Context: an optimization exercise on an open-source flow, tuned for small area, a short achievable clock period and few clock cycles per item. The choices shown serve that exercise and are no tape-out recipe.
RTL that was checked went through simulation tests only; none was proved equivalent to the original.
Some runs may be left out. An edit can pass the tests and still lose a function that they never use.
The RTL of runs 6 to 11 was laid out without a check of its function.
No activity file was given, so power comes from the tool's default toggle rates.

Run 1, signal metal coverage by tile:
Scale: 1 px per µm. 36 x 36 tiles, from black (low) to pale yellow (high), scaled to the fullest tile. Values are wire area over tile area, all layers added.
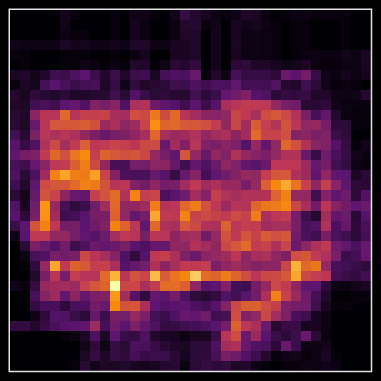
Run 1, routed metal, one color a layer:
Scale: 1 px per µm.
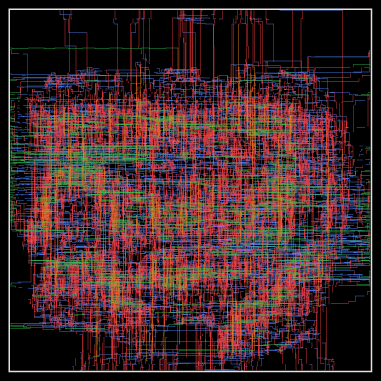
Run 1, track usage over the die:
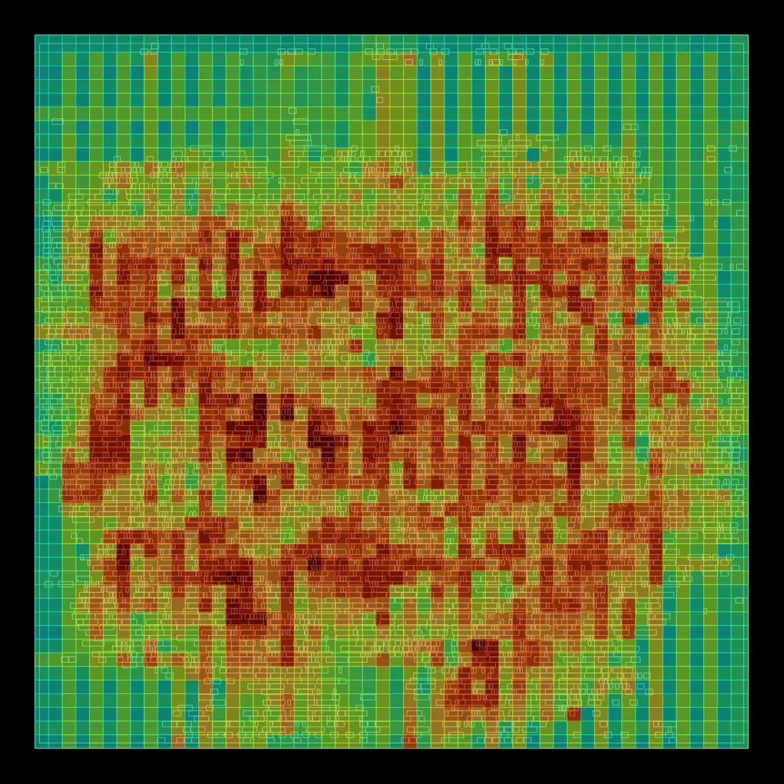
--- flow/design.v: outline only ---
// module fa3: 4 lines
// module matrix_pipeline_mac_top: 5426 lines
module matrix_pipeline_mac_top (
    input wire clk,
    input wire rst,
    input wire start,
    input wire [7:0] a11, a12, a13,
    input wire [7:0] a21, a22, a23,
    input wire [7:0] a31, a32, a33,
    input wire [7:0] b11, b12, b13,
    input wire [7:0] b21, b22, b23,
    input wire [7:0] b31, b32, b33,
    output wire [15:0] c11, c12, c13,
    output wire [15:0] c21, c22, c23,
    output wire [15:0] c31, c32, c33,
    output reg done
);
  // ...
==> flow/run.sh <==
#!/bin/bash
# synth_recipe.tcl (not shown) runs the flow's synth.tcl, then flattens the netlist and writes it again
# the make line also repeats each setting of config.mk as NAME=value (left out here)
make -C /OpenROAD-flow-scripts/flow DESIGN_CONFIG=/design/flow/config.mk WORK_HOME=/design/flow/orfs CLKGATE_MAP_FILE= SYNTH_SCRIPT=/design/flow/synth_recipe.tcl finish
==> flow/config.mk <==
export PLATFORM = sky130hd
export DESIGN_NAME = matrix_pipeline_mac_top
export DESIGN_NICKNAME = matrix_pipeline_mac_top
export VERILOG_FILES = /design/flow/design.v
export SDC_FILE = /design/flow/constraint.sdc
export NUM_CORES = 4
export LEC_CHECK = 0
export CAP_MARGIN = 20
export CORE_MARGIN = 2
export CORE_UTILIZATION = 40
export SLEW_MARGIN = 20
export SYNTH_HIERARCHICAL = 1
export SYNTH_MINIMUM_KEEP_SIZE = 0
==> flow/constraint.sdc <==
create_clock -name core_clock -period 6.0 [get_ports {clk}]
set_input_delay 1.2000 -clock core_clock [delete_from_list [all_inputs] [get_ports {clk}]]
set_output_delay 1.2000 -clock core_clock [all_outputs]
set_load 0.01 [all_outputs]
==> flow_summary.json, run 1 <==
{
  "avgRoutedWirePerCell_um": 25.5,
  "crit_arrival_ps": 3880,
  "dr.pass1.iters": 7,
  "relSlewSlack": 0.394,
  "tns_ps": 0,
  "final-hold-violation-count": 0,
  "clk_path_buf_depth": 3,
  "pg_clk_w": 0.00218,
  "cts_buffers": 37,
  "critPathKind": "reg -> out",
  "cp-end-kind": "output port",
  "dp_hpwl_um": 119000,
  "route.detailed.drc": 0,
  "pwr-share-comb": 0.757,
  "ctsHoldBuffers": 0,
  "layout-drive-gt1-share": 0.0537,
  "status": "finished clean",
  "syn_inst": 4601,
  "core-area_mm2": 0.126,
  "grt_overflow": 0,
  "comb_cell_power_w": 0.0199,
  "yosys_register_bits": 235,
  "critPathLaunchType": "flip-flop",
  "initial_core_util": 0.404,
  "yosysTopAreaCell": "fa_1",
  "io_buffers": 291,
  "antenna_found_initial": 9,
  "synth_top_area_share": 0.588,
  "required_ps": 4800,
  "num_rows": 130,
  "pwr-share-seq": 0.160,
  "switching_share": 0.447,
  "synth-main-ff-cell": "edfxtp_1",
  "synth_seq_area_share": 0.139,
  "cts_resized": 0,
  "worst-path-max-fanout": 3,
  "maxSlewViolCount": 0,
  "post_cts_buffers": 0
}
Testbench counts for the RTL of run 1, summed over its fixed seeds: cycles 960, items 960.
-- 'signal metal coverage by tile' (at the start) --
nearly empty tiles: 15%
mean over tiles: 0.22
fullest tile: 0.84
emptiest ninth of the die: top right

-- 'routed metal, one color a layer' (at the start) --
| layer | color | wire length |
|---|---|---|
| metal 5 | purple | 65.3 µm |
| metal 3 | green | 18800 µm |
| metal 2 | red | 78.6 mm |
| metal 4 | orange | 7760 µm |
| metal 1 | blue | 60.6 mm |

-- 'track usage over the die' (at the start) --
met1 Use GR: 0.325
fin util: 0.467
GRT Overall Usage: 0.260

run 1: synthesized netlist by cell type, drive strengths merged (6+ instances only):
library cell and count:
or2 6, inv 316, a21oi 41, a21o 18
xor2 37, ha 180, clkbuf 288, nand3 27
and3 18, edfxtp 234, fa 1494, o211ai 9
nand2 1593, nor3 22, a2111oi 17, and2 162
nor2 31, or3 13, o21ai 8, xnor2 35
run 1: cells by family (layout without fill, tap and decap cells):
| family | count (synthesis) | after routing | share of synthesized area |
|---|---|---|---|
| compound gates | 131 | 131 | 0.0203 |
| buf+inv | 604 | 846 | 0.0446 |
| simple gates | 1885 | 1885 | 0.152 |
| xor+xnor | 72 | 72 | 0.0124 |
| flops | 235 | 235 | 0.139 |
| other cells | 0 | 2 | 0 |
| fa+ha+maj | 1674 | 1674 | 0.632 |
run 1: metrics by stage:
step | std cells | utilization | instance area, µm²
after floorplan | 4601 | - | 50900
after detailed placement | 6427 | 0.458 | 57600
after global placement | 6427 | 0.458 | 57600
after global routing | 6493 | 0.467 | 58800
final | 6495 | 0.467 | 58800
after CTS | 6493 | 0.467 | 58800
run 1: layout make-up:
class / instances / area (µm²) / share of cell area
sequential: 235 / 7050 / 0.120
inverter: 316 / 1190 / 0.0202
clock buffer: 41 / 941 / 0.0160
clock inverter: 25 / 229 / 0.00389
timing repair buffer: 464 / 5760 / 0.0979
antenna: 2 / 5.00 / 0.0000851
tap: 1650 / 2060 / 0.0351
multi-input combinational: 3762 / 41600 / 0.707
run 1: per-layer routing:
metal,wire length (µm),track usage
met4,7760,0.109
met3,18800,0.0750
met5,65,0
met1,60600,0.325
met2,78600,0.422
run 1: placed cells by master, fill, tap and decap left out, drive strengths merged, types with 2 or more instances in the layout:
cell type,netlist,routed
nand3,27,27
xor2,37,37
o21ai,8,8
o41ai,4,4
or2,6,6
o31ai,5,5
o21bai,4,4
fa,1494,1494
nor3,22,22
nand2b,5,5
a2111oi,17,17
a21oi,41,41
and2,162,162
nor3b,4,4
xnor2,35,35
o2111ai,5,5
buf,0,174
bufinv,0,3
nand2,1593,1593
or3,13,13
o221ai,5,5
a31oi,5,5
inv,316,319
clkbuf,288,41
o211ai,9,9
diode,0,2
clkdlybuf4s50,0,290
o2111a,5,5
ha,180,180
nor2,31,31
clkinv,0,18
and3,18,18
edfxtp,234,234
a211oi,5,5
nand3b,4,4
a21o,18,18
Run 1, cells by drive strength:
Scale: 2 px per µm.
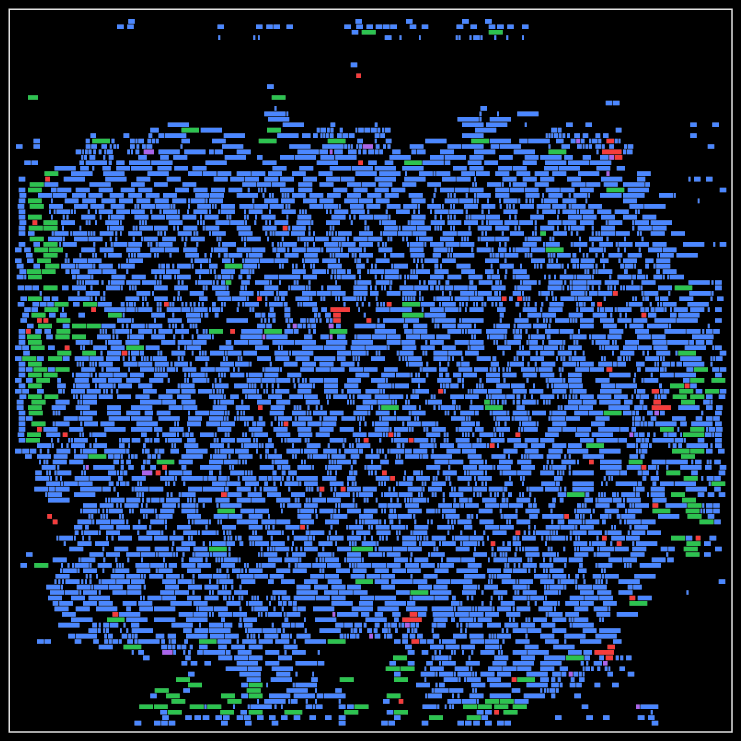

## Run 2: what changed since run 1
--- a/flow/config.mk
+++ b/flow/config.mk
@@ -8,6 +8,7 @@
 export CAP_MARGIN = 20
 export CORE_MARGIN = 2
 export CORE_UTILIZATION = 40
+export GPL_TIMING_DRIVEN = 0
 export SLEW_MARGIN = 20
 export SYNTH_HIERARCHICAL = 1
 export SYNTH_MINIMUM_KEEP_SIZE = 0
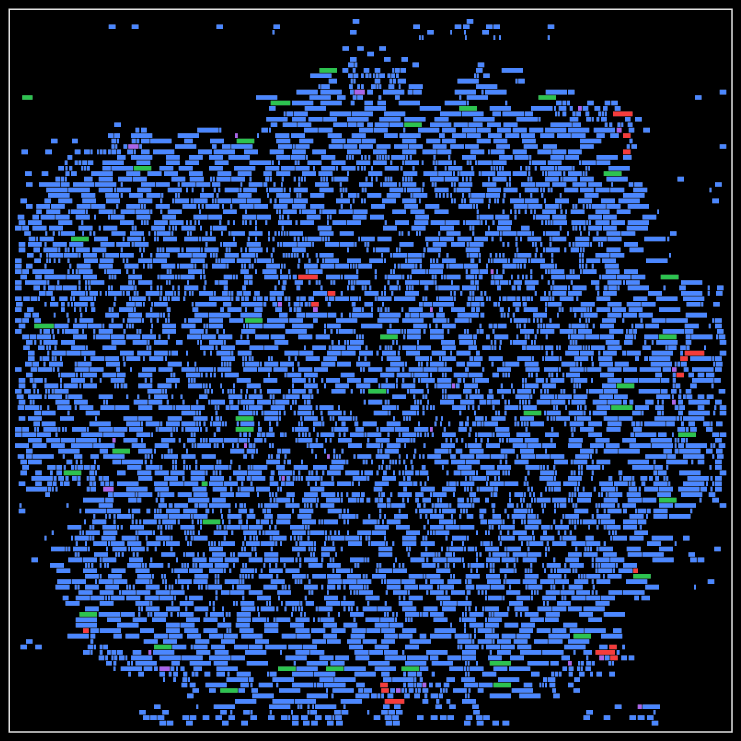
Run 2: cells by drive strength
Scale: 2 px per µm.
| size | color | cells | most used |
|---|---|---|---|
| _0 and _1 cells | blue | 4871 | nand2_1 |
| _2 cells | purple | 25 | clkbuf_2 |
| _3 and _4 cells | red | 17 | and3_4 |
| _6 and larger | green | 37 | clkbuf_16 |

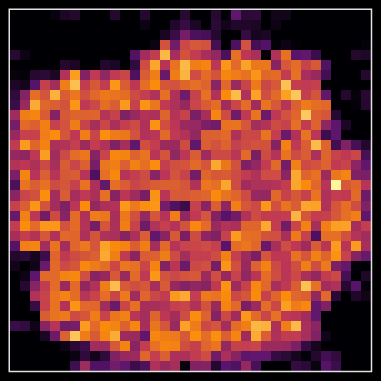
Run 2: cell density map
Scale: 1 px per µm. 36 x 36 tiles, from black (low) to pale yellow (high), 0 to 100% covered.
nearly empty tiles: 17%
mean over tiles: 42%
fullest tile: 98%
tiles over 75% full: 6.1%

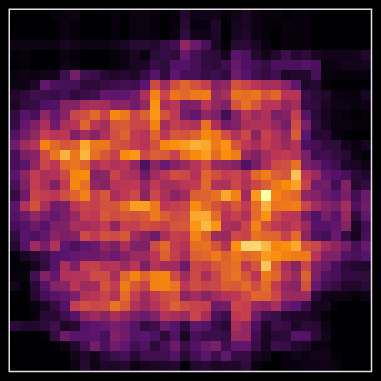
Run 2: signal metal coverage by tile
Scale: 1 px per µm. 36 x 36 tiles, from black (low) to pale yellow (high), scaled to the fullest tile. Values are wire area over tile area, all layers added.
fullest tile: 0.85
nearly empty tiles: 14%
emptiest ninth of the die: top right
tiles over half the peak: 26%
densest ninth of the die: middle
mean over tiles: 0.26

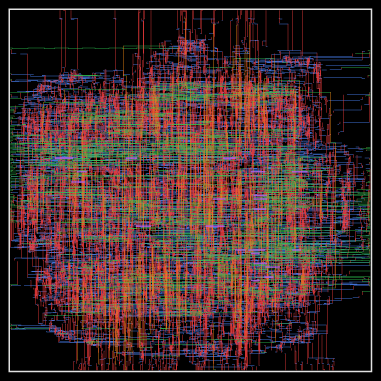
Run 2: routed metal, one color a layer
Scale: 1 px per µm.
| layer | color | wire length |
|---|---|---|
| metal 5 | purple | 242 µm |
| metal 4 | orange | 11200 µm |
| metal 1 | blue | 69.1 mm |
| metal 2 | red | 82.7 mm |
| metal 3 | green | 25.8 mm |

==> run 2 against run 1 <==
Against the previous run: the layout now fails its checks (negative setup slack); first-iteration DRC count increased by 16%; setup slack got worse by 1000 ps; sequential power decreased by 0.9%; fmax decreased by 17%; critical path type is now in -> reg; combinational power about the same; non-clock buffer count increased by 117; register-to-register slack about the same.
==> flow_summary.json, run 2 <==
{
  "grt_overflow": 0,
  "failed_checks": "negative setup slack",
  "status": "finished with violations",
  "num_rows": 130,
  "syn_inst": 4601,
  "post_cts_buffers": 0,
  "finalSetupViolations": 3,
  "core-area_mm2": 0.126,
  "relSlewSlack": 0.167,
  "fin_cells": 6616,
  "yosys-top-cells-count": "nand2_1 (1593), fa_1 (1494), inv_1 (316), clkbuf_1 (288), edfxtp_1 (234)",
  "cp-end-kind": "flip-flop",
  "critPathLaunchType": "input pin",
  "route.detailed.drc": 0,
  "final-hold-violation-count": 0,
  "maxSlewViolCount": 0,
  "initial_core_util": 0.404,
  "dp_hpwl_um": 155000,
  "grtUsageTotal": 0.295,
  "mostFrequentLayoutCells": "nand2_1 (1593), fa_1 (1494), inv_1 (316)",
  "worst_slack_ps": -117,
  "tns_ps": -229,
  "dr.pass1.iters": 8,
  "final_common_cell": "nand2_1",
  "antenna_found_initial": 33,
  "synth_seq_area_share": 0.139
}
## run 2: layout make-up
class | instances | area [µm²] | share of cell area
Sequential cell | 235 | 7050 | 0.124
Timing Repair Buffer | 293 | 2980 | 0.0523
Tap cell | 1650 | 2060 | 0.0363
Antenna cell | 16 | 40.0 | 0.000704
Buffer | 288 | 1090 | 0.0192
Clock buffer | 39 | 806 | 0.0142
Clock inverter | 17 | 134 | 0.00235
Inverter | 316 | 1190 | 0.0208
Multi-Input combinational cell | 3762 | 41600 | 0.730
## run 2: metal layers
layer | up-vias | share of wire | wire [µm] | track usage
met1 | 19800 | 0.37 | 69100 | 0.376
li1 | 14700 | - | - | -
met3 | 612 | 0.14 | 25800 | 0.116
met2 | 2689 | 0.44 | 82700 | 0.438
met5 | - | 0.0013 | 241 | 0
met4 | 42 | 0.059 | 11200 | 0.148
## run 2: stage by stage
step / util / cell area [µm²]
CTS: 0.452 / 56900
global route: 0.452 / 56900
global placement: 0.444 / 55900
floorplan: - / 50900
detailed placement: 0.444 / 55900
finish: 0.452 / 56900
## run 2: logic make-up (layout without fill, tap and decap cells)
logic type	Yosys count	in the layout	share of synthesized area
AO/OA/AOI/OAI	131	131	0.0203
XOR/XNOR	72	72	0.0124
adder cells (fa/ha/maj)	1674	1674	0.632
buffers and inverters	604	953	0.0446
flip-flops	235	235	0.139
other	0	16	0
AND/OR/NAND/NOR	1885	1885	0.152
## run 2: timing repair
action,CTS,global route
setup endpoints to repair,0,11
endpoints found under the hold margin,0,0
gates resized for setup,0,21
## run 2: power breakdown
group          switching (W)  total, W  internal [W]  leakage, nW
logic                 0.0107    0.0202       0.00943         17.2
clock network       0.000787   0.00181       0.00102        0.454
registers           0.000316   0.00418       0.00386         2.31
## run 2: critical path, delay by kind of cell
kind	cells	cell delay, ps
fa+ha+maj	7	3490
buf+inv	2	1580
simple gates	1	170
Run 2, track usage over the die:
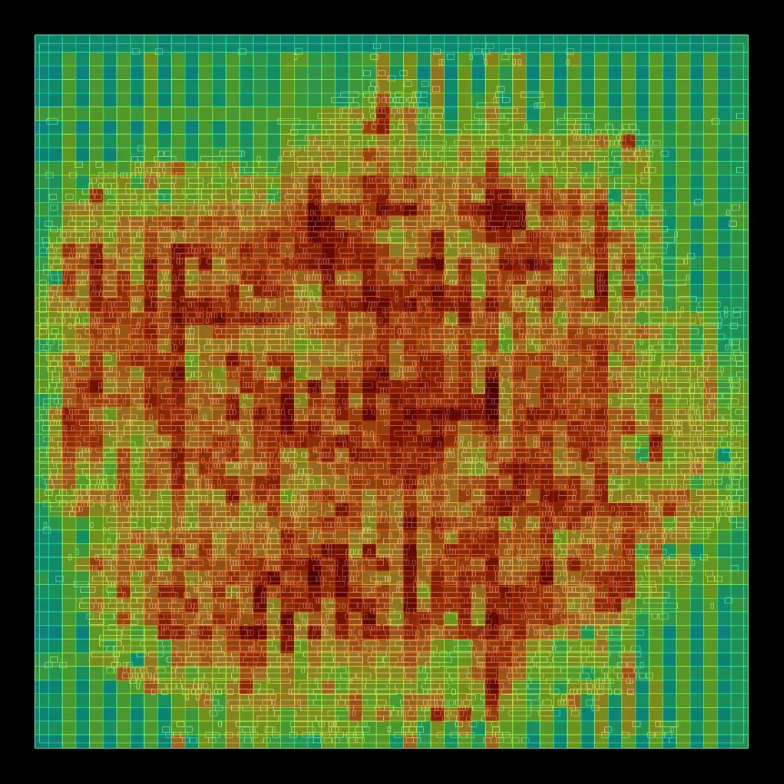

## Run 3: what changed since run 2
==> flow/flow/run.sh (new file) <==
#!/bin/bash
# The standard layout, with sky130_fd_sc_hd__buf_4 as the port buffers
# (ORFS otherwise buffers the ports with the slow clkdlybuf4s50_1 delay cell).
set -o pipefail
bash standard.sh BUFFER_PORTS_ARGS="-buffer_cell sky130_fd_sc_hd__buf_4" finish 2>&1 | tee standard_make.log
==> flow/standard.sh (new file) <==
#!/bin/bash
# synth_recipe.tcl (not shown) runs the flow's synth.tcl, then flattens the netlist and writes it again
# the make line also repeats each setting of config.mk as NAME=value (left out here)
make -C /OpenROAD-flow-scripts/flow DESIGN_CONFIG=/design/flow/config.mk WORK_HOME=/design/flow/orfs CLKGATE_MAP_FILE= SYNTH_SCRIPT=/design/flow/synth_recipe.tcl "${@:-finish}"
--- a/flow/config.mk
+++ b/flow/config.mk
@@ -8,7 +8,6 @@
 export CAP_MARGIN = 20
 export CORE_MARGIN = 2
 export CORE_UTILIZATION = 40
-export GPL_TIMING_DRIVEN = 0
 export SLEW_MARGIN = 20
 export SYNTH_HIERARCHICAL = 1
 export SYNTH_MINIMUM_KEEP_SIZE = 0
removed: flow/run.sh
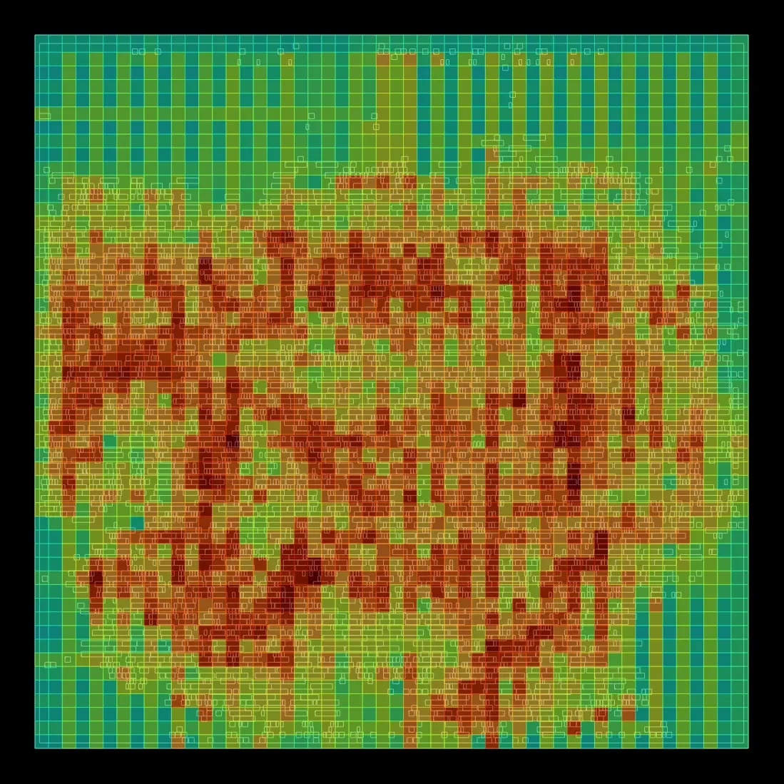
Run 3: track usage over the die
GRT Overall Usage: 0.257
GR met2 Demand/Resource: 0.414
fin util: 0.440
met1 Use GR: 0.331
WL per Instance: 25.7 µm

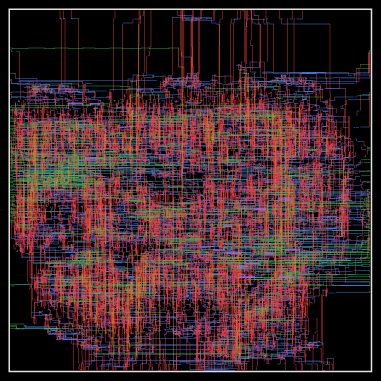
Run 3: routed metal, one color a layer
Scale: 1 px per µm.
| layer | color | wire length |
|---|---|---|
| metal 1 | blue | 61.9 mm |
| metal 3 | green | 17800 µm |
| metal 2 | red | 77.0 mm |
| metal 4 | orange | 5910 µm |
| metal 5 | purple | 158 µm |

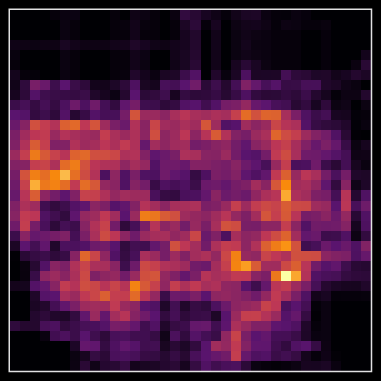
Run 3: signal metal coverage by tile
Scale: 1 px per µm. 36 x 36 tiles, from black (low) to pale yellow (high), scaled to the fullest tile. Values are wire area over tile area, all layers added.
densest ninth of the die: left middle
emptiest ninth of the die: top right
fullest tile: 0.88

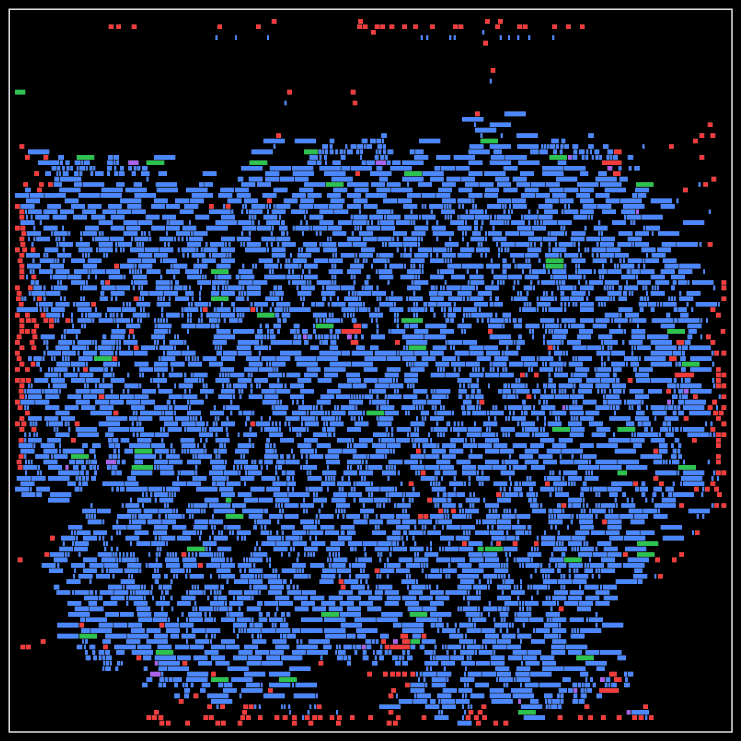
Run 3: cells by drive strength
Scale: 2 px per µm.
| size | color | cells | most used |
|---|---|---|---|
| _3 and _4 cells | red | 324 | buf_4 |
| _2 cells | purple | 20 | or2_2 |
| _0 and _1 cells | blue | 4291 | nand2_1 |
| _6 and larger | green | 46 | clkbuf_16 |

==> run 3 against run 2 <==
Against the previous run: now clean on timing, DRC and antenna; design area shrank 2.7%; highest routed layer unchanged; first-iteration DRC count decreased by 16%; critical path depth is 1 lower; critical path type unchanged; fmax up 31%; largest power group unchanged; clock skew stayed put; core utilization down 1.2 points.
==> flow_summary.json, run 3 <==
{
  "status": "finished clean",
  "synth_seq_area_share": 0.139,
  "dp_hpwl_um": 117000,
  "final_common_cell": "nand2_1",
  "initial_core_util": 0.404,
  "relSlewSlack": 0.451,
  "p_int_w": 0.0137,
  "grt_use_met3": 0.0737,
  "fin_cells": 6338,
  "core-area_mm2": 0.126,
  "num_rows": 130,
  "cts_buffers": 35,
  "antenna_found_initial": 19,
  "critPathKind": "in -> reg",
  "yosys_register_bits": 235,
  "io_buffers": 291,
  "yosys-top-cells-count": "nand2_1 (1593), fa_1 (1494), inv_1 (316), clkbuf_1 (288), edfxtp_1 (234)",
  "cts_resized": 0,
  "synth-xor-area-share": 0.0124,
  "synth_top_family_by_area": "adder cells",
  "clkPwrFrac": 0.085,
  "pwr-share-comb": 0.748,
  "maxSlewViolCount": 0,
  "worst-path-max-fanout": 24,
  "dr.pass1.iters": 6,
  "synth_top_area_share": 0.588,
  "synthAdderAreaFrac": 0.632,
  "synth-main-ff-cell": "edfxtp_1",
  "final-hold-violation-count": 0,
  "grt-busiest-layer": "met2",
  "finalSetupViolations": 0,
  "route.detailed.drc": 0,
  "grt_overflow": 0,
  "switchingPower_w": 0.0116,
  "mostFrequentLayoutCells": "nand2_1 (1593), fa_1 (1494), inv_1 (316)",
  "synth-simple-area-share": 0.152,
  "pwr-share-seq": 0.167,
  "ctsHoldBuffers": 0,
  "syn_inst": 4601
}
-- run 3: cells by family after synthesis --
logic type,after synthesis
DFF,235
buffers and inverters,604
AOI/OAI and AO/OA,131
adders and majority gates,1674
xor gates and xnor gates,72
and+or+nand+nor,1885
-- run 3: power groups by stage --
stage,Sequential (W),Clock (W),Combinational (W)
after floorplan,0.00412,0,0.0120
after global placement,0.00426,0,0.0188
after detailed placement,0.00428,0,0.0192
after CTS,0.00425,0.00222,0.0193
after global routing,0.00433,0.00228,0.0214
final,0.00423,0.00215,0.0189
-- run 3: area by class of cell --
type / count / area (µm²)
Multi-Input combinational cell: 3762 / 41600
Clock buffer: 43 / 968
Timing Repair Buffer: 308 / 2330
Sequential cell: 235 / 7050
Tap cell: 1650 / 2060
Inverter: 316 / 1190
Clock inverter: 17 / 171
Antenna cell: 7 / 17.5
Fill cell: 11800 / 70500
-- run 3: critical path, cell delays in order --
cell and delay [ps]:
buf_4 360, nand2_1 160, fa_1 610, fa_1 460, fa_1 520, fa_1 430, fa_1 390, fa_1 390
fa_1 450
-- run 3: through the flow --
| stage | power [W] | instance area (µm²) | util | setup WS, ps |
|---|---|---|---|---|
| after floorplan | 0.0161 | 50900 | - | 1090 |
| after CTS | 0.0257 | 55300 | 0.439 | 1440 |
| final | 0.0253 | 55300 | 0.440 | 1350 |
| after global placement | 0.0231 | 54200 | 0.430 | 863 |
| after detailed placement | 0.0235 | 54200 | 0.430 | 800 |
| after global routing | 0.0280 | 55300 | 0.439 | 1310 |
-- run 3: metal layers --
| layer | up-vias | part of all wire |
|---|---|---|
| li1 | 14100 | - |
| met1 | 19300 | 0.38 |
| met2 | 2095 | 0.47 |
| met3 | 394 | 0.11 |
| met4 | 28 | 0.036 |
| met5 | - | 0.00097 |
Run 3, cell density map:
Scale: 1 px per µm. 36 x 36 tiles, from black (low) to pale yellow (high), 0 to 100% covered.
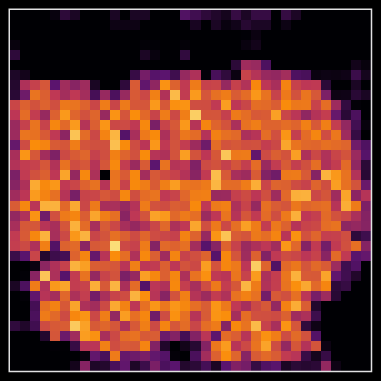

## Run 4: what changed since run 3
--- a/flow/config.mk
+++ b/flow/config.mk
@@ -7,7 +7,7 @@
 export LEC_CHECK = 0
 export CAP_MARGIN = 20
 export CORE_MARGIN = 2
-export CORE_UTILIZATION = 40
+export CORE_UTILIZATION = 65
 export SLEW_MARGIN = 20
 export SYNTH_HIERARCHICAL = 1
 export SYNTH_MINIMUM_KEEP_SIZE = 0
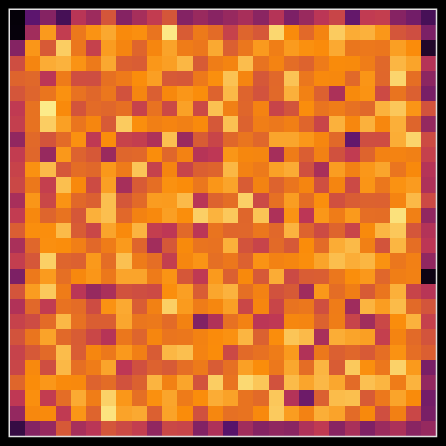
Run 4: cell density map
Scale: 1.5 px per µm. 28 x 28 tiles, from black (low) to pale yellow (high), 0 to 100% covered.
nearly empty tiles: 0.30%
tiles over 75% full: 29%
fullest tile: 96%
mean over tiles: 66%

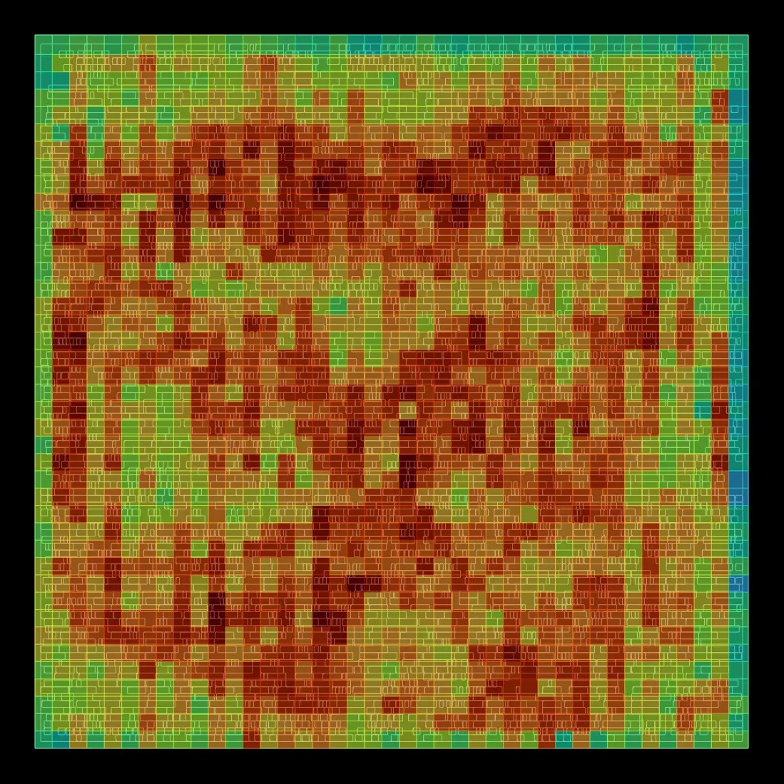
Run 4: track usage over the die
fin util: 0.703
met1 Use GR: 0.492

==> run 4 against run 3 <==
Against the previous run: fmax up 1.3%; via count up 0.12%; die area down 38%; sequential share of layout area up 0.21 points; synthesized cell count unchanged; synthesized area unchanged; register-to-register slack about the same; combinational power down 3%; core utilization up 26 points; clock skew unchanged.
==> flow_summary.json, run 4 <==
{
  "fin_crit_sh": 0.766,
  "path_common_cell": "fa_1",
  "dp_hpwl_um": 104000,
  "dr.pass1.iters": 6,
  "relSlewSlack": 0.484,
  "io_buffers": 291,
  "crit_chain": "buf_4 -> nand2_1 -> fa_1 -> fa_1 -> fa_1 -> fa_1 -> fa_1 -> fa_1 -> fa_1",
  "yosysMostFrequentCell": "nand2_1",
  "mostFrequentLayoutCells": "nand2_1 (1593), fa_1 (1494), inv_1 (316)",
  "worst_slack_ps": 1400,
  "crit_cells": 9,
  "required_ps": 6360,
  "drt_iter0_drc": 3408,
  "syn_inst": 4601,
  "crit_arrival_ps": 4960,
  "cts_resized": 0,
  "cpPeakStageDelay_ps": 520,
  "yosys_register_bits": 235,
  "layout-drive-gt1-share": 0.0808,
  "critPathKind": "in -> reg",
  "core-area_mm2": 0.0775,
  "cp_slowest_cell": "fa_1",
  "post-place-ws_ps": 827,
  "tns_ps": 0,
  "clk_path_buf_depth": 3,
  "route.met2.wl_um": 71700,
  "synth_top_area_share": 0.588,
  "dp.cells": 5649,
  "maxSlewViolCount": 0,
  "critPathLaunchType": "input pin",
  "final-hold-violation-count": 0,
  "grt_overflow": 0,
  "finalSetupViolations": 0,
  "worst-path-max-fanout": 24,
  "post_cts_buffers": 0,
  "critPathTopFamily": "adder cells",
  "yosysTopAreaCell": "fa_1",
  "highest_layer": "met4",
  "synth_seq_area_share": 0.139,
  "cp-end-kind": "flip-flop",
  "avgRoutedWirePerCell_um": 26.0,
  "ctsHoldBuffers": 0,
  "critPathBufInv": 1,
  "yosys-top-cells-count": "nand2_1 (1593), fa_1 (1494), inv_1 (316), clkbuf_1 (288), edfxtp_1 (234)",
  "initial_core_util": 0.657,
  "status": "finished clean",
  "fin_cells": 5705,
  "dr_wl_met3_um": 15700,
  "synth-main-ff-cell": "edfxtp_1",
  "final_common_cell": "nand2_1",
  "num_rows": 102,
  "insertedDiodeCount": 0,
  "m1WireLength_um": 51600,
  "cts_buffers": 31
}
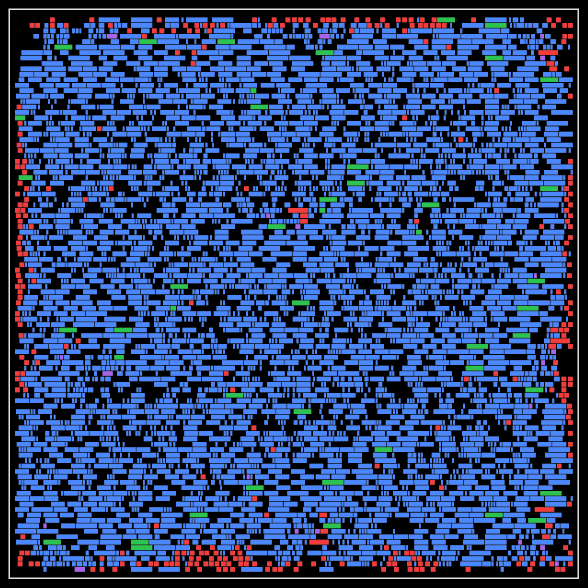
Run 4: cells by drive strength
Scale: 2 px per µm.
| size | color | cells | most used |
|---|---|---|---|
| _0 and _1 cells | blue | 4288 | nand2_1 |
| _6 and larger | green | 45 | clkbuf_16 |
| _3 and _4 cells | red | 312 | buf_4 |
| _2 cells | purple | 20 | or2_2 |

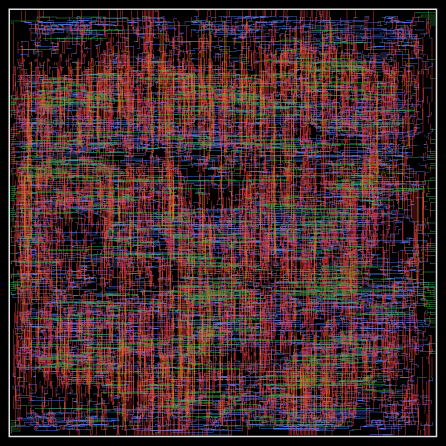
Run 4: routed metal, one color a layer
Scale: 1.5 px per µm.
| layer | color | wire length |
|---|---|---|
| metal 1 | blue | 51.6 mm |
| metal 3 | green | 15700 µm |
| metal 4 | orange | 9040 µm |
| metal 2 | red | 71.7 mm |

-- run 4: cell counts after synthesis --
No cell type changed its count.
-- run 4: layout make-up --
class	instances	area (µm²)
Inverter	316	1190
Sequential cell	235	7050
Clock inverter	21	300
Clock buffer	35	801
Multi-Input combinational cell	3762	41600
Tap cell	1040	1300
Timing Repair Buffer	296	2240
Fill cell	5847	23000
-- run 4: where the power goes --
part           internal (W)  total [W]  leakage [nW]  switching, W
sequential          0.00387    0.00421          2.31      0.000345
combinational       0.00855     0.0184          17.1       0.00984
clock               0.00126    0.00206         0.533      0.000800
total                0.0137     0.0247          19.9        0.0110
-- run 4: cell families (layout without fill, tap and decap cells) --
kind of cell / count (synthesis) / count (layout) / synth area share
adders and majority gates: 1674 / 1674 / 0.632
xor gates and xnor gates: 72 / 72 / 0.0124
DFF: 235 / 235 / 0.139
and+or+nand+nor: 1885 / 1885 / 0.152
AOI/OAI and AO/OA: 131 / 131 / 0.0203
buffers and inverters: 604 / 668 / 0.0446
-- run 4: metrics by stage --
stage / total power [W] / instance area [µm²] / utilization / hold WS [ps]
after floorplan: 0.0161 / 50900 / - / 512
after global placement: 0.0220 / 53300 / 0.689 / 458
after detailed placement: 0.0226 / 53300 / 0.689 / 460
after CTS: 0.0248 / 54400 / 0.703 / 370
after global routing: 0.0271 / 54400 / 0.703 / 402
final: 0.0247 / 54400 / 0.703 / 407
-- run 4: routing by layer --
layer  global-route usage  up-vias
li1                     -    14100
met1                0.492    18700
met2                0.621     2503
met3               0.0848      610
met4                0.203        0
met5                    0        -
Run 4, signal metal coverage by tile:
Scale: 1.5 px per µm. 28 x 28 tiles, from black (low) to pale yellow (high), scaled to the fullest tile. Values are wire area over tile area, all layers added.
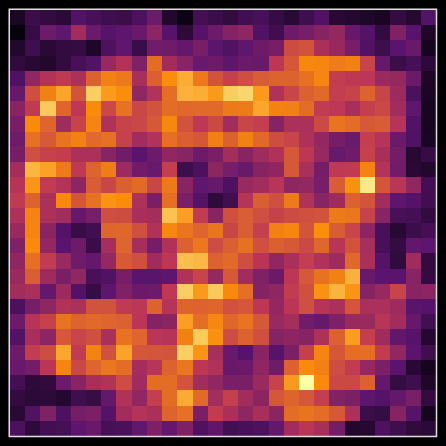

## Run 5: what changed since run 4
==> flow/flow/run.sh (replaced) <==
#!/bin/bash
# The standard layout, with sky130_fd_sc_hd__buf_2 as the port buffers
# (ORFS otherwise buffers the ports with the slow clkdlybuf4s50_1 delay cell).
set -o pipefail
bash standard.sh BUFFER_PORTS_ARGS="-buffer_cell sky130_fd_sc_hd__buf_2" finish 2>&1 | tee standard_make.log
--- a/flow/config.mk
+++ b/flow/config.mk
@@ -7,7 +7,7 @@
 export LEC_CHECK = 0
 export CAP_MARGIN = 20
 export CORE_MARGIN = 2
-export CORE_UTILIZATION = 65
+export CORE_UTILIZATION = 40
 export SLEW_MARGIN = 20
 export SYNTH_HIERARCHICAL = 1
 export SYNTH_MINIMUM_KEEP_SIZE = 0
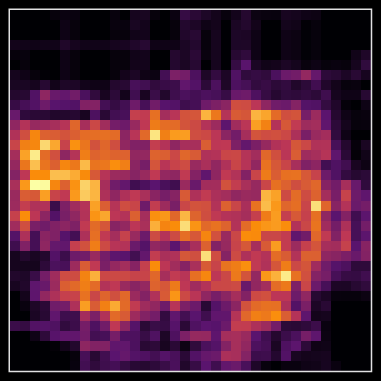
Run 5: signal metal coverage by tile
Scale: 1 px per µm. 36 x 36 tiles, from black (low) to pale yellow (high), scaled to the fullest tile. Values are wire area over tile area, all layers added.
nearly empty tiles: 14%
emptiest ninth of the die: top left
mean over tiles: 0.22

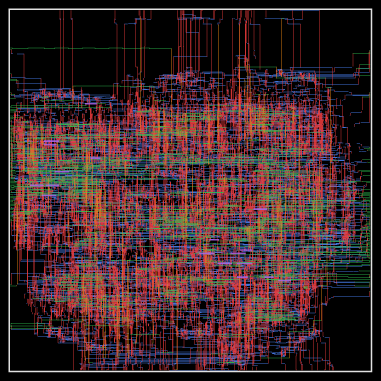
Run 5: routed metal, one color a layer
Scale: 1 px per µm.
| layer | color | wire length |
|---|---|---|
| metal 5 | purple | 206 µm |
| metal 1 | blue | 62.9 mm |
| metal 4 | orange | 6390 µm |
| metal 2 | red | 78.5 mm |
| metal 3 | green | 19200 µm |

==> run 5 against run 4 <==
Against the previous run: critical path type unchanged; design area up 3.0%; routed wire length up 13%; sequential cell count unchanged; critical endpoint is now t32_r13; final cell count up 14%; non-clock buffer count up 203; synthesized area unchanged; still clean; fmax down 3.8%; die area up 62%.
==> flow_summary.json, run 5 <==
{
  "synth_top_area_share": 0.588,
  "path_common_cell": "fa_1",
  "core-area_mm2": 0.126,
  "yosysMostFrequentCell": "nand2_1",
  "io_buffers": 291,
  "layout-drive-gt1-share": 0.120,
  "use_met1": 0.338,
  "synthMuxAreaShare": 0,
  "yosys-top-cells-count": "nand2_1 (1593), fa_1 (1494), inv_1 (316), clkbuf_1 (288), edfxtp_1 (234)",
  "crit_arrival_ps": 5190,
  "fin_total_pwr_w": 0.0246,
  "initial_core_util": 0.404,
  "num_rows": 130,
  "post_cts_buffers": 0,
  "synthAdderAreaFrac": 0.632,
  "grt_overflow": 0,
  "synth-simple-area-share": 0.152,
  "finalSetupViolations": 0,
  "antenna_found_initial": 29,
  "relSlewSlack": 0.383,
  "hold_slack_ps": 356,
  "synth-xor-area-share": 0.0124,
  "syn_inst": 4601,
  "yosysTopAreaCell": "fa_1",
  "mostFrequentLayoutCells": "nand2_1 (1593), fa_1 (1494), inv_1 (316)",
  "dp_hpwl_um": 127000,
  "ctsHoldBuffers": 0,
  "synth-main-ff-cell": "edfxtp_1",
  "dr.pass1.iters": 7,
  "tns_ps": 0,
  "cts_resized": 0,
  "avgRoutedWirePerCell_um": 25.6,
  "cts_buffers": 31,
  "crit_chain": "buf_2 -> nand2_1 -> fa_1 -> fa_1 -> fa_1 -> fa_1 -> fa_1 -> fa_1 -> fa_1",
  "maxSlewViolCount": 0,
  "synth_top_family_by_area": "adder cells",
  "cp-end-kind": "flip-flop",
  "status": "finished clean",
  "critPathKind": "in -> reg"
}
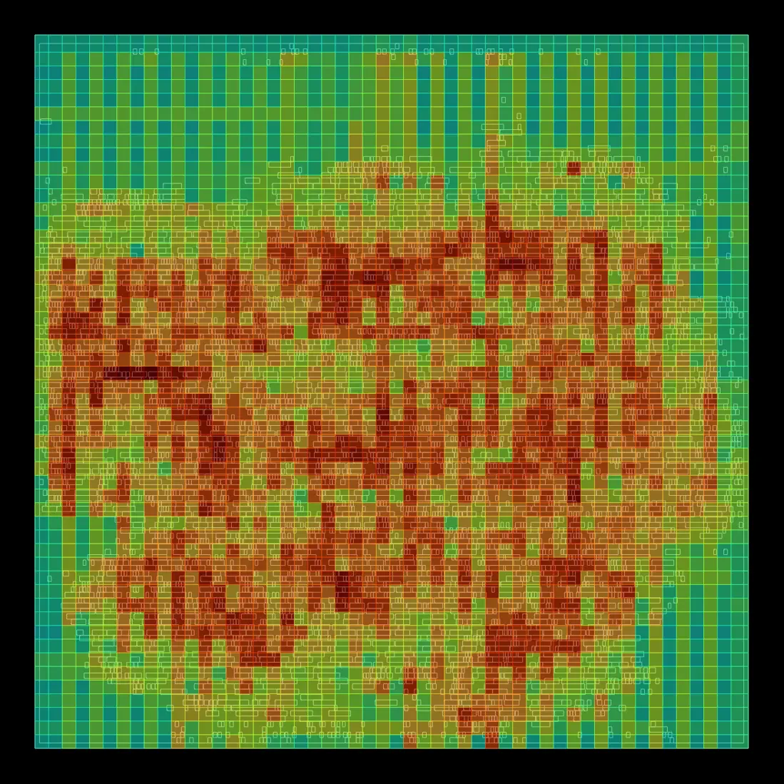
Run 5: track usage over the die
GR met2 Demand/Resource: 0.421
GRT Max-Usage Layer: met2
fin util: 0.445
GR Util met3: 0.0818
GRT Overall Usage: 0.262

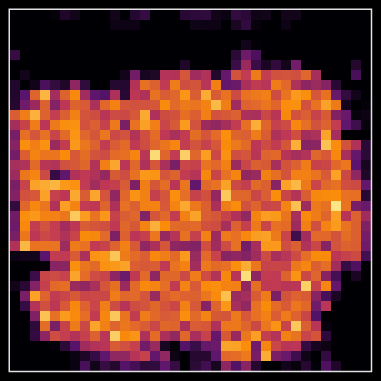
Run 5: cell density map
Scale: 1 px per µm. 36 x 36 tiles, from black (low) to pale yellow (high), 0 to 100% covered.
mean over tiles: 42%
nearly empty tiles: 22%
tiles over 75% full: 7.9%
fullest tile: 94%
emptiest ninth of the die: top left

run 5: cell counts after synthesis:
No cell type changed its count.
run 5: per-layer routing:
metal | part of all wire | vias to the layer above
li1 | - | 14500
met1 | 0.38 | 19300
met2 | 0.47 | 2254
met3 | 0.11 | 449
met4 | 0.038 | 36
met5 | 0.0012 | -
run 5: power breakdown:
| part | total (W) | switching (W) | internal (W) | leakage, nW |
|---|---|---|---|---|
| Sequential | 0.00424 | 0.000372 | 0.00387 | 2.31 |
| Combinational | 0.0182 | 0.0103 | 0.00790 | 17.8 |
| Clock | 0.00210 | 0.000858 | 0.00124 | 0.543 |
run 5: layout make-up:
class                      instances  area, µm²
timing repair buffer             499       3080
inverter                         316       1190
clock inverter                    25        325
clock buffer                      32        779
multi-input combinational       3762      41600
antenna                            7       17.5
fill                           11800      69800
tap                             1650       2060
sequential                       235       7050
run 5: metrics by stage:
stage | instances | setup WS (ps) | instance area, µm²
floorplan | 4601 | 1090 | 50900
global placement | 6462 | 617 | 54900
detailed placement | 6462 | 564 | 54900
CTS | 6519 | 1310 | 56000
global route | 6520 | 1150 | 56000
finish | 6526 | 1220 | 56100
run 5: worst max-delay path, delay by kind of cell:
kind          cells  cell delay [ps]
simple gates      1              210
buf+inv           1              500
fa+ha+maj         7             3250
run 5: logic make-up after synthesis:
group                      Yosys count
and+or+nand+nor                   1885
AOI/OAI and AO/OA                  131
buffers and inverters              604
xor gates and xnor gates            72
DFF                                235
adders and majority gates         1674
Run 5, cells by drive strength:
Scale: 2 px per µm.
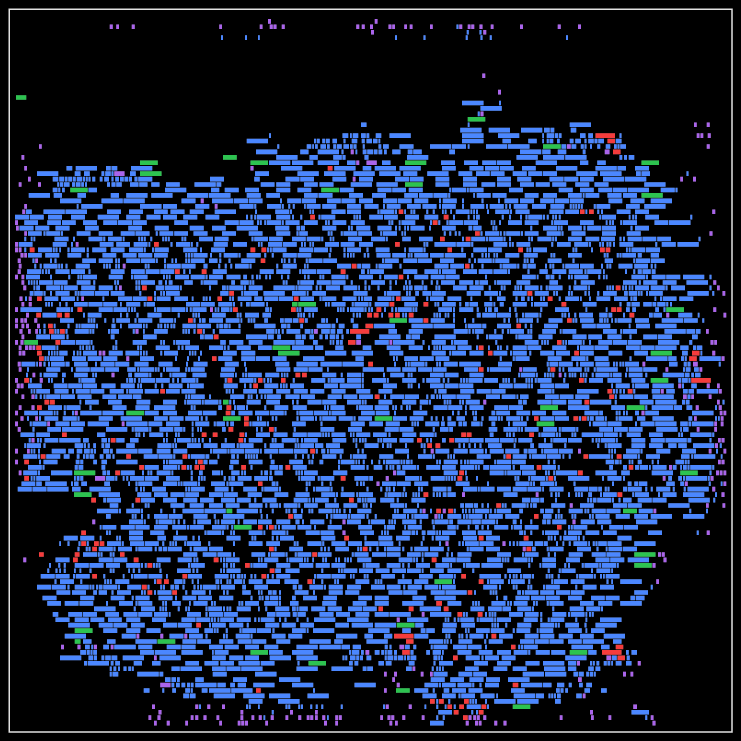

## Run 6: what changed since run 5
--- a/flow/design.v
+++ b/flow/design.v
@@ -5394,23 +5394,32 @@
             t33_r25 <= t33_c175;
         end
     end
-    wire [9:0] t11_hi = {t11_r24, t11_r22, t11_r20, t11_r18, t11_r16, t11_r14, t11_r12, t11_r10, t11_r8, t11_r6} + {1'b1, t11_r23, t11_r21, t11_r19, t11_r17, t11_r15, t11_r13, t11_r11, t11_r9, t11_r7} + {9'd0, t11_r25};
+    wire [10:0] t11_hx = {{t11_r24, t11_r22, t11_r20, t11_r18, t11_r16, t11_r14, t11_r12, t11_r10, t11_r8, t11_r6}, 1'b1} + {{1'b1, t11_r23, t11_r21, t11_r19, t11_r17, t11_r15, t11_r13, t11_r11, t11_r9, t11_r7}, t11_r25};
+    wire [9:0] t11_hi = t11_hx[10:1];
     wire [15:0] t11_sum = ~{t11_hi, {t11_r5, t11_r4, t11_r3, t11_r2, t11_r1, t11_r0}};
-    wire [9:0] t12_hi = {t12_r24, t12_r22, t12_r20, t12_r18, t12_r16, t12_r14, t12_r12, t12_r10, t12_r8, t12_r6} + {1'b1, t12_r23, t12_r21, t12_r19, t12_r17, t12_r15, t12_r13, t12_r11, t12_r9, t12_r7} + {9'd0, t12_r25};
+    wire [10:0] t12_hx = {{t12_r24, t12_r22, t12_r20, t12_r18, t12_r16, t12_r14, t12_r12, t12_r10, t12_r8, t12_r6}, 1'b1} + {{1'b1, t12_r23, t12_r21, t12_r19, t12_r17, t12_r15, t12_r13, t12_r11, t12_r9, t12_r7}, t12_r25};
+    wire [9:0] t12_hi = t12_hx[10:1];
     wire [15:0] t12_sum = ~{t12_hi, {t12_r5, t12_r4, t12_r3, t12_r2, t12_r1, t12_r0}};
-    wire [9:0] t13_hi = {t13_r24, t13_r22, t13_r20, t13_r18, t13_r16, t13_r14, t13_r12, t13_r10, t13_r8, t13_r6} + {1'b1, t13_r23, t13_r21, t13_r19, t13_r17, t13_r15, t13_r13, t13_r11, t13_r9, t13_r7} + {9'd0, t13_r25};
+    wire [10:0] t13_hx = {{t13_r24, t13_r22, t13_r20, t13_r18, t13_r16, t13_r14, t13_r12, t13_r10, t13_r8, t13_r6}, 1'b1} + {{1'b1, t13_r23, t13_r21, t13_r19, t13_r17, t13_r15, t13_r13, t13_r11, t13_r9, t13_r7}, t13_r25};
+    wire [9:0] t13_hi = t13_hx[10:1];
     wire [15:0] t13_sum = ~{t13_hi, {t13_r5, t13_r4, t13_r3, t13_r2, t13_r1, t13_r0}};
-    wire [9:0] t21_hi = {t21_r24, t21_r22, t21_r20, t21_r18, t21_r16, t21_r14, t21_r12, t21_r10, t21_r8, t21_r6} + {1'b1, t21_r23, t21_r21, t21_r19, t21_r17, t21_r15, t21_r13, t21_r11, t21_r9, t21_r7} + {9'd0, t21_r25};
+    wire [10:0] t21_hx = {{t21_r24, t21_r22, t21_r20, t21_r18, t21_r16, t21_r14, t21_r12, t21_r10, t21_r8, t21_r6}, 1'b1} + {{1'b1, t21_r23, t21_r21, t21_r19, t21_r17, t21_r15, t21_r13, t21_r11, t21_r9, t21_r7}, t21_r25};
+    wire [9:0] t21_hi = t21_hx[10:1];
     wire [15:0] t21_sum = ~{t21_hi, {t21_r5, t21_r4, t21_r3, t21_r2, t21_r1, t21_r0}};
-    wire [9:0] t22_hi = {t22_r24, t22_r22, t22_r20, t22_r18, t22_r16, t22_r14, t22_r12, t22_r10, t22_r8, t22_r6} + {1'b1, t22_r23, t22_r21, t22_r19, t22_r17, t22_r15, t22_r13, t22_r11, t22_r9, t22_r7} + {9'd0, t22_r25};
+    wire [10:0] t22_hx = {{t22_r24, t22_r22, t22_r20, t22_r18, t22_r16, t22_r14, t22_r12, t22_r10, t22_r8, t22_r6}, 1'b1} + {{1'b1, t22_r23, t22_r21, t22_r19, t22_r17, t22_r15, t22_r13, t22_r11, t22_r9, t22_r7}, t22_r25};
+    wire [9:0] t22_hi = t22_hx[10:1];
     wire [15:0] t22_sum = ~{t22_hi, {t22_r5, t22_r4, t22_r3, t22_r2, t22_r1, t22_r0}};
-    wire [9:0] t23_hi = {t23_r24, t23_r22, t23_r20, t23_r18, t23_r16, t23_r14, t23_r12, t23_r10, t23_r8, t23_r6} + {1'b1, t23_r23, t23_r21, t23_r19, t23_r17, t23_r15, t23_r13, t23_r11, t23_r9, t23_r7} + {9'd0, t23_r25};
+    wire [10:0] t23_hx = {{t23_r24, t23_r22, t23_r20, t23_r18, t23_r16, t23_r14, t23_r12, t23_r10, t23_r8, t23_r6}, 1'b1} + {{1'b1, t23_r23, t23_r21, t23_r19, t23_r17, t23_r15, t23_r13, t23_r11, t23_r9, t23_r7}, t23_r25};
+    wire [9:0] t23_hi = t23_hx[10:1];
     wire [15:0] t23_sum = ~{t23_hi, {t23_r5, t23_r4, t23_r3, t23_r2, t23_r1, t23_r0}};
-    wire [9:0] t31_hi = {t31_r24, t31_r22, t31_r20, t31_r18, t31_r16, t31_r14, t31_r12, t31_r10, t31_r8, t31_r6} + {1'b1, t31_r23, t31_r21, t31_r19, t31_r17, t31_r15, t31_r13, t31_r11, t31_r9, t31_r7} + {9'd0, t31_r25};
+    wire [10:0] t31_hx = {{t31_r24, t31_r22, t31_r20, t31_r18, t31_r16, t31_r14, t31_r12, t31_r10, t31_r8, t31_r6}, 1'b1} + {{1'b1, t31_r23, t31_r21, t31_r19, t31_r17, t31_r15, t31_r13, t31_r11, t31_r9, t31_r7}, t31_r25};
+    wire [9:0] t31_hi = t31_hx[10:1];
     wire [15:0] t31_sum = ~{t31_hi, {t31_r5, t31_r4, t31_r3, t31_r2, t31_r1, t31_r0}};
-    wire [9:0] t32_hi = {t32_r24, t32_r22, t32_r20, t32_r18, t32_r16, t32_r14, t32_r12, t32_r10, t32_r8, t32_r6} + {1'b1, t32_r23, t32_r21, t32_r19, t32_r17, t32_r15, t32_r13, t32_r11, t32_r9, t32_r7} + {9'd0, t32_r25};
+    wire [10:0] t32_hx = {{t32_r24, t32_r22, t32_r20, t32_r18, t32_r16, t32_r14, t32_r12, t32_r10, t32_r8, t32_r6}, 1'b1} + {{1'b1, t32_r23, t32_r21, t32_r19, t32_r17, t32_r15, t32_r13, t32_r11, t32_r9, t32_r7}, t32_r25};
+    wire [9:0] t32_hi = t32_hx[10:1];
     wire [15:0] t32_sum = ~{t32_hi, {t32_r5, t32_r4, t32_r3, t32_r2, t32_r1, t32_r0}};
-    wire [9:0] t33_hi = {t33_r24, t33_r22, t33_r20, t33_r18, t33_r16, t33_r14, t33_r12, t33_r10, t33_r8, t33_r6} + {1'b1, t33_r23, t33_r21, t33_r19, t33_r17, t33_r15, t33_r13, t33_r11, t33_r9, t33_r7} + {9'd0, t33_r25};
+    wire [10:0] t33_hx = {{t33_r24, t33_r22, t33_r20, t33_r18, t33_r16, t33_r14, t33_r12, t33_r10, t33_r8, t33_r6}, 1'b1} + {{1'b1, t33_r23, t33_r21, t33_r19, t33_r17, t33_r15, t33_r13, t33_r11, t33_r9, t33_r7}, t33_r25};
+    wire [9:0] t33_hi = t33_hx[10:1];
     wire [15:0] t33_sum = ~{t33_hi, {t33_r5, t33_r4, t33_r3, t33_r2, t33_r1, t33_r0}};
     assign c11 = t11_sum;
     assign c12 = t12_sum;
==> flow/flow/run.sh (replaced) <==
#!/bin/bash
# The standard layout, with sky130_fd_sc_hd__buf_4 as the port buffers
# (ORFS otherwise buffers the ports with the slow clkdlybuf4s50_1 delay cell).
set -o pipefail
bash standard.sh BUFFER_PORTS_ARGS="-buffer_cell sky130_fd_sc_hd__buf_4" finish 2>&1 | tee standard_make.log
--- a/flow/config.mk
+++ b/flow/config.mk
@@ -7,7 +7,7 @@
 export LEC_CHECK = 0
 export CAP_MARGIN = 20
 export CORE_MARGIN = 2
-export CORE_UTILIZATION = 40
+export CORE_UTILIZATION = 65
 export SLEW_MARGIN = 20
 export SYNTH_HIERARCHICAL = 1
 export SYNTH_MINIMUM_KEEP_SIZE = 0
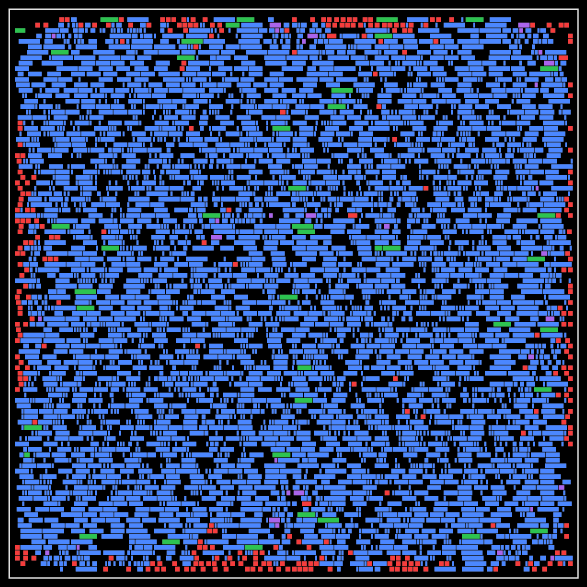
Run 6: cells by drive strength
Scale: 2 px per µm.
| size | color | cells | most used |
|---|---|---|---|
| _6 and larger | green | 42 | clkbuf_16 |
| _0 and _1 cells | blue | 4314 | nand2_1 |
| _2 cells | purple | 31 | or2_2 |
| _3 and _4 cells | red | 309 | buf_4 |

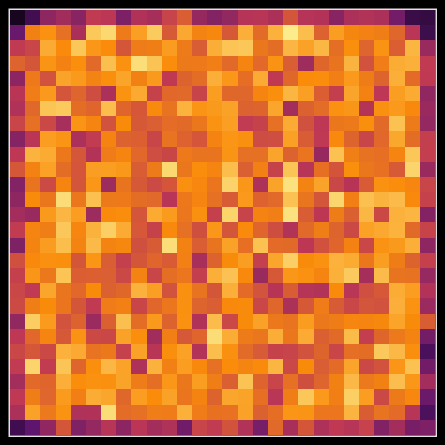
Run 6: cell density map
Scale: 1.5 px per µm. 28 x 28 tiles, from black (low) to pale yellow (high), 0 to 100% covered.
mean over tiles: 66%
fullest tile: 96%
tiles over 75% full: 31%

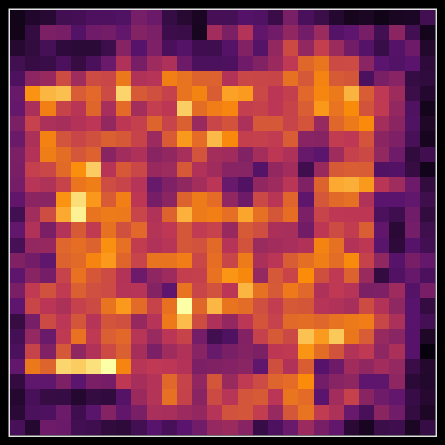
Run 6: signal metal coverage by tile
Scale: 1.5 px per µm. 28 x 28 tiles, from black (low) to pale yellow (high), scaled to the fullest tile. Values are wire area over tile area, all layers added.
mean over tiles: 0.34
fullest tile: 0.76
tiles over half the peak: 41%

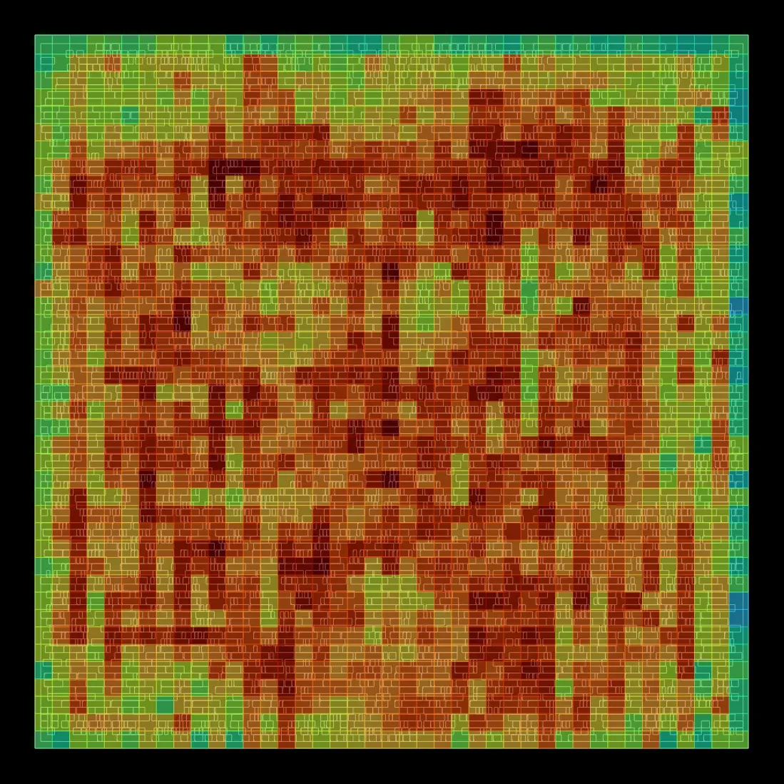
Run 6: track usage over the die
GR Util met3: 0.0973
fin util: 0.702

==> run 6 against run 5 <==
Against the previous run: critical path type unchanged; largest power group unchanged; die area fell by 38%; sequential share of layout area rose by 0.38 points; worst hold slack improved by 37 ps.
==> flow_summary.json, run 6 <==
{
  "post-place-ws_ps": 803,
  "maxSlewViolCount": 0,
  "num_rows": 102,
  "worst_slack_ps": 1410,
  "route.detailed.drc": 0,
  "cpPeakStageDelay_ps": 610,
  "syn_inst": 4626,
  "dr.pass1.iters": 9,
  "io_buffers": 291,
  "relSlewSlack": 0.498,
  "final_common_cell": "nand2_1",
  "cts_buffers": 31,
  "layout-drive-gt1-share": 0.0813,
  "grt_overflow": 0,
  "crit_cells": 9,
  "critPathTopFamily": "adder cells",
  "critPathLaunchType": "input pin",
  "crit_arrival_ps": 4970,
  "yosysMostFrequentCell": "nand2_1",
  "yosys_register_bits": 235,
  "grtUsageTotal": 0.401,
  "power.leakage_nw": 20.1,
  "die_height_um": 284,
  "fin_crit_sh": 0.766,
  "dp_hpwl_um": 107000,
  "antenna_found_initial": 6,
  "fin_cells": 5739,
  "status": "finished clean",
  "finalSetupViolations": 0,
  "nFillCells": 5817,
  "worst-path-max-fanout": 24,
  "ctsHoldBuffers": 0,
  "drt_iter0_drc": 3465,
  "critPathKind": "in -> reg",
  "final-hold-violation-count": 0,
  "mostFrequentLayoutCells": "nand2_1 (1612), fa_1 (1485), inv_1 (323)",
  "cts_root_buf": "clkbuf_16",
  "initial_core_util": 0.656,
  "post_cts_buffers": 0,
  "core-area_mm2": 0.0775,
  "synth_seq_area_share": 0.139,
  "cp_slowest_cell": "fa_1",
  "avgRoutedWirePerCell_um": 27.0,
  "synth-main-ff-cell": "edfxtp_1",
  "crit_chain": "buf_4 -> nand2_1 -> fa_1 -> fa_1 -> fa_1 -> fa_1 -> fa_1 -> fa_1 -> fa_1",
  "place.gp.congestion": 0.892,
  "vias": 36800,
  "tns_ps": 0,
  "required_ps": 6380,
  "clk_path_buf_depth": 3,
  "cp-end-kind": "flip-flop",
  "cts_resized": 0,
  "yosysTopAreaCell": "fa_1",
  "synth_top_area_share": 0.585
}
## run 6: per-layer routing
layer | track usage | share of wire
met4 | 0.218 | 0.065
met1 | 0.508 | 0.34
met5 | 0 | 0.00017
met3 | 0.0973 | 0.11
met2 | 0.646 | 0.48
## run 6: cell type report
class	count	area, µm²	area share
antenna	3	7.51	0.000138
clock buffer	34	787	0.0145
clock inverter	24	312	0.00573
inverter	323	1210	0.0223
multi-input combinational	3780	41500	0.762
sequential	235	7050	0.130
tap	1040	1300	0.0239
timing repair buffer	300	2270	0.0418
## run 6: logic make-up (layout without fill, tap and decap cells)
group,after synthesis,after routing,synth area share
adder cells (fa/ha/maj),1674,1674,0.632
buffers and inverters,611,681,0.0451
flip-flops,235,235,0.139
other,0,3,0
AND/OR/NAND/NOR,1883,1883,0.151
XOR/XNOR,90,90,0.0155
AO/OA/AOI/OAI,133,133,0.0183
## run 6: power by group
part / internal, W / switching (W)
registers: 0.00386 / 0.000312
logic: 0.00874 / 0.0103
clock network: 0.00121 / 0.000859
total: 0.0138 / 0.0114
## run 6: through the flow
step / instance area, µm² / power (W) / utilization / hold WS (ps)
after floorplan: 50800 / 0.0162 / - / 512
after global placement: 53300 / 0.0223 / 0.688 / 456
after detailed placement: 53300 / 0.0230 / 0.688 / 457
after CTS: 54400 / 0.0252 / 0.702 / 359
after global routing: 54400 / 0.0275 / 0.702 / 384
final: 54400 / 0.0253 / 0.702 / 393
Run 6, routed metal, one color a layer:
Scale: 1.5 px per µm.
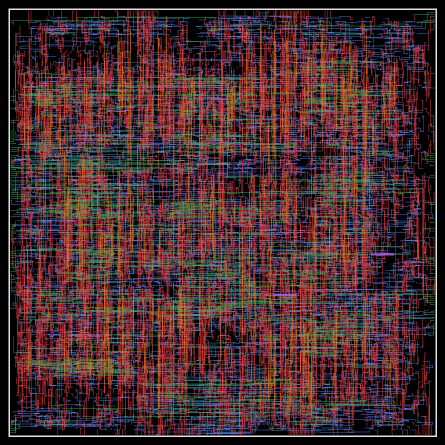

## Run 7: what changed since run 6
--- a/flow/config.mk
+++ b/flow/config.mk
@@ -7,7 +7,7 @@
 export LEC_CHECK = 0
 export CAP_MARGIN = 20
 export CORE_MARGIN = 2
-export CORE_UTILIZATION = 65
+export CORE_UTILIZATION = 80
 export SLEW_MARGIN = 20
 export SYNTH_HIERARCHICAL = 1
 export SYNTH_MINIMUM_KEEP_SIZE = 0
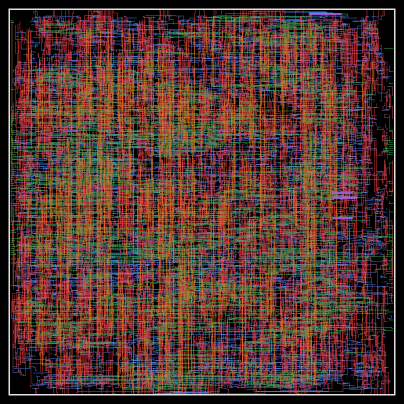
Run 7: routed metal, one color a layer
Scale: 1.5 px per µm.
| layer | color | wire length |
|---|---|---|
| metal 3 | green | 24.7 mm |
| metal 5 | purple | 59.6 µm |
| metal 4 | orange | 14900 µm |
| metal 1 | blue | 46.6 mm |
| metal 2 | red | 71.7 mm |

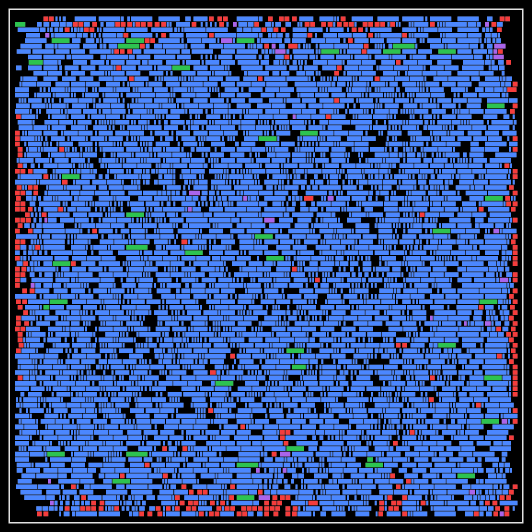
Run 7: cells by drive strength
Scale: 2 px per µm.
| size | color | cells | most used |
|---|---|---|---|
| _2 cells | purple | 31 | or2_2 |
| _3 and _4 cells | red | 306 | buf_4 |
| _6 and larger | green | 41 | clkbuf_16 |
| _0 and _1 cells | blue | 4311 | nand2_1 |

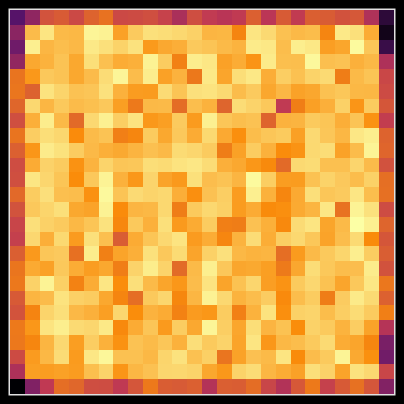
Run 7: cell density map
Scale: 1.5 px per µm. 26 x 26 tiles, from black (low) to pale yellow (high), 0 to 100% covered.
fullest tile: 100%
mean over tiles: 81%
nearly empty tiles: 0.10%

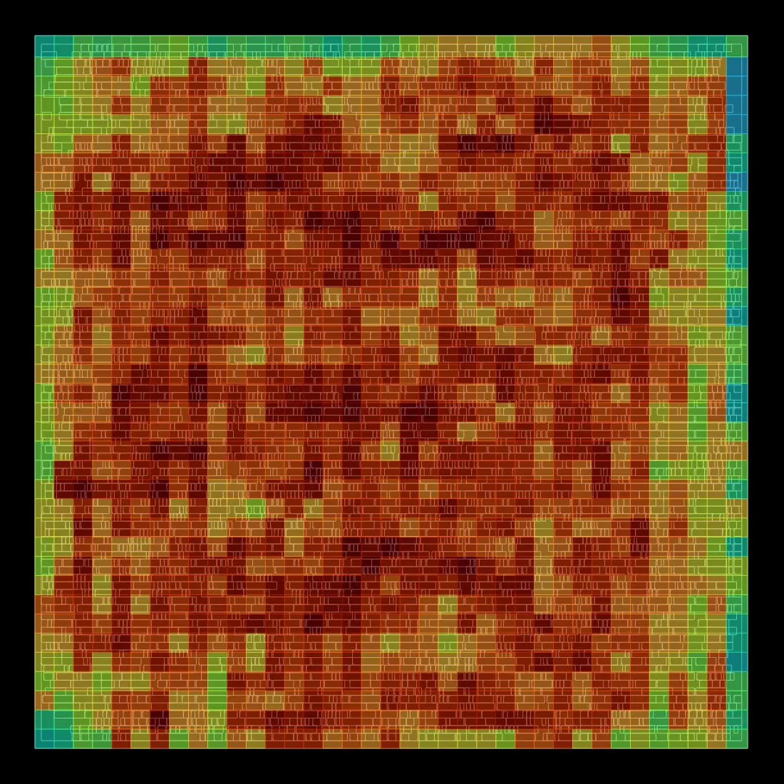
Run 7: track usage over the die
GR met2 Demand/Resource: 0.767
fin util: 0.859
met1 Use GR: 0.606

==> run 7 against run 6 <==
Against the previous run: still clean on timing, DRC and antenna; non-clock buffer count fell by 4; clock skew did not move; setup slack got worse by 56 ps; clock power barely moved; design area fell by 0.57%; sequential power rose by 1%; combinational power rose by 4%; power rose by 2.7%; final cell count fell by 3.5%; core utilization rose by 16 points; via count rose by 5.9%; critical path depth did not move; critical path type unchanged.
==> flow_summary.json, run 7 <==
{
  "crit_cells": 9,
  "synth_top_area_share": 0.585,
  "place.gp.congestion": 0.926,
  "maxSlewViolCount": 0,
  "critPathBufInv": 1,
  "p_int_w": 0.0140,
  "worst-path-max-fanout": 20,
  "critPathTopFamily": "adder cells",
  "post_cts_buffers": 0,
  "yosys-top-cells-count": "nand2_1 (1612), fa_1 (1485), inv_1 (323), clkbuf_1 (288), edfxtp_1 (234)",
  "yosysMostFrequentCell": "nand2_1",
  "fin_total_pwr_w": 0.0259,
  "final-hold-violation-count": 0,
  "cp-end-kind": "flip-flop",
  "vias": 38900,
  "cp_slowest_cell": "fa_1",
  "ctsHoldBuffers": 0,
  "num_rows": 92,
  "pwr-share-comb": 0.759,
  "cts_resized": 0,
  "grt_overflow": 0,
  "core-area_mm2": 0.0630,
  "pwr-share-seq": 0.162,
  "crit_chain": "buf_4 -> nand2_1 -> fa_1 -> fa_1 -> fa_1 -> fa_1 -> fa_1 -> fa_1 -> fa_1",
  "cpPeakStageDelay_ps": 550,
  "mostFrequentLayoutCells": "nand2_1 (1612), fa_1 (1485), inv_1 (323)",
  "fin_cells": 5538,
  "post_dp_cell_area_mm2": 0.0530,
  "power.leakage_nw": 20.0,
  "dr.pass1.iters": 7,
  "fin_crit_sh": 0.775,
  "cts_root_buf": "clkbuf_16",
  "grtUsageTotal": 0.503,
  "synth-main-ff-cell": "edfxtp_1",
  "dp_hpwl_um": 107000,
  "die_height_um": 256,
  "relSlewSlack": 0.522,
  "final_common_cell": "nand2_1",
  "dp.cells": 5480,
  "grt-busiest-layer": "met2",
  "required_ps": 6370,
  "critPathLaunchType": "input pin",
  "syn_inst": 4626,
  "clk_path_buf_depth": 3,
  "status": "finished clean",
  "io_buffers": 291,
  "grt_pass1_wl_um": 244000,
  "switchingPower_w": 0.0120,
  "initial_core_util": 0.807,
  "tns_ps": 0,
  "yosysTopAreaCell": "fa_1",
  "grt_use_met3": 0.175,
  "yosys_register_bits": 235,
  "route.detailed.drc": 0,
  "crit_arrival_ps": 5020,
  "cts_buffers": 31,
  "synth_seq_area_share": 0.139
}
run 7: cell counts after synthesis:
Identical to the previous run, type by type.
run 7: cell type report:
class | instances | area [µm²]
clock inverter | 22 | 280
multi-input combinational | 3780 | 41500
timing repair buffer | 296 | 2240
antenna | 3 | 7.51
tap | 846 | 1060
sequential | 235 | 7050
inverter | 323 | 1210
clock buffer | 33 | 783
fill | 3198 | 8850
run 7: kinds of logic (layout without fill, tap and decap cells):
kind of cell | Yosys count | count (layout) | synth area share
AOI/OAI and AO/OA | 133 | 133 | 0.0183
xor gates and xnor gates | 90 | 90 | 0.0155
adders and majority gates | 1674 | 1674 | 0.632
buffers and inverters | 611 | 674 | 0.0451
DFF | 235 | 235 | 0.139
other | 0 | 3 | 0
and+or+nand+nor | 1883 | 1883 | 0.151
run 7: stage by stage:
step	hold slack (ps)	worst slack [ps]	util
finish	397	1350	0.859
global route	394	1300	0.859
CTS	380	1450	0.859
detailed placement	468	780	0.842
global placement	459	894	0.842
floorplan	512	1090	-
run 7: power by group through the flow:
stage,Combinational (W),Clock (W),Sequential [W]
2_1_floorplan,0.0121,0,0.00407
3_3_place_gp,0.0178,0,0.00418
3_5_place_dp,0.0189,0,0.00421
4_1_cts,0.0192,0.00204,0.00419
5_1_grt,0.0214,0.00209,0.00428
6_report,0.0197,0.00204,0.00421
run 7: layer usage:
| layer | wire length [µm] | share of wire |
|---|---|---|
| met5 | 59 | 0.00037 |
| met4 | 14900 | 0.094 |
| met3 | 24700 | 0.16 |
| met2 | 71700 | 0.45 |
| met1 | 46600 | 0.29 |
Run 7, signal metal coverage by tile:
Scale: 1.5 px per µm. 26 x 26 tiles, from black (low) to pale yellow (high), scaled to the fullest tile. Values are wire area over tile area, all layers added.
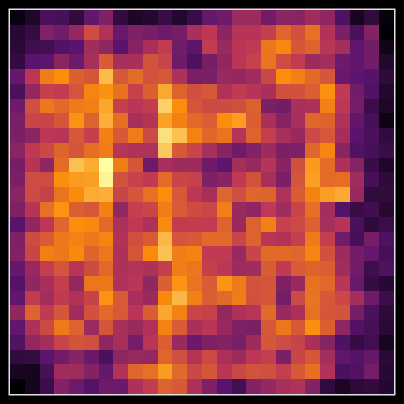

## Run 8: what changed since run 7
--- a/flow/config.mk
+++ b/flow/config.mk
@@ -7,7 +7,8 @@
 export LEC_CHECK = 0
 export CAP_MARGIN = 20
 export CORE_MARGIN = 2
-export CORE_UTILIZATION = 80
+export CORE_UTILIZATION = 65
+export SETUP_SLACK_MARGIN = 1.7
 export SLEW_MARGIN = 20
 export SYNTH_HIERARCHICAL = 1
 export SYNTH_MINIMUM_KEEP_SIZE = 0
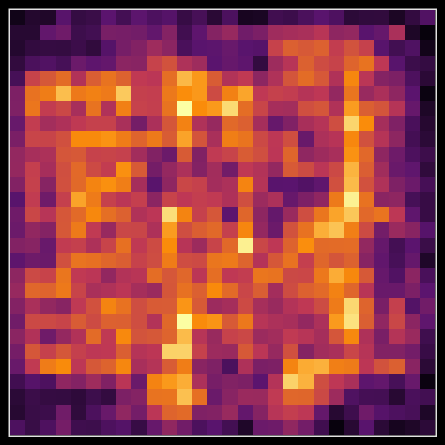
Run 8: signal metal coverage by tile
Scale: 1.5 px per µm. 28 x 28 tiles, from black (low) to pale yellow (high), scaled to the fullest tile. Values are wire area over tile area, all layers added.
nearly empty tiles: 0.10%
mean over tiles: 0.33
tiles over half the peak: 44%
fullest tile: 0.72

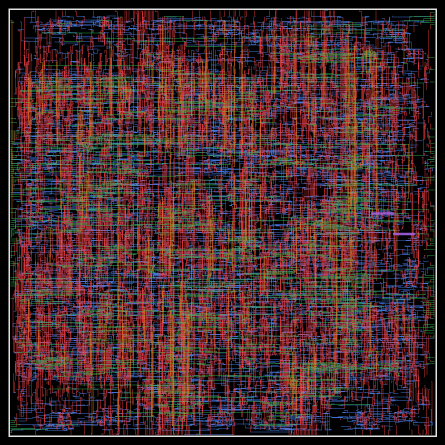
Run 8: routed metal, one color a layer
Scale: 1.5 px per µm.
| layer | color | wire length |
|---|---|---|
| metal 1 | blue | 52.8 mm |
| metal 2 | red | 73.9 mm |
| metal 3 | green | 17400 µm |
| metal 4 | orange | 8410 µm |
| metal 5 | purple | 26.7 µm |

==> run 8 against run 7 <==
Against the previous run: clock power is essentially flat; routed wire length shrank 3.3%; global-route usage shrank 11 points; first-iteration DRC count shrank 36%; synthesized area is the same; synthesized cell count is the same; sequential cell count is the same; count of clock-buffer cells in the layout grew 3; critical path type unchanged; largest cell class unchanged; highest routed layer unchanged.
==> flow_summary.json, run 8 <==
{
  "cp-end-kind": "flip-flop",
  "die_height_um": 284,
  "drt_iter0_drc": 3557,
  "antenna_found_initial": 2,
  "num_rows": 102,
  "grt_overflow": 0,
  "route.detailed.drc": 0,
  "fin_crit_sh": 0.720,
  "synth-main-ff-cell": "edfxtp_1",
  "status": "finished clean",
  "final-hold-violation-count": 0,
  "yosys-top-cells-count": "nand2_1 (1612), fa_1 (1485), inv_1 (323), clkbuf_1 (288), edfxtp_1 (234)",
  "relSlewSlack": 0.425,
  "vias": 36300,
  "dp_hpwl_um": 105000,
  "place.gp.congestion": 0.892,
  "finalSetupViolations": 0,
  "layout-drive-gt1-share": 0.181,
  "tns_ps": 0,
  "cts_buffers": 31,
  "syn_inst": 4626,
  "maxSlewViolCount": 0,
  "yosysMostFrequentCell": "nand2_1",
  "fin_total_pwr_w": 0.0257,
  "mostFrequentLayoutCells": "nand2_1 (1502), fa_1 (1147), fa_2 (338)",
  "final_common_cell": "nand2_1",
  "insertedDiodeCount": 0,
  "worst-path-max-fanout": 24,
  "synth_top_area_share": 0.585,
  "post_cts_buffers": 0,
  "initial_core_util": 0.656,
  "grt_pass1_wl_um": 234000,
  "crit_arrival_ps": 4690,
  "required_ps": 6370,
  "yosys_register_bits": 235,
  "core-area_mm2": 0.0775,
  "critPathLaunchType": "input pin",
  "yosysTopAreaCell": "fa_1",
  "dr.pass1.iters": 6
}
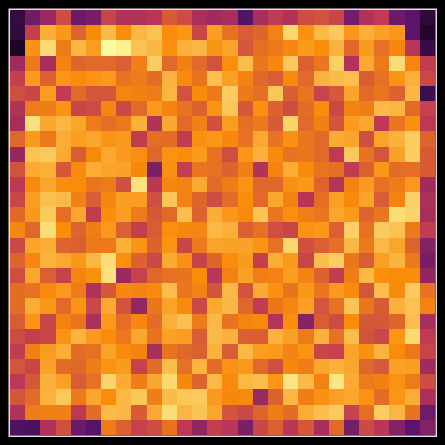
Run 8: cell density map
Scale: 1.5 px per µm. 28 x 28 tiles, from black (low) to pale yellow (high), 0 to 100% covered.
mean over tiles: 69%
tiles over 75% full: 39%
fullest tile: 99%

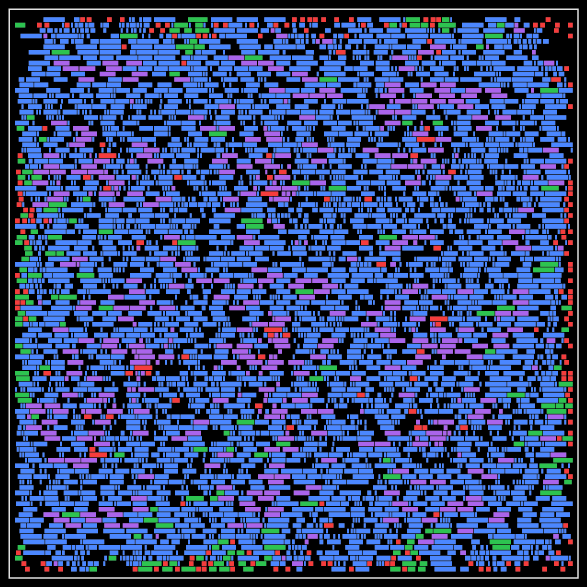
Run 8: cells by drive strength
Scale: 2 px per µm.
| size | color | cells | most used |
|---|---|---|---|
| _0 and _1 cells | blue | 3844 | nand2_1 |
| _2 cells | purple | 462 | fa_2 |
| _6 and larger | green | 163 | buf_6 |
| _3 and _4 cells | red | 223 | buf_4 |

-- run 8: changes by cell type in the layout (fill, tap and decap cells not counted), moves of 8 or more --
cell	delta
fa_1	-338
fa_2	+338
buf_4	-121
nand2_1	-110
nand2_2	+84
buf_6	+67
nand2_4	+26
buf_8	+25
buf_12	+22
and2_1	-8
and2_4	+8
-- run 8: what timing repair did --
action,in CTS,in global routing
setup endpoints to repair,43,54
hold buffers,0,0
pin swaps,0,1
resized for setup,66,136
cloned,0,3
-- run 8: area by class of cell --
type                            instances  area, µm²
Clock buffer                           36        795
Fill cell                            5516      20900
Inverter                              323       1210
Tap cell                             1040       1300
Clock inverter                         22        277
Sequential cell                       235       7050
Timing Repair Buffer                  296       3090
Multi-Input combinational cell       3780      42800
-- run 8: worst max-delay path, cell delays in order --
cell	delay (ps)
buf_4	330
nand2_1	140
fa_1	500
fa_1	580
fa_2	470
fa_2	380
fa_1	590
fa_2	470
-- run 8: cell families after synthesis --
family / after synthesis / synth area share
AND/OR/NAND/NOR: 1883 / 0.151
adder cells (fa/ha/maj): 1674 / 0.632
buffers and inverters: 611 / 0.0451
XOR/XNOR: 90 / 0.0155
AO/OA/AOI/OAI: 133 / 0.0183
flip-flops: 235 / 0.139
-- run 8: routing by layer --
layer	track usage	routed length, µm
met5	0	26
met4	0.193	8410
met3	0.0872	17400
met1	0.503	52800
met2	0.632	73900
-- run 8: power breakdown --
group	leakage [nW]	internal (W)	switching (W)	total (W)
Combinational	17.6	0.00929	0.0103	0.0195
Clock	0.519	0.00117	0.000836	0.00201
Sequential	2.31	0.00386	0.000310	0.00417
Total	20.4	0.0143	0.0114	0.0257
-- run 8: stage by stage --
step	cells	setup slack [ps]	hold WS, ps	utilization	instance area (µm²)
after floorplan	4626	1280	512	-	54300
after global placement	5671	894	457	0.705	54600
after detailed placement	5671	824	463	0.705	54600
after CTS	5729	1680	356	0.722	55900
after global routing	5732	1680	384	0.730	56600
final	5732	1680	383	0.730	56600
Run 8, track usage over the die:
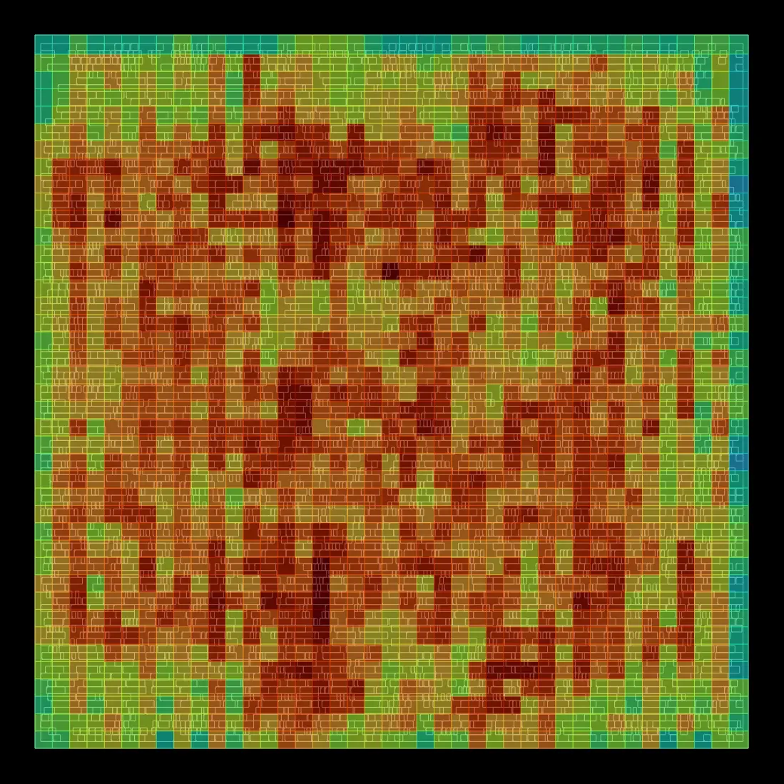

## Run 9: what changed since run 8
==> flow/flow/run.sh (replaced) <==
#!/bin/bash
# The standard layout, with sky130_fd_sc_hd__buf_8 as the input port buffers
# and sky130_fd_sc_hd__buf_2 as the output port buffers (ORFS otherwise buffers
# every port with the slow clkdlybuf4s50_1 delay cell).  The output buffers
# are added right after global placement (flow/post_gpl.tcl), since the
# timing-driven global placement removes buffers before it buffers the ports.
set -o pipefail
bash standard.sh BUFFER_PORTS_ARGS="-inputs -buffer_cell sky130_fd_sc_hd__buf_8" \
    POST_GLOBAL_PLACE_TCL="$PWD/flow/post_gpl.tcl" finish 2>&1 | tee standard_make.log
==> flow/flow/post_gpl.tcl (new file) <==
# Buffer the output ports after global placement, with a small buffer: the
# output paths have slack to spare.
buffer_ports -outputs -buffer_cell sky130_fd_sc_hd__buf_2
--- a/flow/config.mk
+++ b/flow/config.mk
@@ -8,7 +8,6 @@
 export CAP_MARGIN = 20
 export CORE_MARGIN = 2
 export CORE_UTILIZATION = 65
-export SETUP_SLACK_MARGIN = 1.7
 export SLEW_MARGIN = 20
 export SYNTH_HIERARCHICAL = 1
 export SYNTH_MINIMUM_KEEP_SIZE = 0
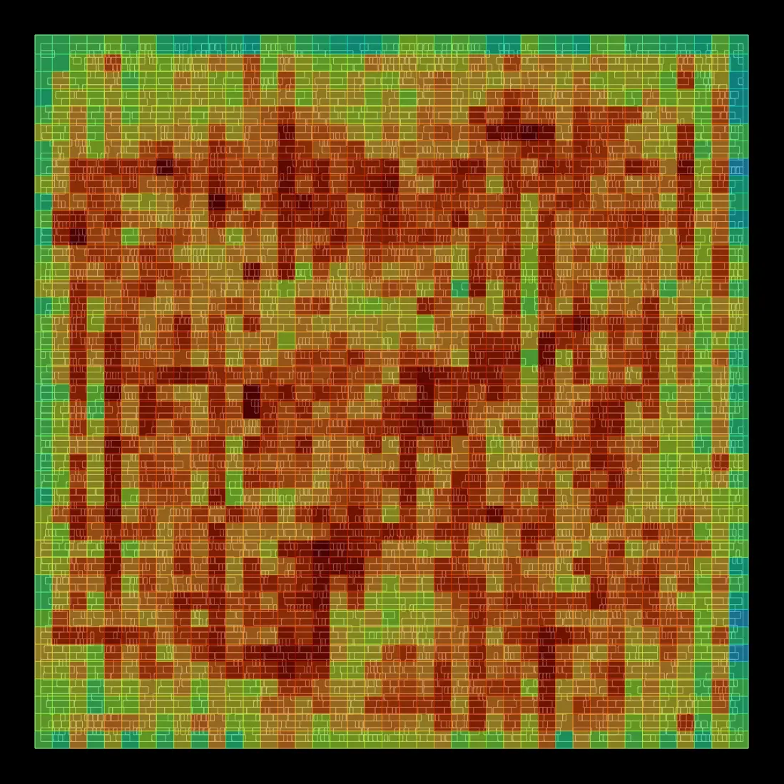
Run 9: track usage over the die
fin util: 0.711
GR Util met3: 0.0855
WL per Instance: 26.8 µm
GR met2 Demand/Resource: 0.638
met1 Use GR: 0.525

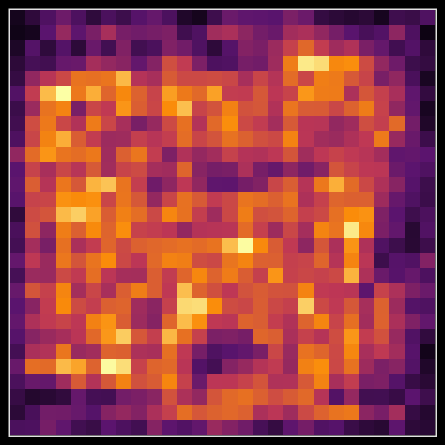
Run 9: signal metal coverage by tile
Scale: 1.5 px per µm. 28 x 28 tiles, from black (low) to pale yellow (high), scaled to the fullest tile. Values are wire area over tile area, all layers added.
mean over tiles: 0.33
tiles over half the peak: 48%
fullest tile: 0.70

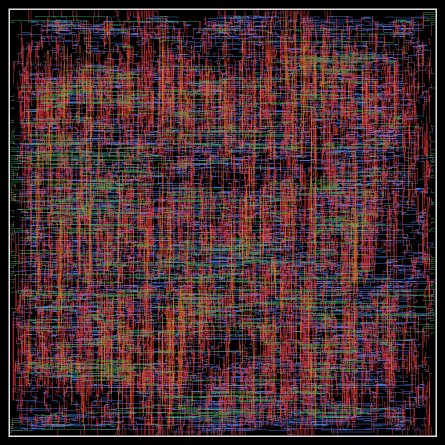
Run 9: routed metal, one color a layer
Scale: 1.5 px per µm.
| layer | color | wire length |
|---|---|---|
| metal 3 | green | 17100 µm |
| metal 4 | orange | 7830 µm |
| metal 2 | red | 74.3 mm |
| metal 1 | blue | 54.3 mm |

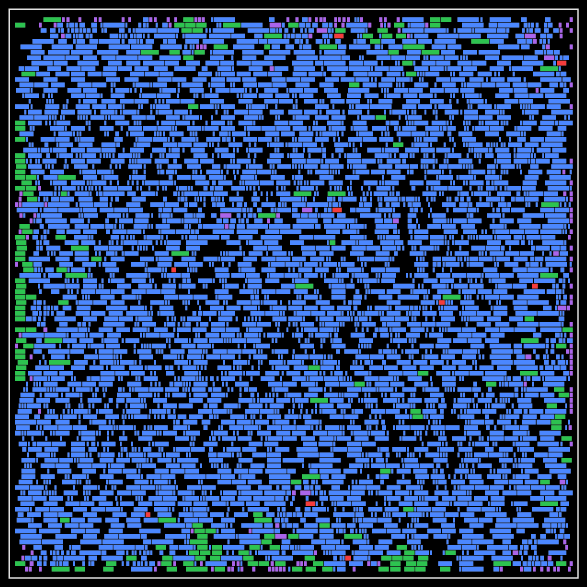
Run 9: cells by drive strength
Scale: 2 px per µm.
| size | color | cells | most used |
|---|---|---|---|
| _2 cells | purple | 174 | buf_2 |
| _3 and _4 cells | red | 9 | nor2b_4 |
| _0 and _1 cells | blue | 4313 | nand2_1 |
| _6 and larger | green | 190 | buf_8 |

==> run 9 against run 8 <==
Against the previous run: synthesized cell count did not move; clock power fell by 2%; non-clock buffer count is 3 lower; combinational power shrank 6%; first-iteration DRC count is 0.79% lower; synthesized area unchanged; sequential cell count stayed put; core utilization is 2.0 points lower; count of clock-buffer cells in the layout increased by 2; design area down 2.7%; critical path type unchanged; largest cell class unchanged.
==> flow_summary.json, run 9 <==
{
  "cp-end-kind": "flip-flop",
  "clk_path_buf_depth": 3,
  "drt_iter0_drc": 3529,
  "ctsHoldBuffers": 0,
  "synth_top_area_share": 0.585,
  "tns_ps": 0,
  "switchingPower_w": 0.0113,
  "fin_area_mm2": 0.0550,
  "status": "finished clean",
  "worst-path-max-fanout": 24,
  "layout-drive-gt1-share": 0.0796,
  "dr.pass1.iters": 8,
  "yosysTopAreaCell": "fa_1",
  "pwr-share-seq": 0.170,
  "synth-main-ff-cell": "edfxtp_1",
  "p_int_w": 0.0131,
  "switching_share": 0.464,
  "maxSlewViolCount": 0,
  "worst_slack_ps": 1520,
  "grtUsageTotal": 0.397,
  "nFillCells": 5689,
  "final_common_cell": "nand2_1",
  "cts_root_buf": "clkbuf_16",
  "required_ps": 6360,
  "dp_hpwl_um": 106000,
  "yosysMostFrequentCell": "nand2_1",
  "crit_arrival_ps": 4840,
  "antenna_found_initial": 1,
  "critPathLaunchType": "input pin"
}
[run 9: logic make-up (layout without fill, tap and decap cells)]
| logic type | Yosys count | count (layout) | share of synthesized area |
|---|---|---|---|
| adders and majority gates | 1674 | 1674 | 0.632 |
| xor gates and xnor gates | 90 | 90 | 0.0155 |
| buffers and inverters | 611 | 671 | 0.0451 |
| DFF | 235 | 235 | 0.139 |
| and+or+nand+nor | 1883 | 1883 | 0.151 |
| AOI/OAI and AO/OA | 133 | 133 | 0.0183 |
| other | 0 | 1 | 0 |
[run 9: power groups by stage]
stage | clock network [W] | registers [W] | logic (W)
global route | 0.00206 | 0.00424 | 0.0204
CTS | 0.00200 | 0.00417 | 0.0183
global placement | 0 | 0.00418 | 0.0163
floorplan | 0 | 0.00407 | 0.0121
finish | 0.00197 | 0.00416 | 0.0183
detailed placement | 0 | 0.00419 | 0.0181
[run 9: critical path, stage by stage]
cell and delay [ps]:
buf_8 210, nand2_1 130, fa_1 470, fa_1 460, fa_1 540, fa_1 450, fa_1 410, fa_1 520
fa_1 420
[run 9: layer usage]
| metal | track usage | routed length [µm] | part of all wire |
|---|---|---|---|
| met3 | 0.0855 | 17100 | 0.11 |
| met1 | 0.525 | 54300 | 0.35 |
| met2 | 0.638 | 74300 | 0.48 |
| met5 | 0 | 0 | 0 |
| met4 | 0.185 | 7830 | 0.051 |
[run 9: area by class of cell]
class | instances | area, µm² | area share
clock inverters | 17 | 223 | 0.00405
flip-flops and latches | 235 | 7050 | 0.128
repair buffers | 293 | 2960 | 0.0537
multi-input cells | 3780 | 41500 | 0.753
clock buffers | 38 | 821 | 0.0149
diodes | 1 | 2.50 | 0.0000455
well taps | 1040 | 1300 | 0.0236
inverters | 323 | 1210 | 0.0220
[run 9: per-stage QoR]
step	util	hold slack, ps	std cells
finish	0.711	375	5727
global route	0.711	370	5726
CTS	0.711	358	5726
detailed placement	0.697	464	5671
global placement	0.688	532	5526
floorplan	-	512	4626
Run 9, cell density map:
Scale: 1.5 px per µm. 28 x 28 tiles, from black (low) to pale yellow (high), 0 to 100% covered.
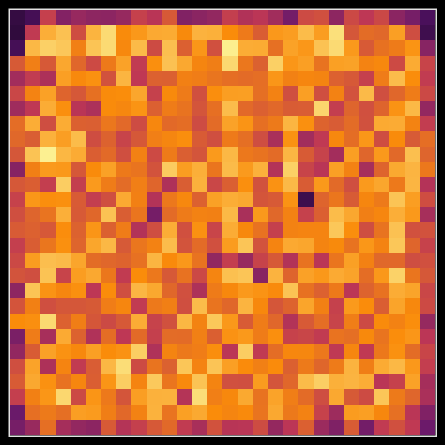

## Run 10: what changed since run 9
--- a/flow/config.mk
+++ b/flow/config.mk
@@ -8,6 +8,7 @@
 export CAP_MARGIN = 20
 export CORE_MARGIN = 2
 export CORE_UTILIZATION = 65
+export SETUP_SLACK_MARGIN = 1.8
 export SLEW_MARGIN = 20
 export SYNTH_HIERARCHICAL = 1
 export SYNTH_MINIMUM_KEEP_SIZE = 0
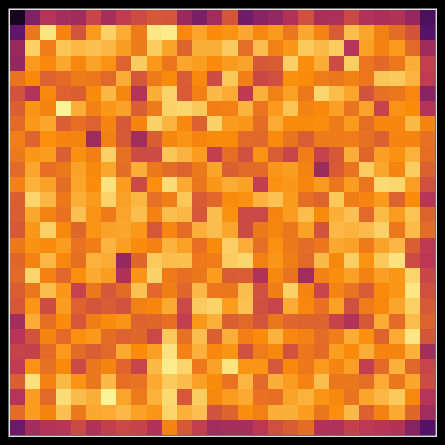
Run 10: cell density map
Scale: 1.5 px per µm. 28 x 28 tiles, from black (low) to pale yellow (high), 0 to 100% covered.
mean over tiles: 71%
tiles over 75% full: 40%
fullest tile: 98%

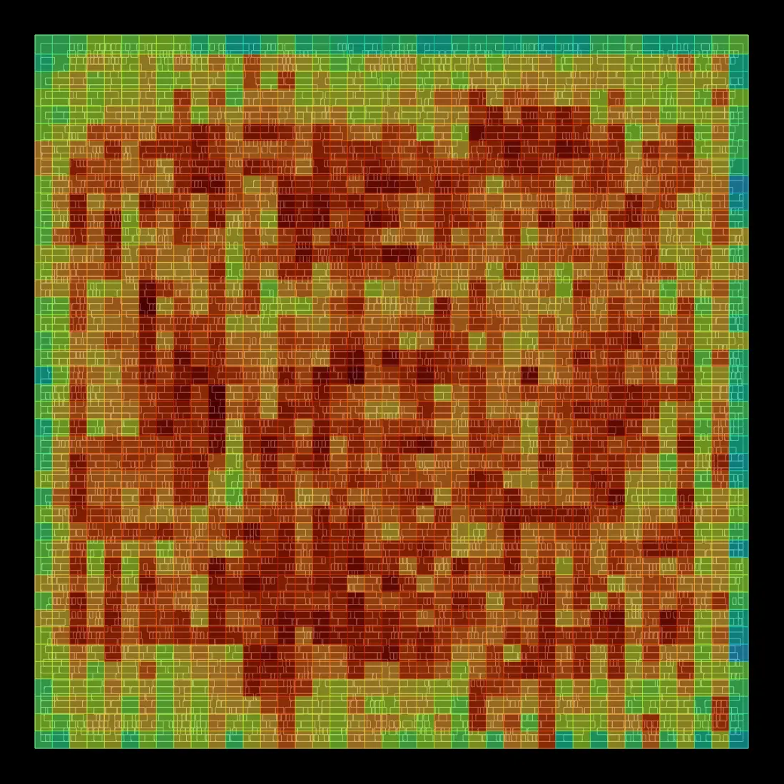
Run 10: track usage over the die
met1 Use GR: 0.517
GR met2 Demand/Resource: 0.656

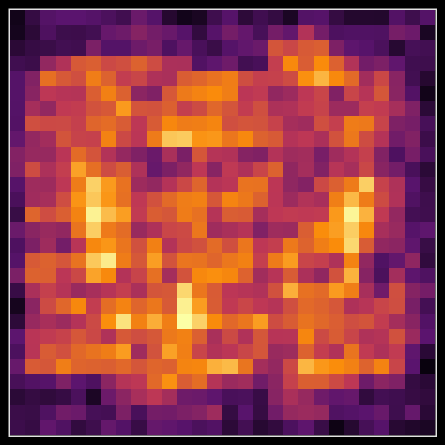
Run 10: signal metal coverage by tile
Scale: 1.5 px per µm. 28 x 28 tiles, from black (low) to pale yellow (high), scaled to the fullest tile. Values are wire area over tile area, all layers added.
tiles over half the peak: 45%
mean over tiles: 0.36
fullest tile: 0.77

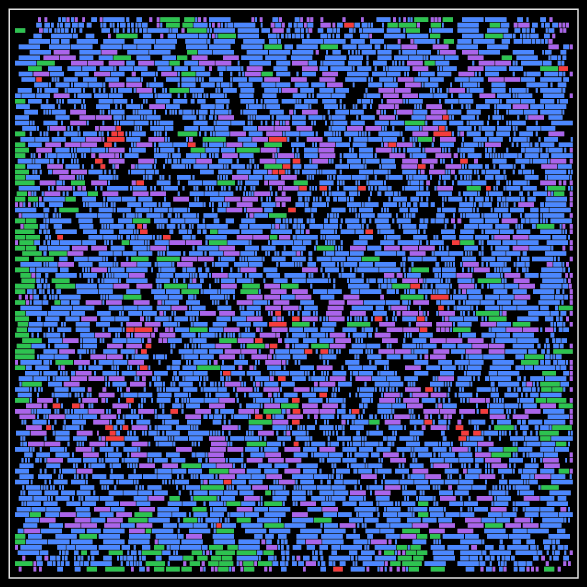
Run 10: cells by drive strength
Scale: 2 px per µm.
| size | color | cells | most used |
|---|---|---|---|
| _3 and _4 cells | red | 81 | nand2_4 |
| _6 and larger | green | 221 | buf_8 |
| _0 and _1 cells | blue | 3732 | nand2_1 |
| _2 cells | purple | 690 | fa_2 |

==> run 10 against run 9 <==
Against the previous run: still clean; power rose by 3.9%; clock skew did not move; final cell count rose by 0.65%; count of clock-buffer cells in the layout fell by 2; combinational power rose by 6%; synthesized cell count did not move; global-route usage rose by 0.84 points; die area did not move; register-to-register slack got worse by 30 ps; fmax rose by 4.1%; critical path depth rose by 1; critical endpoint is now t31_r13; highest routed layer is now met5.
==> flow_summary.json, run 10 <==
{
  "dr.pass1.iters": 8,
  "mostFrequentLayoutCells": "nand2_1 (1466), fa_1 (1074), fa_2 (411)",
  "critPathKind": "in -> reg",
  "finalSetupViolations": 0,
  "switching_share": 0.458,
  "cts_root_buf": "clkbuf_16",
  "final_common_cell": "nand2_1",
  "core-area_mm2": 0.0775,
  "synth_seq_area_share": 0.139,
  "fin_area_mm2": 0.0583,
  "clk_path_buf_depth": 3,
  "pwr-share-comb": 0.763,
  "fin_crit_sh": 0.717,
  "switchingPower_w": 0.0116,
  "pwr-share-seq": 0.165,
  "maxSlewViolCount": 0,
  "syn_inst": 4626,
  "layout-drive-gt1-share": 0.210,
  "status": "finished clean",
  "num_rows": 102,
  "grt_pass1_wl_um": 242000,
  "required_ps": 6340,
  "grtUsageTotal": 0.405,
  "nFillCells": 5205,
  "synth_top_area_share": 0.585,
  "drt_iter0_drc": 4548,
  "synth-main-ff-cell": "edfxtp_1",
  "tns_ps": 0,
  "post-place-ws_ps": 1000,
  "worst_slack_ps": 1700,
  "vias": 37400,
  "die_height_um": 284,
  "dp_hpwl_um": 108000,
  "route.detailed.drc": 0,
  "post_dp_cell_area_mm2": 0.0557,
  "yosysMostFrequentCell": "nand2_1",
  "initial_core_util": 0.656,
  "worst-path-max-fanout": 24,
  "power.leakage_nw": 21.2,
  "p_int_w": 0.0137
}
-- run 10: cell counts after synthesis --
Identical to the previous run, type by type.
-- run 10: cell families after synthesis --
group / share of synthesized area
buffers and inverters: 0.0451
AND/OR/NAND/NOR: 0.151
flip-flops: 0.139
AO/OA/AOI/OAI: 0.0183
adder cells (fa/ha/maj): 0.632
XOR/XNOR: 0.0155
-- run 10: per-stage QoR --
stage | instances | util | hold slack, ps | power (W)
after floorplan | 4626 | - | 512 | 0.0171
after global placement | 5526 | 0.710 | 532 | 0.0214
after detailed placement | 5671 | 0.719 | 505 | 0.0231
after CTS | 5740 | 0.742 | 373 | 0.0252
after global routing | 5764 | 0.752 | 400 | 0.0276
final | 5764 | 0.752 | 415 | 0.0254
-- run 10: power by group through the flow --
stage	combinational [W]	sequential [W]	clock, W
after global routing	0.0214	0.00425	0.00192
after global placement	0.0172	0.00418	0
after CTS	0.0191	0.00418	0.00187
after detailed placement	0.0189	0.00420	0
final	0.0194	0.00418	0.00183
after floorplan	0.0130	0.00407	0
-- run 10: layout make-up --
cell class | instances | area, µm² | share of cell area
repair buffers | 332 | 4500 | 0.0772
clock buffers | 36 | 795 | 0.0136
inverters | 323 | 1210 | 0.0208
well taps | 1040 | 1300 | 0.0223
flip-flops and latches | 235 | 7050 | 0.121
clock inverters | 18 | 179 | 0.00307
multi-input cells | 3780 | 43200 | 0.742
-- run 10: per-layer routing --
metal,global-route usage,vias to the layer above,wire length (µm)
met1,0.517,19500,55300
met3,0.0970,704,20200
met2,0.656,3074,78100
met5,0,-,12
met4,0.206,2,10100
li1,-,14200,-
-- run 10: critical path: stages --
cell,delay [ps]
buf_12,140
and2_4,180
ha_4,250
inv_2,30
fa_2,440
fa_2,580
fa_2,460
fa_2,370
fa_2,540
fa_2,430
-- run 10: timing repair --
| action | 4_1_cts | 5_1_grt |
|---|---|---|
| hold endpoints to repair | 0 | 0 |
| hold buffers | 0 | 0 |
| cloned | 12 | 18 |
| endpoints found under the setup margin | 25 | 37 |
| resized for setup | 64 | 56 |
| pin swaps | 2 | 13 |
| setup buffers | 3 | 6 |
Run 10, routed metal, one color a layer:
Scale: 1.5 px per µm.
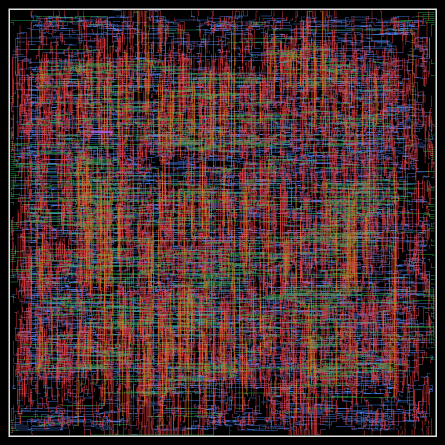

## Run 11: large edit since run 10, in outline
flow/design.v: 5439 -> 5412 lines; modules unchanged: 1
  matrix_pipeline_mac_top: edited, 5435 -> 5408 lines
==> flow/run.sh (new file) <==
#!/bin/bash
# synth_recipe.tcl (not shown) runs the flow's synth.tcl, then flattens the netlist and writes it again
# the make line also repeats each setting of config.mk as NAME=value (left out here)
make -C /OpenROAD-flow-scripts/flow DESIGN_CONFIG=/design/flow/config.mk WORK_HOME=/design/flow/orfs CLKGATE_MAP_FILE= SYNTH_SCRIPT=/design/flow/synth_recipe.tcl finish
--- a/flow/config.mk
+++ b/flow/config.mk
@@ -8,6 +8,5 @@
 export CAP_MARGIN = 20
 export CORE_MARGIN = 2
-export CORE_UTILIZATION = 65
-export SETUP_SLACK_MARGIN = 1.8
+export CORE_UTILIZATION = 40
 export SLEW_MARGIN = 20
 export SYNTH_HIERARCHICAL = 1
removed: flow/flow/run.sh
removed: flow/flow/post_gpl.tcl
removed: flow/standard.sh
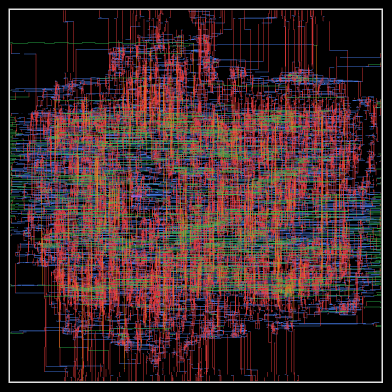
Run 11: routed metal, one color a layer
Scale: 1 px per µm.
| layer | color | wire length |
|---|---|---|
| metal 4 | orange | 6420 µm |
| metal 2 | red | 81.8 mm |
| metal 1 | blue | 65.8 mm |
| metal 5 | purple | 9.20 µm |
| metal 3 | green | 20.1 mm |

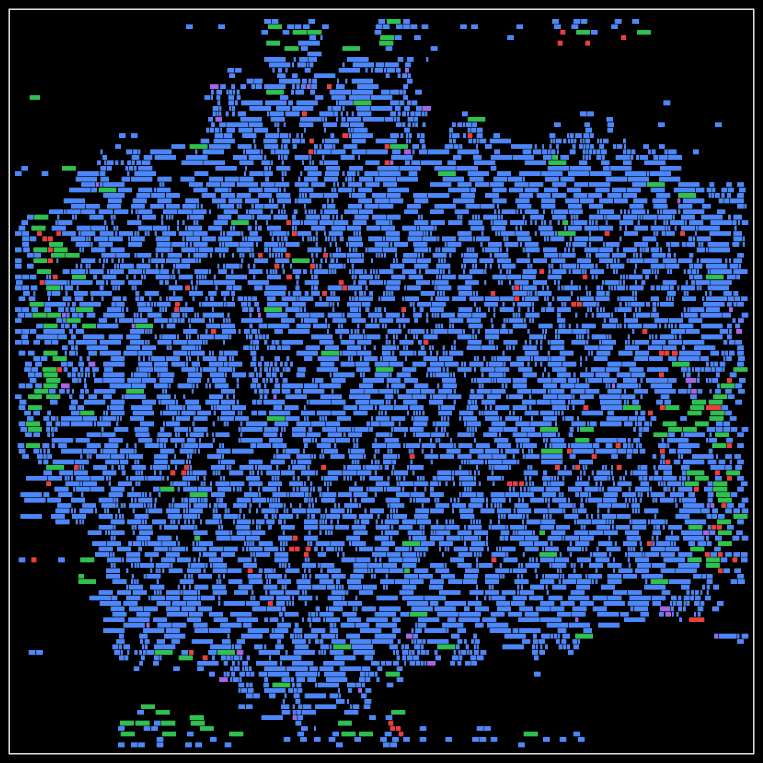
Run 11: cells by drive strength
Scale: 2 px per µm.
| size | color | cells | most used |
|---|---|---|---|
| _0 and _1 cells | blue | 4925 | nand2_1 |
| _2 cells | purple | 33 | clkinv_2 |
| _6 and larger | green | 144 | buf_12 |
| _3 and _4 cells | red | 103 | buf_4 |

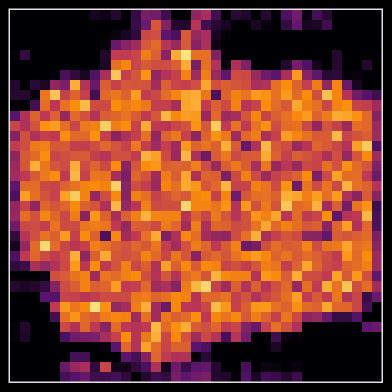
Run 11: cell density map
Scale: 1 px per µm. 37 x 37 tiles, from black (low) to pale yellow (high), 0 to 100% covered.
fullest tile: 95%
nearly empty tiles: 20%
tiles over 75% full: 9.8%
mean over tiles: 43%

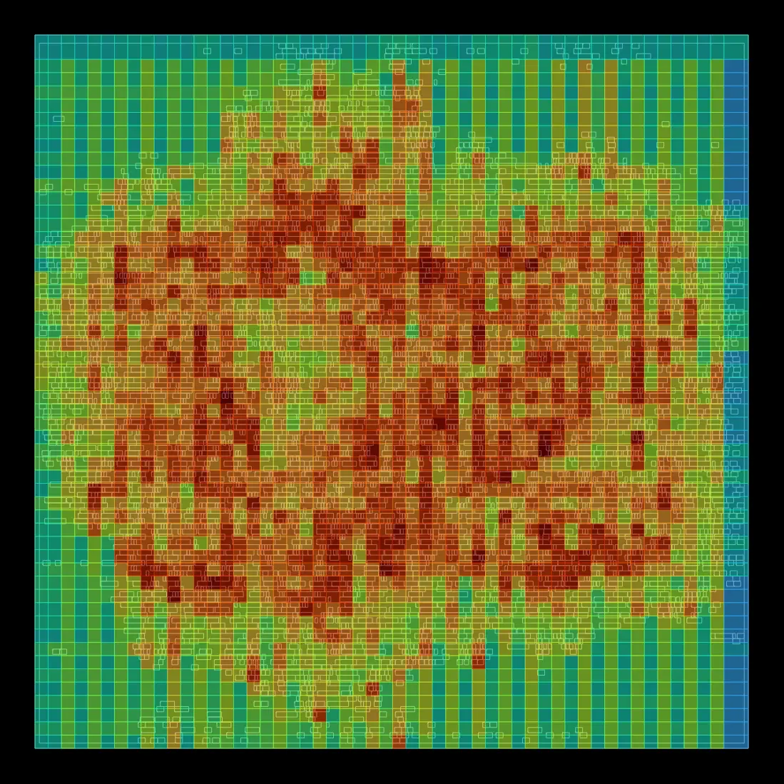
Run 11: track usage over the die
met1 Use GR: 0.336
GR met2 Demand/Resource: 0.416

==> run 11 against run 10 <==
Against the previous run: still clean on timing, DRC and antenna; combinational power is 12% higher; clock skew stayed put; sequential share of layout area is 1.9 points higher; largest cell class unchanged; largest power group unchanged.
==> flow_summary.json, run 11 <==
{
  "status": "finished clean",
  "yosysMostFrequentCell": "nand2_1",
  "worst_slack_ps": 855,
  "synth_seq_area_share": 0.161,
  "dp_hpwl_um": 128000,
  "fin_util": 0.462,
  "fin_crit_sh": 0.858,
  "fin_total_pwr_w": 0.0285,
  "final_common_cell": "nand2_1",
  "clk_path_buf_depth": 3,
  "layout-drive-gt1-share": 0.0538,
  "required_ps": 6330,
  "drt_iter0_drc": 3871,
  "place.gp.congestion": 0.898,
  "power.leakage_nw": 22.2,
  "finalSetupViolations": 0,
  "mostFrequentLayoutCells": "nand2_1 (1647), fa_1 (1440), clkdlybuf4s50_1 (290)",
  "synth_top_area_share": 0.534,
  "syn_inst": 4948,
  "avgRoutedWirePerCell_um": 25.0,
  "critPathKind": "in -> reg",
  "grtUsageTotal": 0.259,
  "yosys_register_bits": 289,
  "yosys-top-cells-count": "nand2_1 (1647), fa_1 (1440), clkbuf_1 (293), edfxtp_1 (288), inv_1 (272)",
  "io_buffers": 291,
  "antenna_found_initial": 4,
  "post_cts_buffers": 0,
  "switchingPower_w": 0.0128,
  "worst-path-max-fanout": 5
}
-- run 11: metrics by stage --
step                      area (µm²)  cells
after floorplan                54000   4948
after global placement         60700   6901
after detailed placement       60700   6901
after CTS                      61900   6973
after global routing           61900   6974
final                          61900   6976
-- run 11: cell families after synthesis --
kind of cell / synth area share
xor gates and xnor gates: 0.0172
buffers and inverters: 0.0403
DFF: 0.161
muxes: 0.00222
adders and majority gates: 0.590
AOI/OAI and AO/OA: 0.0389
and+or+nand+nor: 0.151
-- run 11: layer usage --
| metal | up-vias | wire length (µm) | global-route usage |
|---|---|---|---|
| met5 | - | 9 | 0 |
| met4 | 2 | 6420 | 0.0934 |
| met3 | 447 | 20100 | 0.0702 |
| met2 | 2421 | 81800 | 0.416 |
| met1 | 20600 | 65800 | 0.336 |
| li1 | 15900 | - | - |
-- run 11: layout make-up --
class	instances	area [µm²]	share of cell area
clock buffers	42	987	0.0160
multi-input cells	4088	43200	0.698
repair buffers	484	5580	0.0902
clock inverters	30	203	0.00328
inverters	272	1020	0.0165
flip-flops and latches	289	8670	0.140
well taps	1768	2210	0.0358
diodes	3	7.51	0.000121
-- run 11: power by group through the flow --
stage	Sequential, W	Combinational [W]	Clock, W
after global routing	0.00461	0.0242	0.00241
after global placement	0.00455	0.0215	0
final	0.00453	0.0217	0.00228
after detailed placement	0.00455	0.0218	0
after floorplan	0.00445	0.0133	0
after CTS	0.00453	0.0220	0.00235
-- run 11: critical path, stage by stage --
cell             delay (ps)
clkdlybuf4s50_1         910
nand2_1                 160
fa_1                    460
fa_1                    440
fa_1                    530
fa_1                    460
fa_1                    390
fa_1                    510
fa_1                    410
Run 11, signal metal coverage by tile:
Scale: 1 px per µm. 37 x 37 tiles, from black (low) to pale yellow (high), scaled to the fullest tile. Values are wire area over tile area, all layers added.
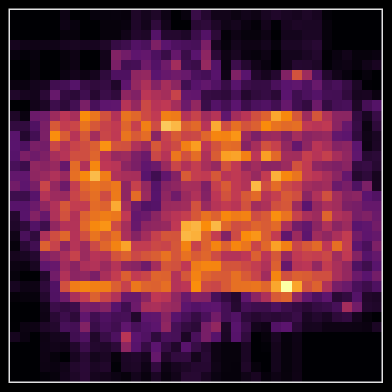

==> run 12: too many edits to list; what changed since run 11 <==
flow/design.v: 5412 -> 5544 lines; modules unchanged: 1
  xnor2m: new, 3 lines
  or2m: new, 3 lines
  matrix_pipeline_mac_top: edited, 5408 -> 5534 lines
==> module xnor2m as of run 12 <==
module xnor2m (input wire a, input wire b, output wire y);
    assign y = ~(a ^ b);
endmodule
==> module or2m as of run 12 <==
module or2m (input wire a, input wire b, output wire y);
    assign y = a | b;
endmodule
==> flow/flow/run.sh (new file) <==
#!/bin/bash
# The standard layout, with sky130_fd_sc_hd__buf_8 as the input port buffers
# and sky130_fd_sc_hd__buf_2 as the output port buffers (ORFS otherwise buffers
# every port with the slow clkdlybuf4s50_1 delay cell).  The output buffers
# are added right after global placement (flow/post_gpl.tcl), since the
# timing-driven global placement removes buffers before it buffers the ports.
set -o pipefail
bash standard.sh BUFFER_PORTS_ARGS="-inputs -buffer_cell sky130_fd_sc_hd__buf_8" \
    POST_GLOBAL_PLACE_TCL="$PWD/flow/post_gpl.tcl" finish 2>&1 | tee standard_make.log
==> flow/flow/post_gpl.tcl (new file) <==
# Buffer the output ports after global placement, with a small buffer: the
# output paths have slack to spare.
buffer_ports -outputs -buffer_cell sky130_fd_sc_hd__buf_2
==> flow/standard.sh (new file) <==
#!/bin/bash
# synth_recipe.tcl (not shown) runs the flow's synth.tcl, then flattens the netlist and writes it again
# the make line also repeats each setting of config.mk as NAME=value (left out here)
make -C /OpenROAD-flow-scripts/flow DESIGN_CONFIG=/design/flow/config.mk WORK_HOME=/design/flow/orfs CLKGATE_MAP_FILE= SYNTH_SCRIPT=/design/flow/synth_recipe.tcl "${@:-finish}"
--- a/flow/config.mk
+++ b/flow/config.mk
@@ -8,5 +8,6 @@
 export CAP_MARGIN = 20
 export CORE_MARGIN = 2
-export CORE_UTILIZATION = 40
+export CORE_UTILIZATION = 65
+export CTS_BUF_LIST = sky130_fd_sc_hd__clkbuf_4
 export SLEW_MARGIN = 20
 export SYNTH_HIERARCHICAL = 1
removed: flow/run.sh
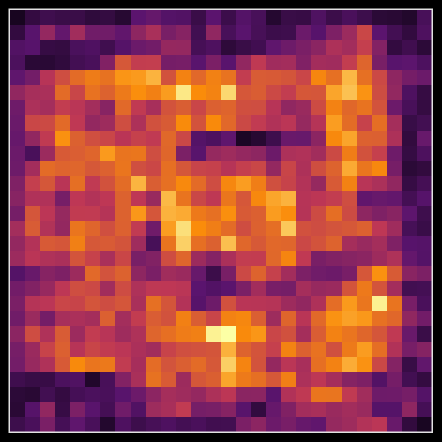
Run 12: signal metal coverage by tile
Scale: 1.5 px per µm. 28 x 28 tiles, from black (low) to pale yellow (high), scaled to the fullest tile. Values are wire area over tile area, all layers added.
tiles over half the peak: 44%
mean over tiles: 0.33
densest ninth of the die: middle

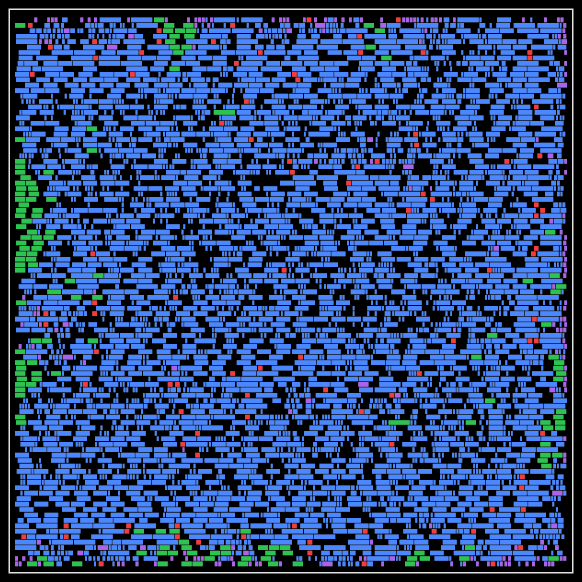
Run 12: cells by drive strength
Scale: 2 px per µm.
| size | color | cells | most used |
|---|---|---|---|
| _0 and _1 cells | blue | 4234 | nand2_1 |
| _6 and larger | green | 149 | buf_8 |
| _2 cells | purple | 191 | buf_2 |
| _3 and _4 cells | red | 97 | clkbuf_4 |

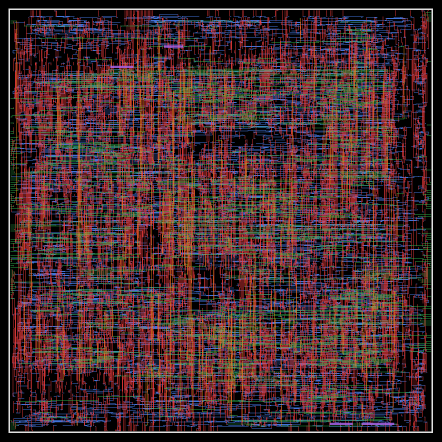
Run 12: routed metal, one color a layer
Scale: 1.5 px per µm.
| layer | color | wire length |
|---|---|---|
| metal 4 | orange | 7600 µm |
| metal 5 | purple | 58.9 µm |
| metal 3 | green | 18400 µm |
| metal 1 | blue | 52.7 mm |
| metal 2 | red | 72.2 mm |

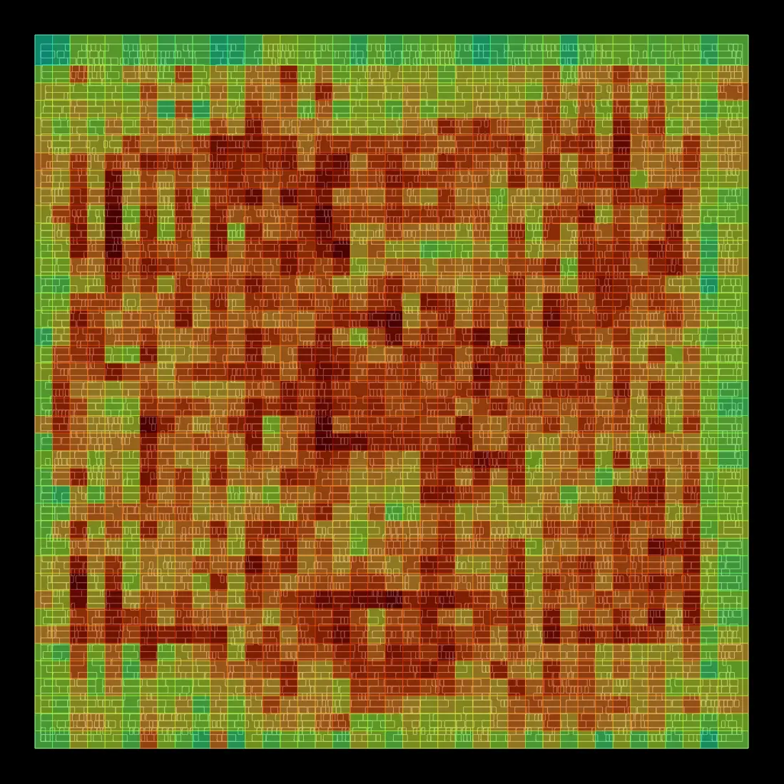
Run 12: track usage over the die
GR Util met3: 0.110
met1 Use GR: 0.527
GR met2 Demand/Resource: 0.642
GRT Overall Usage: 0.404
fin util: 0.710

==> run 12 against run 11 <==
Against the previous run: still clean on timing, DRC and antenna; fmax grew 16%; setup slack improved by 730 ps; clock skew did not move; sequential share of layout area down 0.95 points; count of clock-buffer cells in the layout rose by 53; register-to-register slack about the same; non-clock buffer count is 191 lower; final cell count down 18%; power decreased by 15%; critical path type is now reg -> out; critical endpoint is now c22[12]; largest cell class unchanged.
==> flow_summary.json, run 12 <==
{
  "status": "finished clean",
  "cts_buffers": 73,
  "critPathLaunchType": "flip-flop",
  "grt_overflow": 0,
  "synth-main-ff-cell": "edfxtp_1",
  "drt_iter0_drc": 3786,
  "cts_root_buf": "clkbuf_4",
  "grt_pass1_wl_um": 234000,
  "synth_top_area_share": 0.596,
  "ff_latch_area_mm2": 0.00705,
  "vias": 36300,
  "cp-end-kind": "output port",
  "initial_core_util": 0.657,
  "nFillCells": 5602,
  "critPathKind": "reg -> out",
  "final-hold-violation-count": 0,
  "fin_crit_sh": 0.737,
  "crit_arrival_ps": 3220,
  "route.detailed.drc": 0,
  "relSlewSlack": 0.399,
  "multi_input_area_mm2": 0.0413,
  "post_cts_buffers": 0,
  "required_ps": 4800,
  "ctsHoldBuffers": 0,
  "layout-drive-gt1-share": 0.0936
}
Testbench counts for the RTL of run 12, summed over its fixed seeds: cycles 960, items 960.
run 12: changes by cell type after synthesis, sizes merged, moves of 52 or more:
| cell | before | now |
|---|---|---|
| nand2 | 1647 | 1782 |
| xnor2 | 66 | 144 |
| or2 | 9 | 118 |
| inv | 272 | 109 |
| ha | 243 | 81 |
| and2 | 158 | 0 |
| o21ai | 70 | 18 |
| edfxtp | 288 | 234 |
run 12: metal layers:
metal  wire (µm)  share of wire  GRT usage
met1       52700           0.35      0.527
met2       72200           0.48      0.642
met3       18400           0.12      0.110
met4        7600          0.050      0.183
met5          58        0.00038          0
run 12: cell families (layout without fill, tap and decap cells):
kind of cell    after synthesis  after routing  share of synthesized area
other cells                   0              8                          0
simple gates               2008           2008                      0.159
flops                       235            235                      0.141
xor+xnor                    198            198                     0.0348
buf+inv                     397            529                     0.0299
compound gates              135            135                     0.0183
fa+ha+maj                  1566           1566                      0.616
run 12: through the flow:
step           std cells  hold WS [ps]  cell area, µm²   util  worst slack, ps
5_1_grt             5705           100           53900  0.710             1450
2_1_floorplan       4539           512           49900      -             1090
3_5_place_dp        5574           479           53000  0.698              965
6_report            5709           144           54000  0.710             1580
3_3_place_gp        5429           538           52300  0.689              998
4_1_cts             5701          76.0           53900  0.710             1620
run 12: power breakdown:
group | switching (W) | internal, W | total, W | leakage, nW
Sequential | 0.000316 | 0.00387 | 0.00418 | 2.31
Clock | 0.000849 | 0.000824 | 0.00167 | 0.533
Combinational | 0.0103 | 0.00795 | 0.0183 | 16.1
run 12: final cells by class:
type                       instances  area share
multi-input combinational       3907       0.766
sequential                       235       0.131
antenna                            8    0.000371
clock inverter                    32     0.00343
inverter                         109     0.00758
clock buffer                      95      0.0132
tap                             1030      0.0239
timing repair buffer             293      0.0546
run 12: critical path: stages (launching register included):
cell and delay [ps]:
edfxtp_1 390, ha_1 320, a21oi_2 190, o2111ai_2 230, a21o_1 250, a21oi_2 140
xor2_1 630, buf_2 260

-- what the ideal ports hide --
In the flow no input, the clock included, has a driving cell. The finished layouts below were timed again as built, in two steps.
Step 1 sets driving cells, clkbuf_16 on the clock port and buf_2 on the other inputs (assumed; they add their load-dependent delay and slew).
Step 2 also shifts input and output timing later by t, the mid clock arrival at the registers, as if the neighbouring blocks saw the same clock.
a / b / c = no drivers / after step 1 / after step 2; a / b = the first two.
| run | t (ns) | slack for setup (ns) | worst hold slack (ns) |
|---|---|---|---|
| run 1 | 0.680 | 0.923 / 0.847 / 0.212 | 0.474 / 0.474 / 0.474 |
| run 2 | 0.705 | -0.117 / -0.073 / -0.778 | 0.470 / 0.470 / 0.470 |
| run 3 | 0.675 | 1.346 / 1.368 / 0.693 | 0.423 / 0.377 / 0.476 |
| run 4 | 0.680 | 1.404 / 1.423 / 0.742 | 0.407 / 0.355 / 0.469 |
| run 5 | 0.714 | 1.224 / 1.226 / 0.512 | 0.356 / 0.302 / 0.468 |
| run 6 | 0.715 | 1.405 / 1.399 / 0.684 | 0.393 / 0.348 / 0.487 |
| run 7 | 0.712 | 1.350 / 1.374 / 0.662 | 0.397 / 0.355 / 0.479 |
| run 8 | 0.706 | 1.681 / 1.606 / 0.900 | 0.383 / 0.337 / 0.481 |
| run 9 | 0.703 | 1.520 / 1.536 / 0.833 | 0.375 / 0.342 / 0.477 |
| run 10 | 0.691 | 1.696 / 1.561 / 0.870 | 0.415 / 0.381 / 0.510 |
| run 11 | 0.689 | 0.855 / 0.816 / 0.215 | 0.477 / 0.477 / 0.477 |
| run 12 | 0.923 | 1.581 / 1.513 / 0.868 | 0.144 / 0.116 / 0.498 |
For run 10, which loses most, drivers alone change the setup slack by -0.135 ns; drivers and shift together by -0.826 ns.
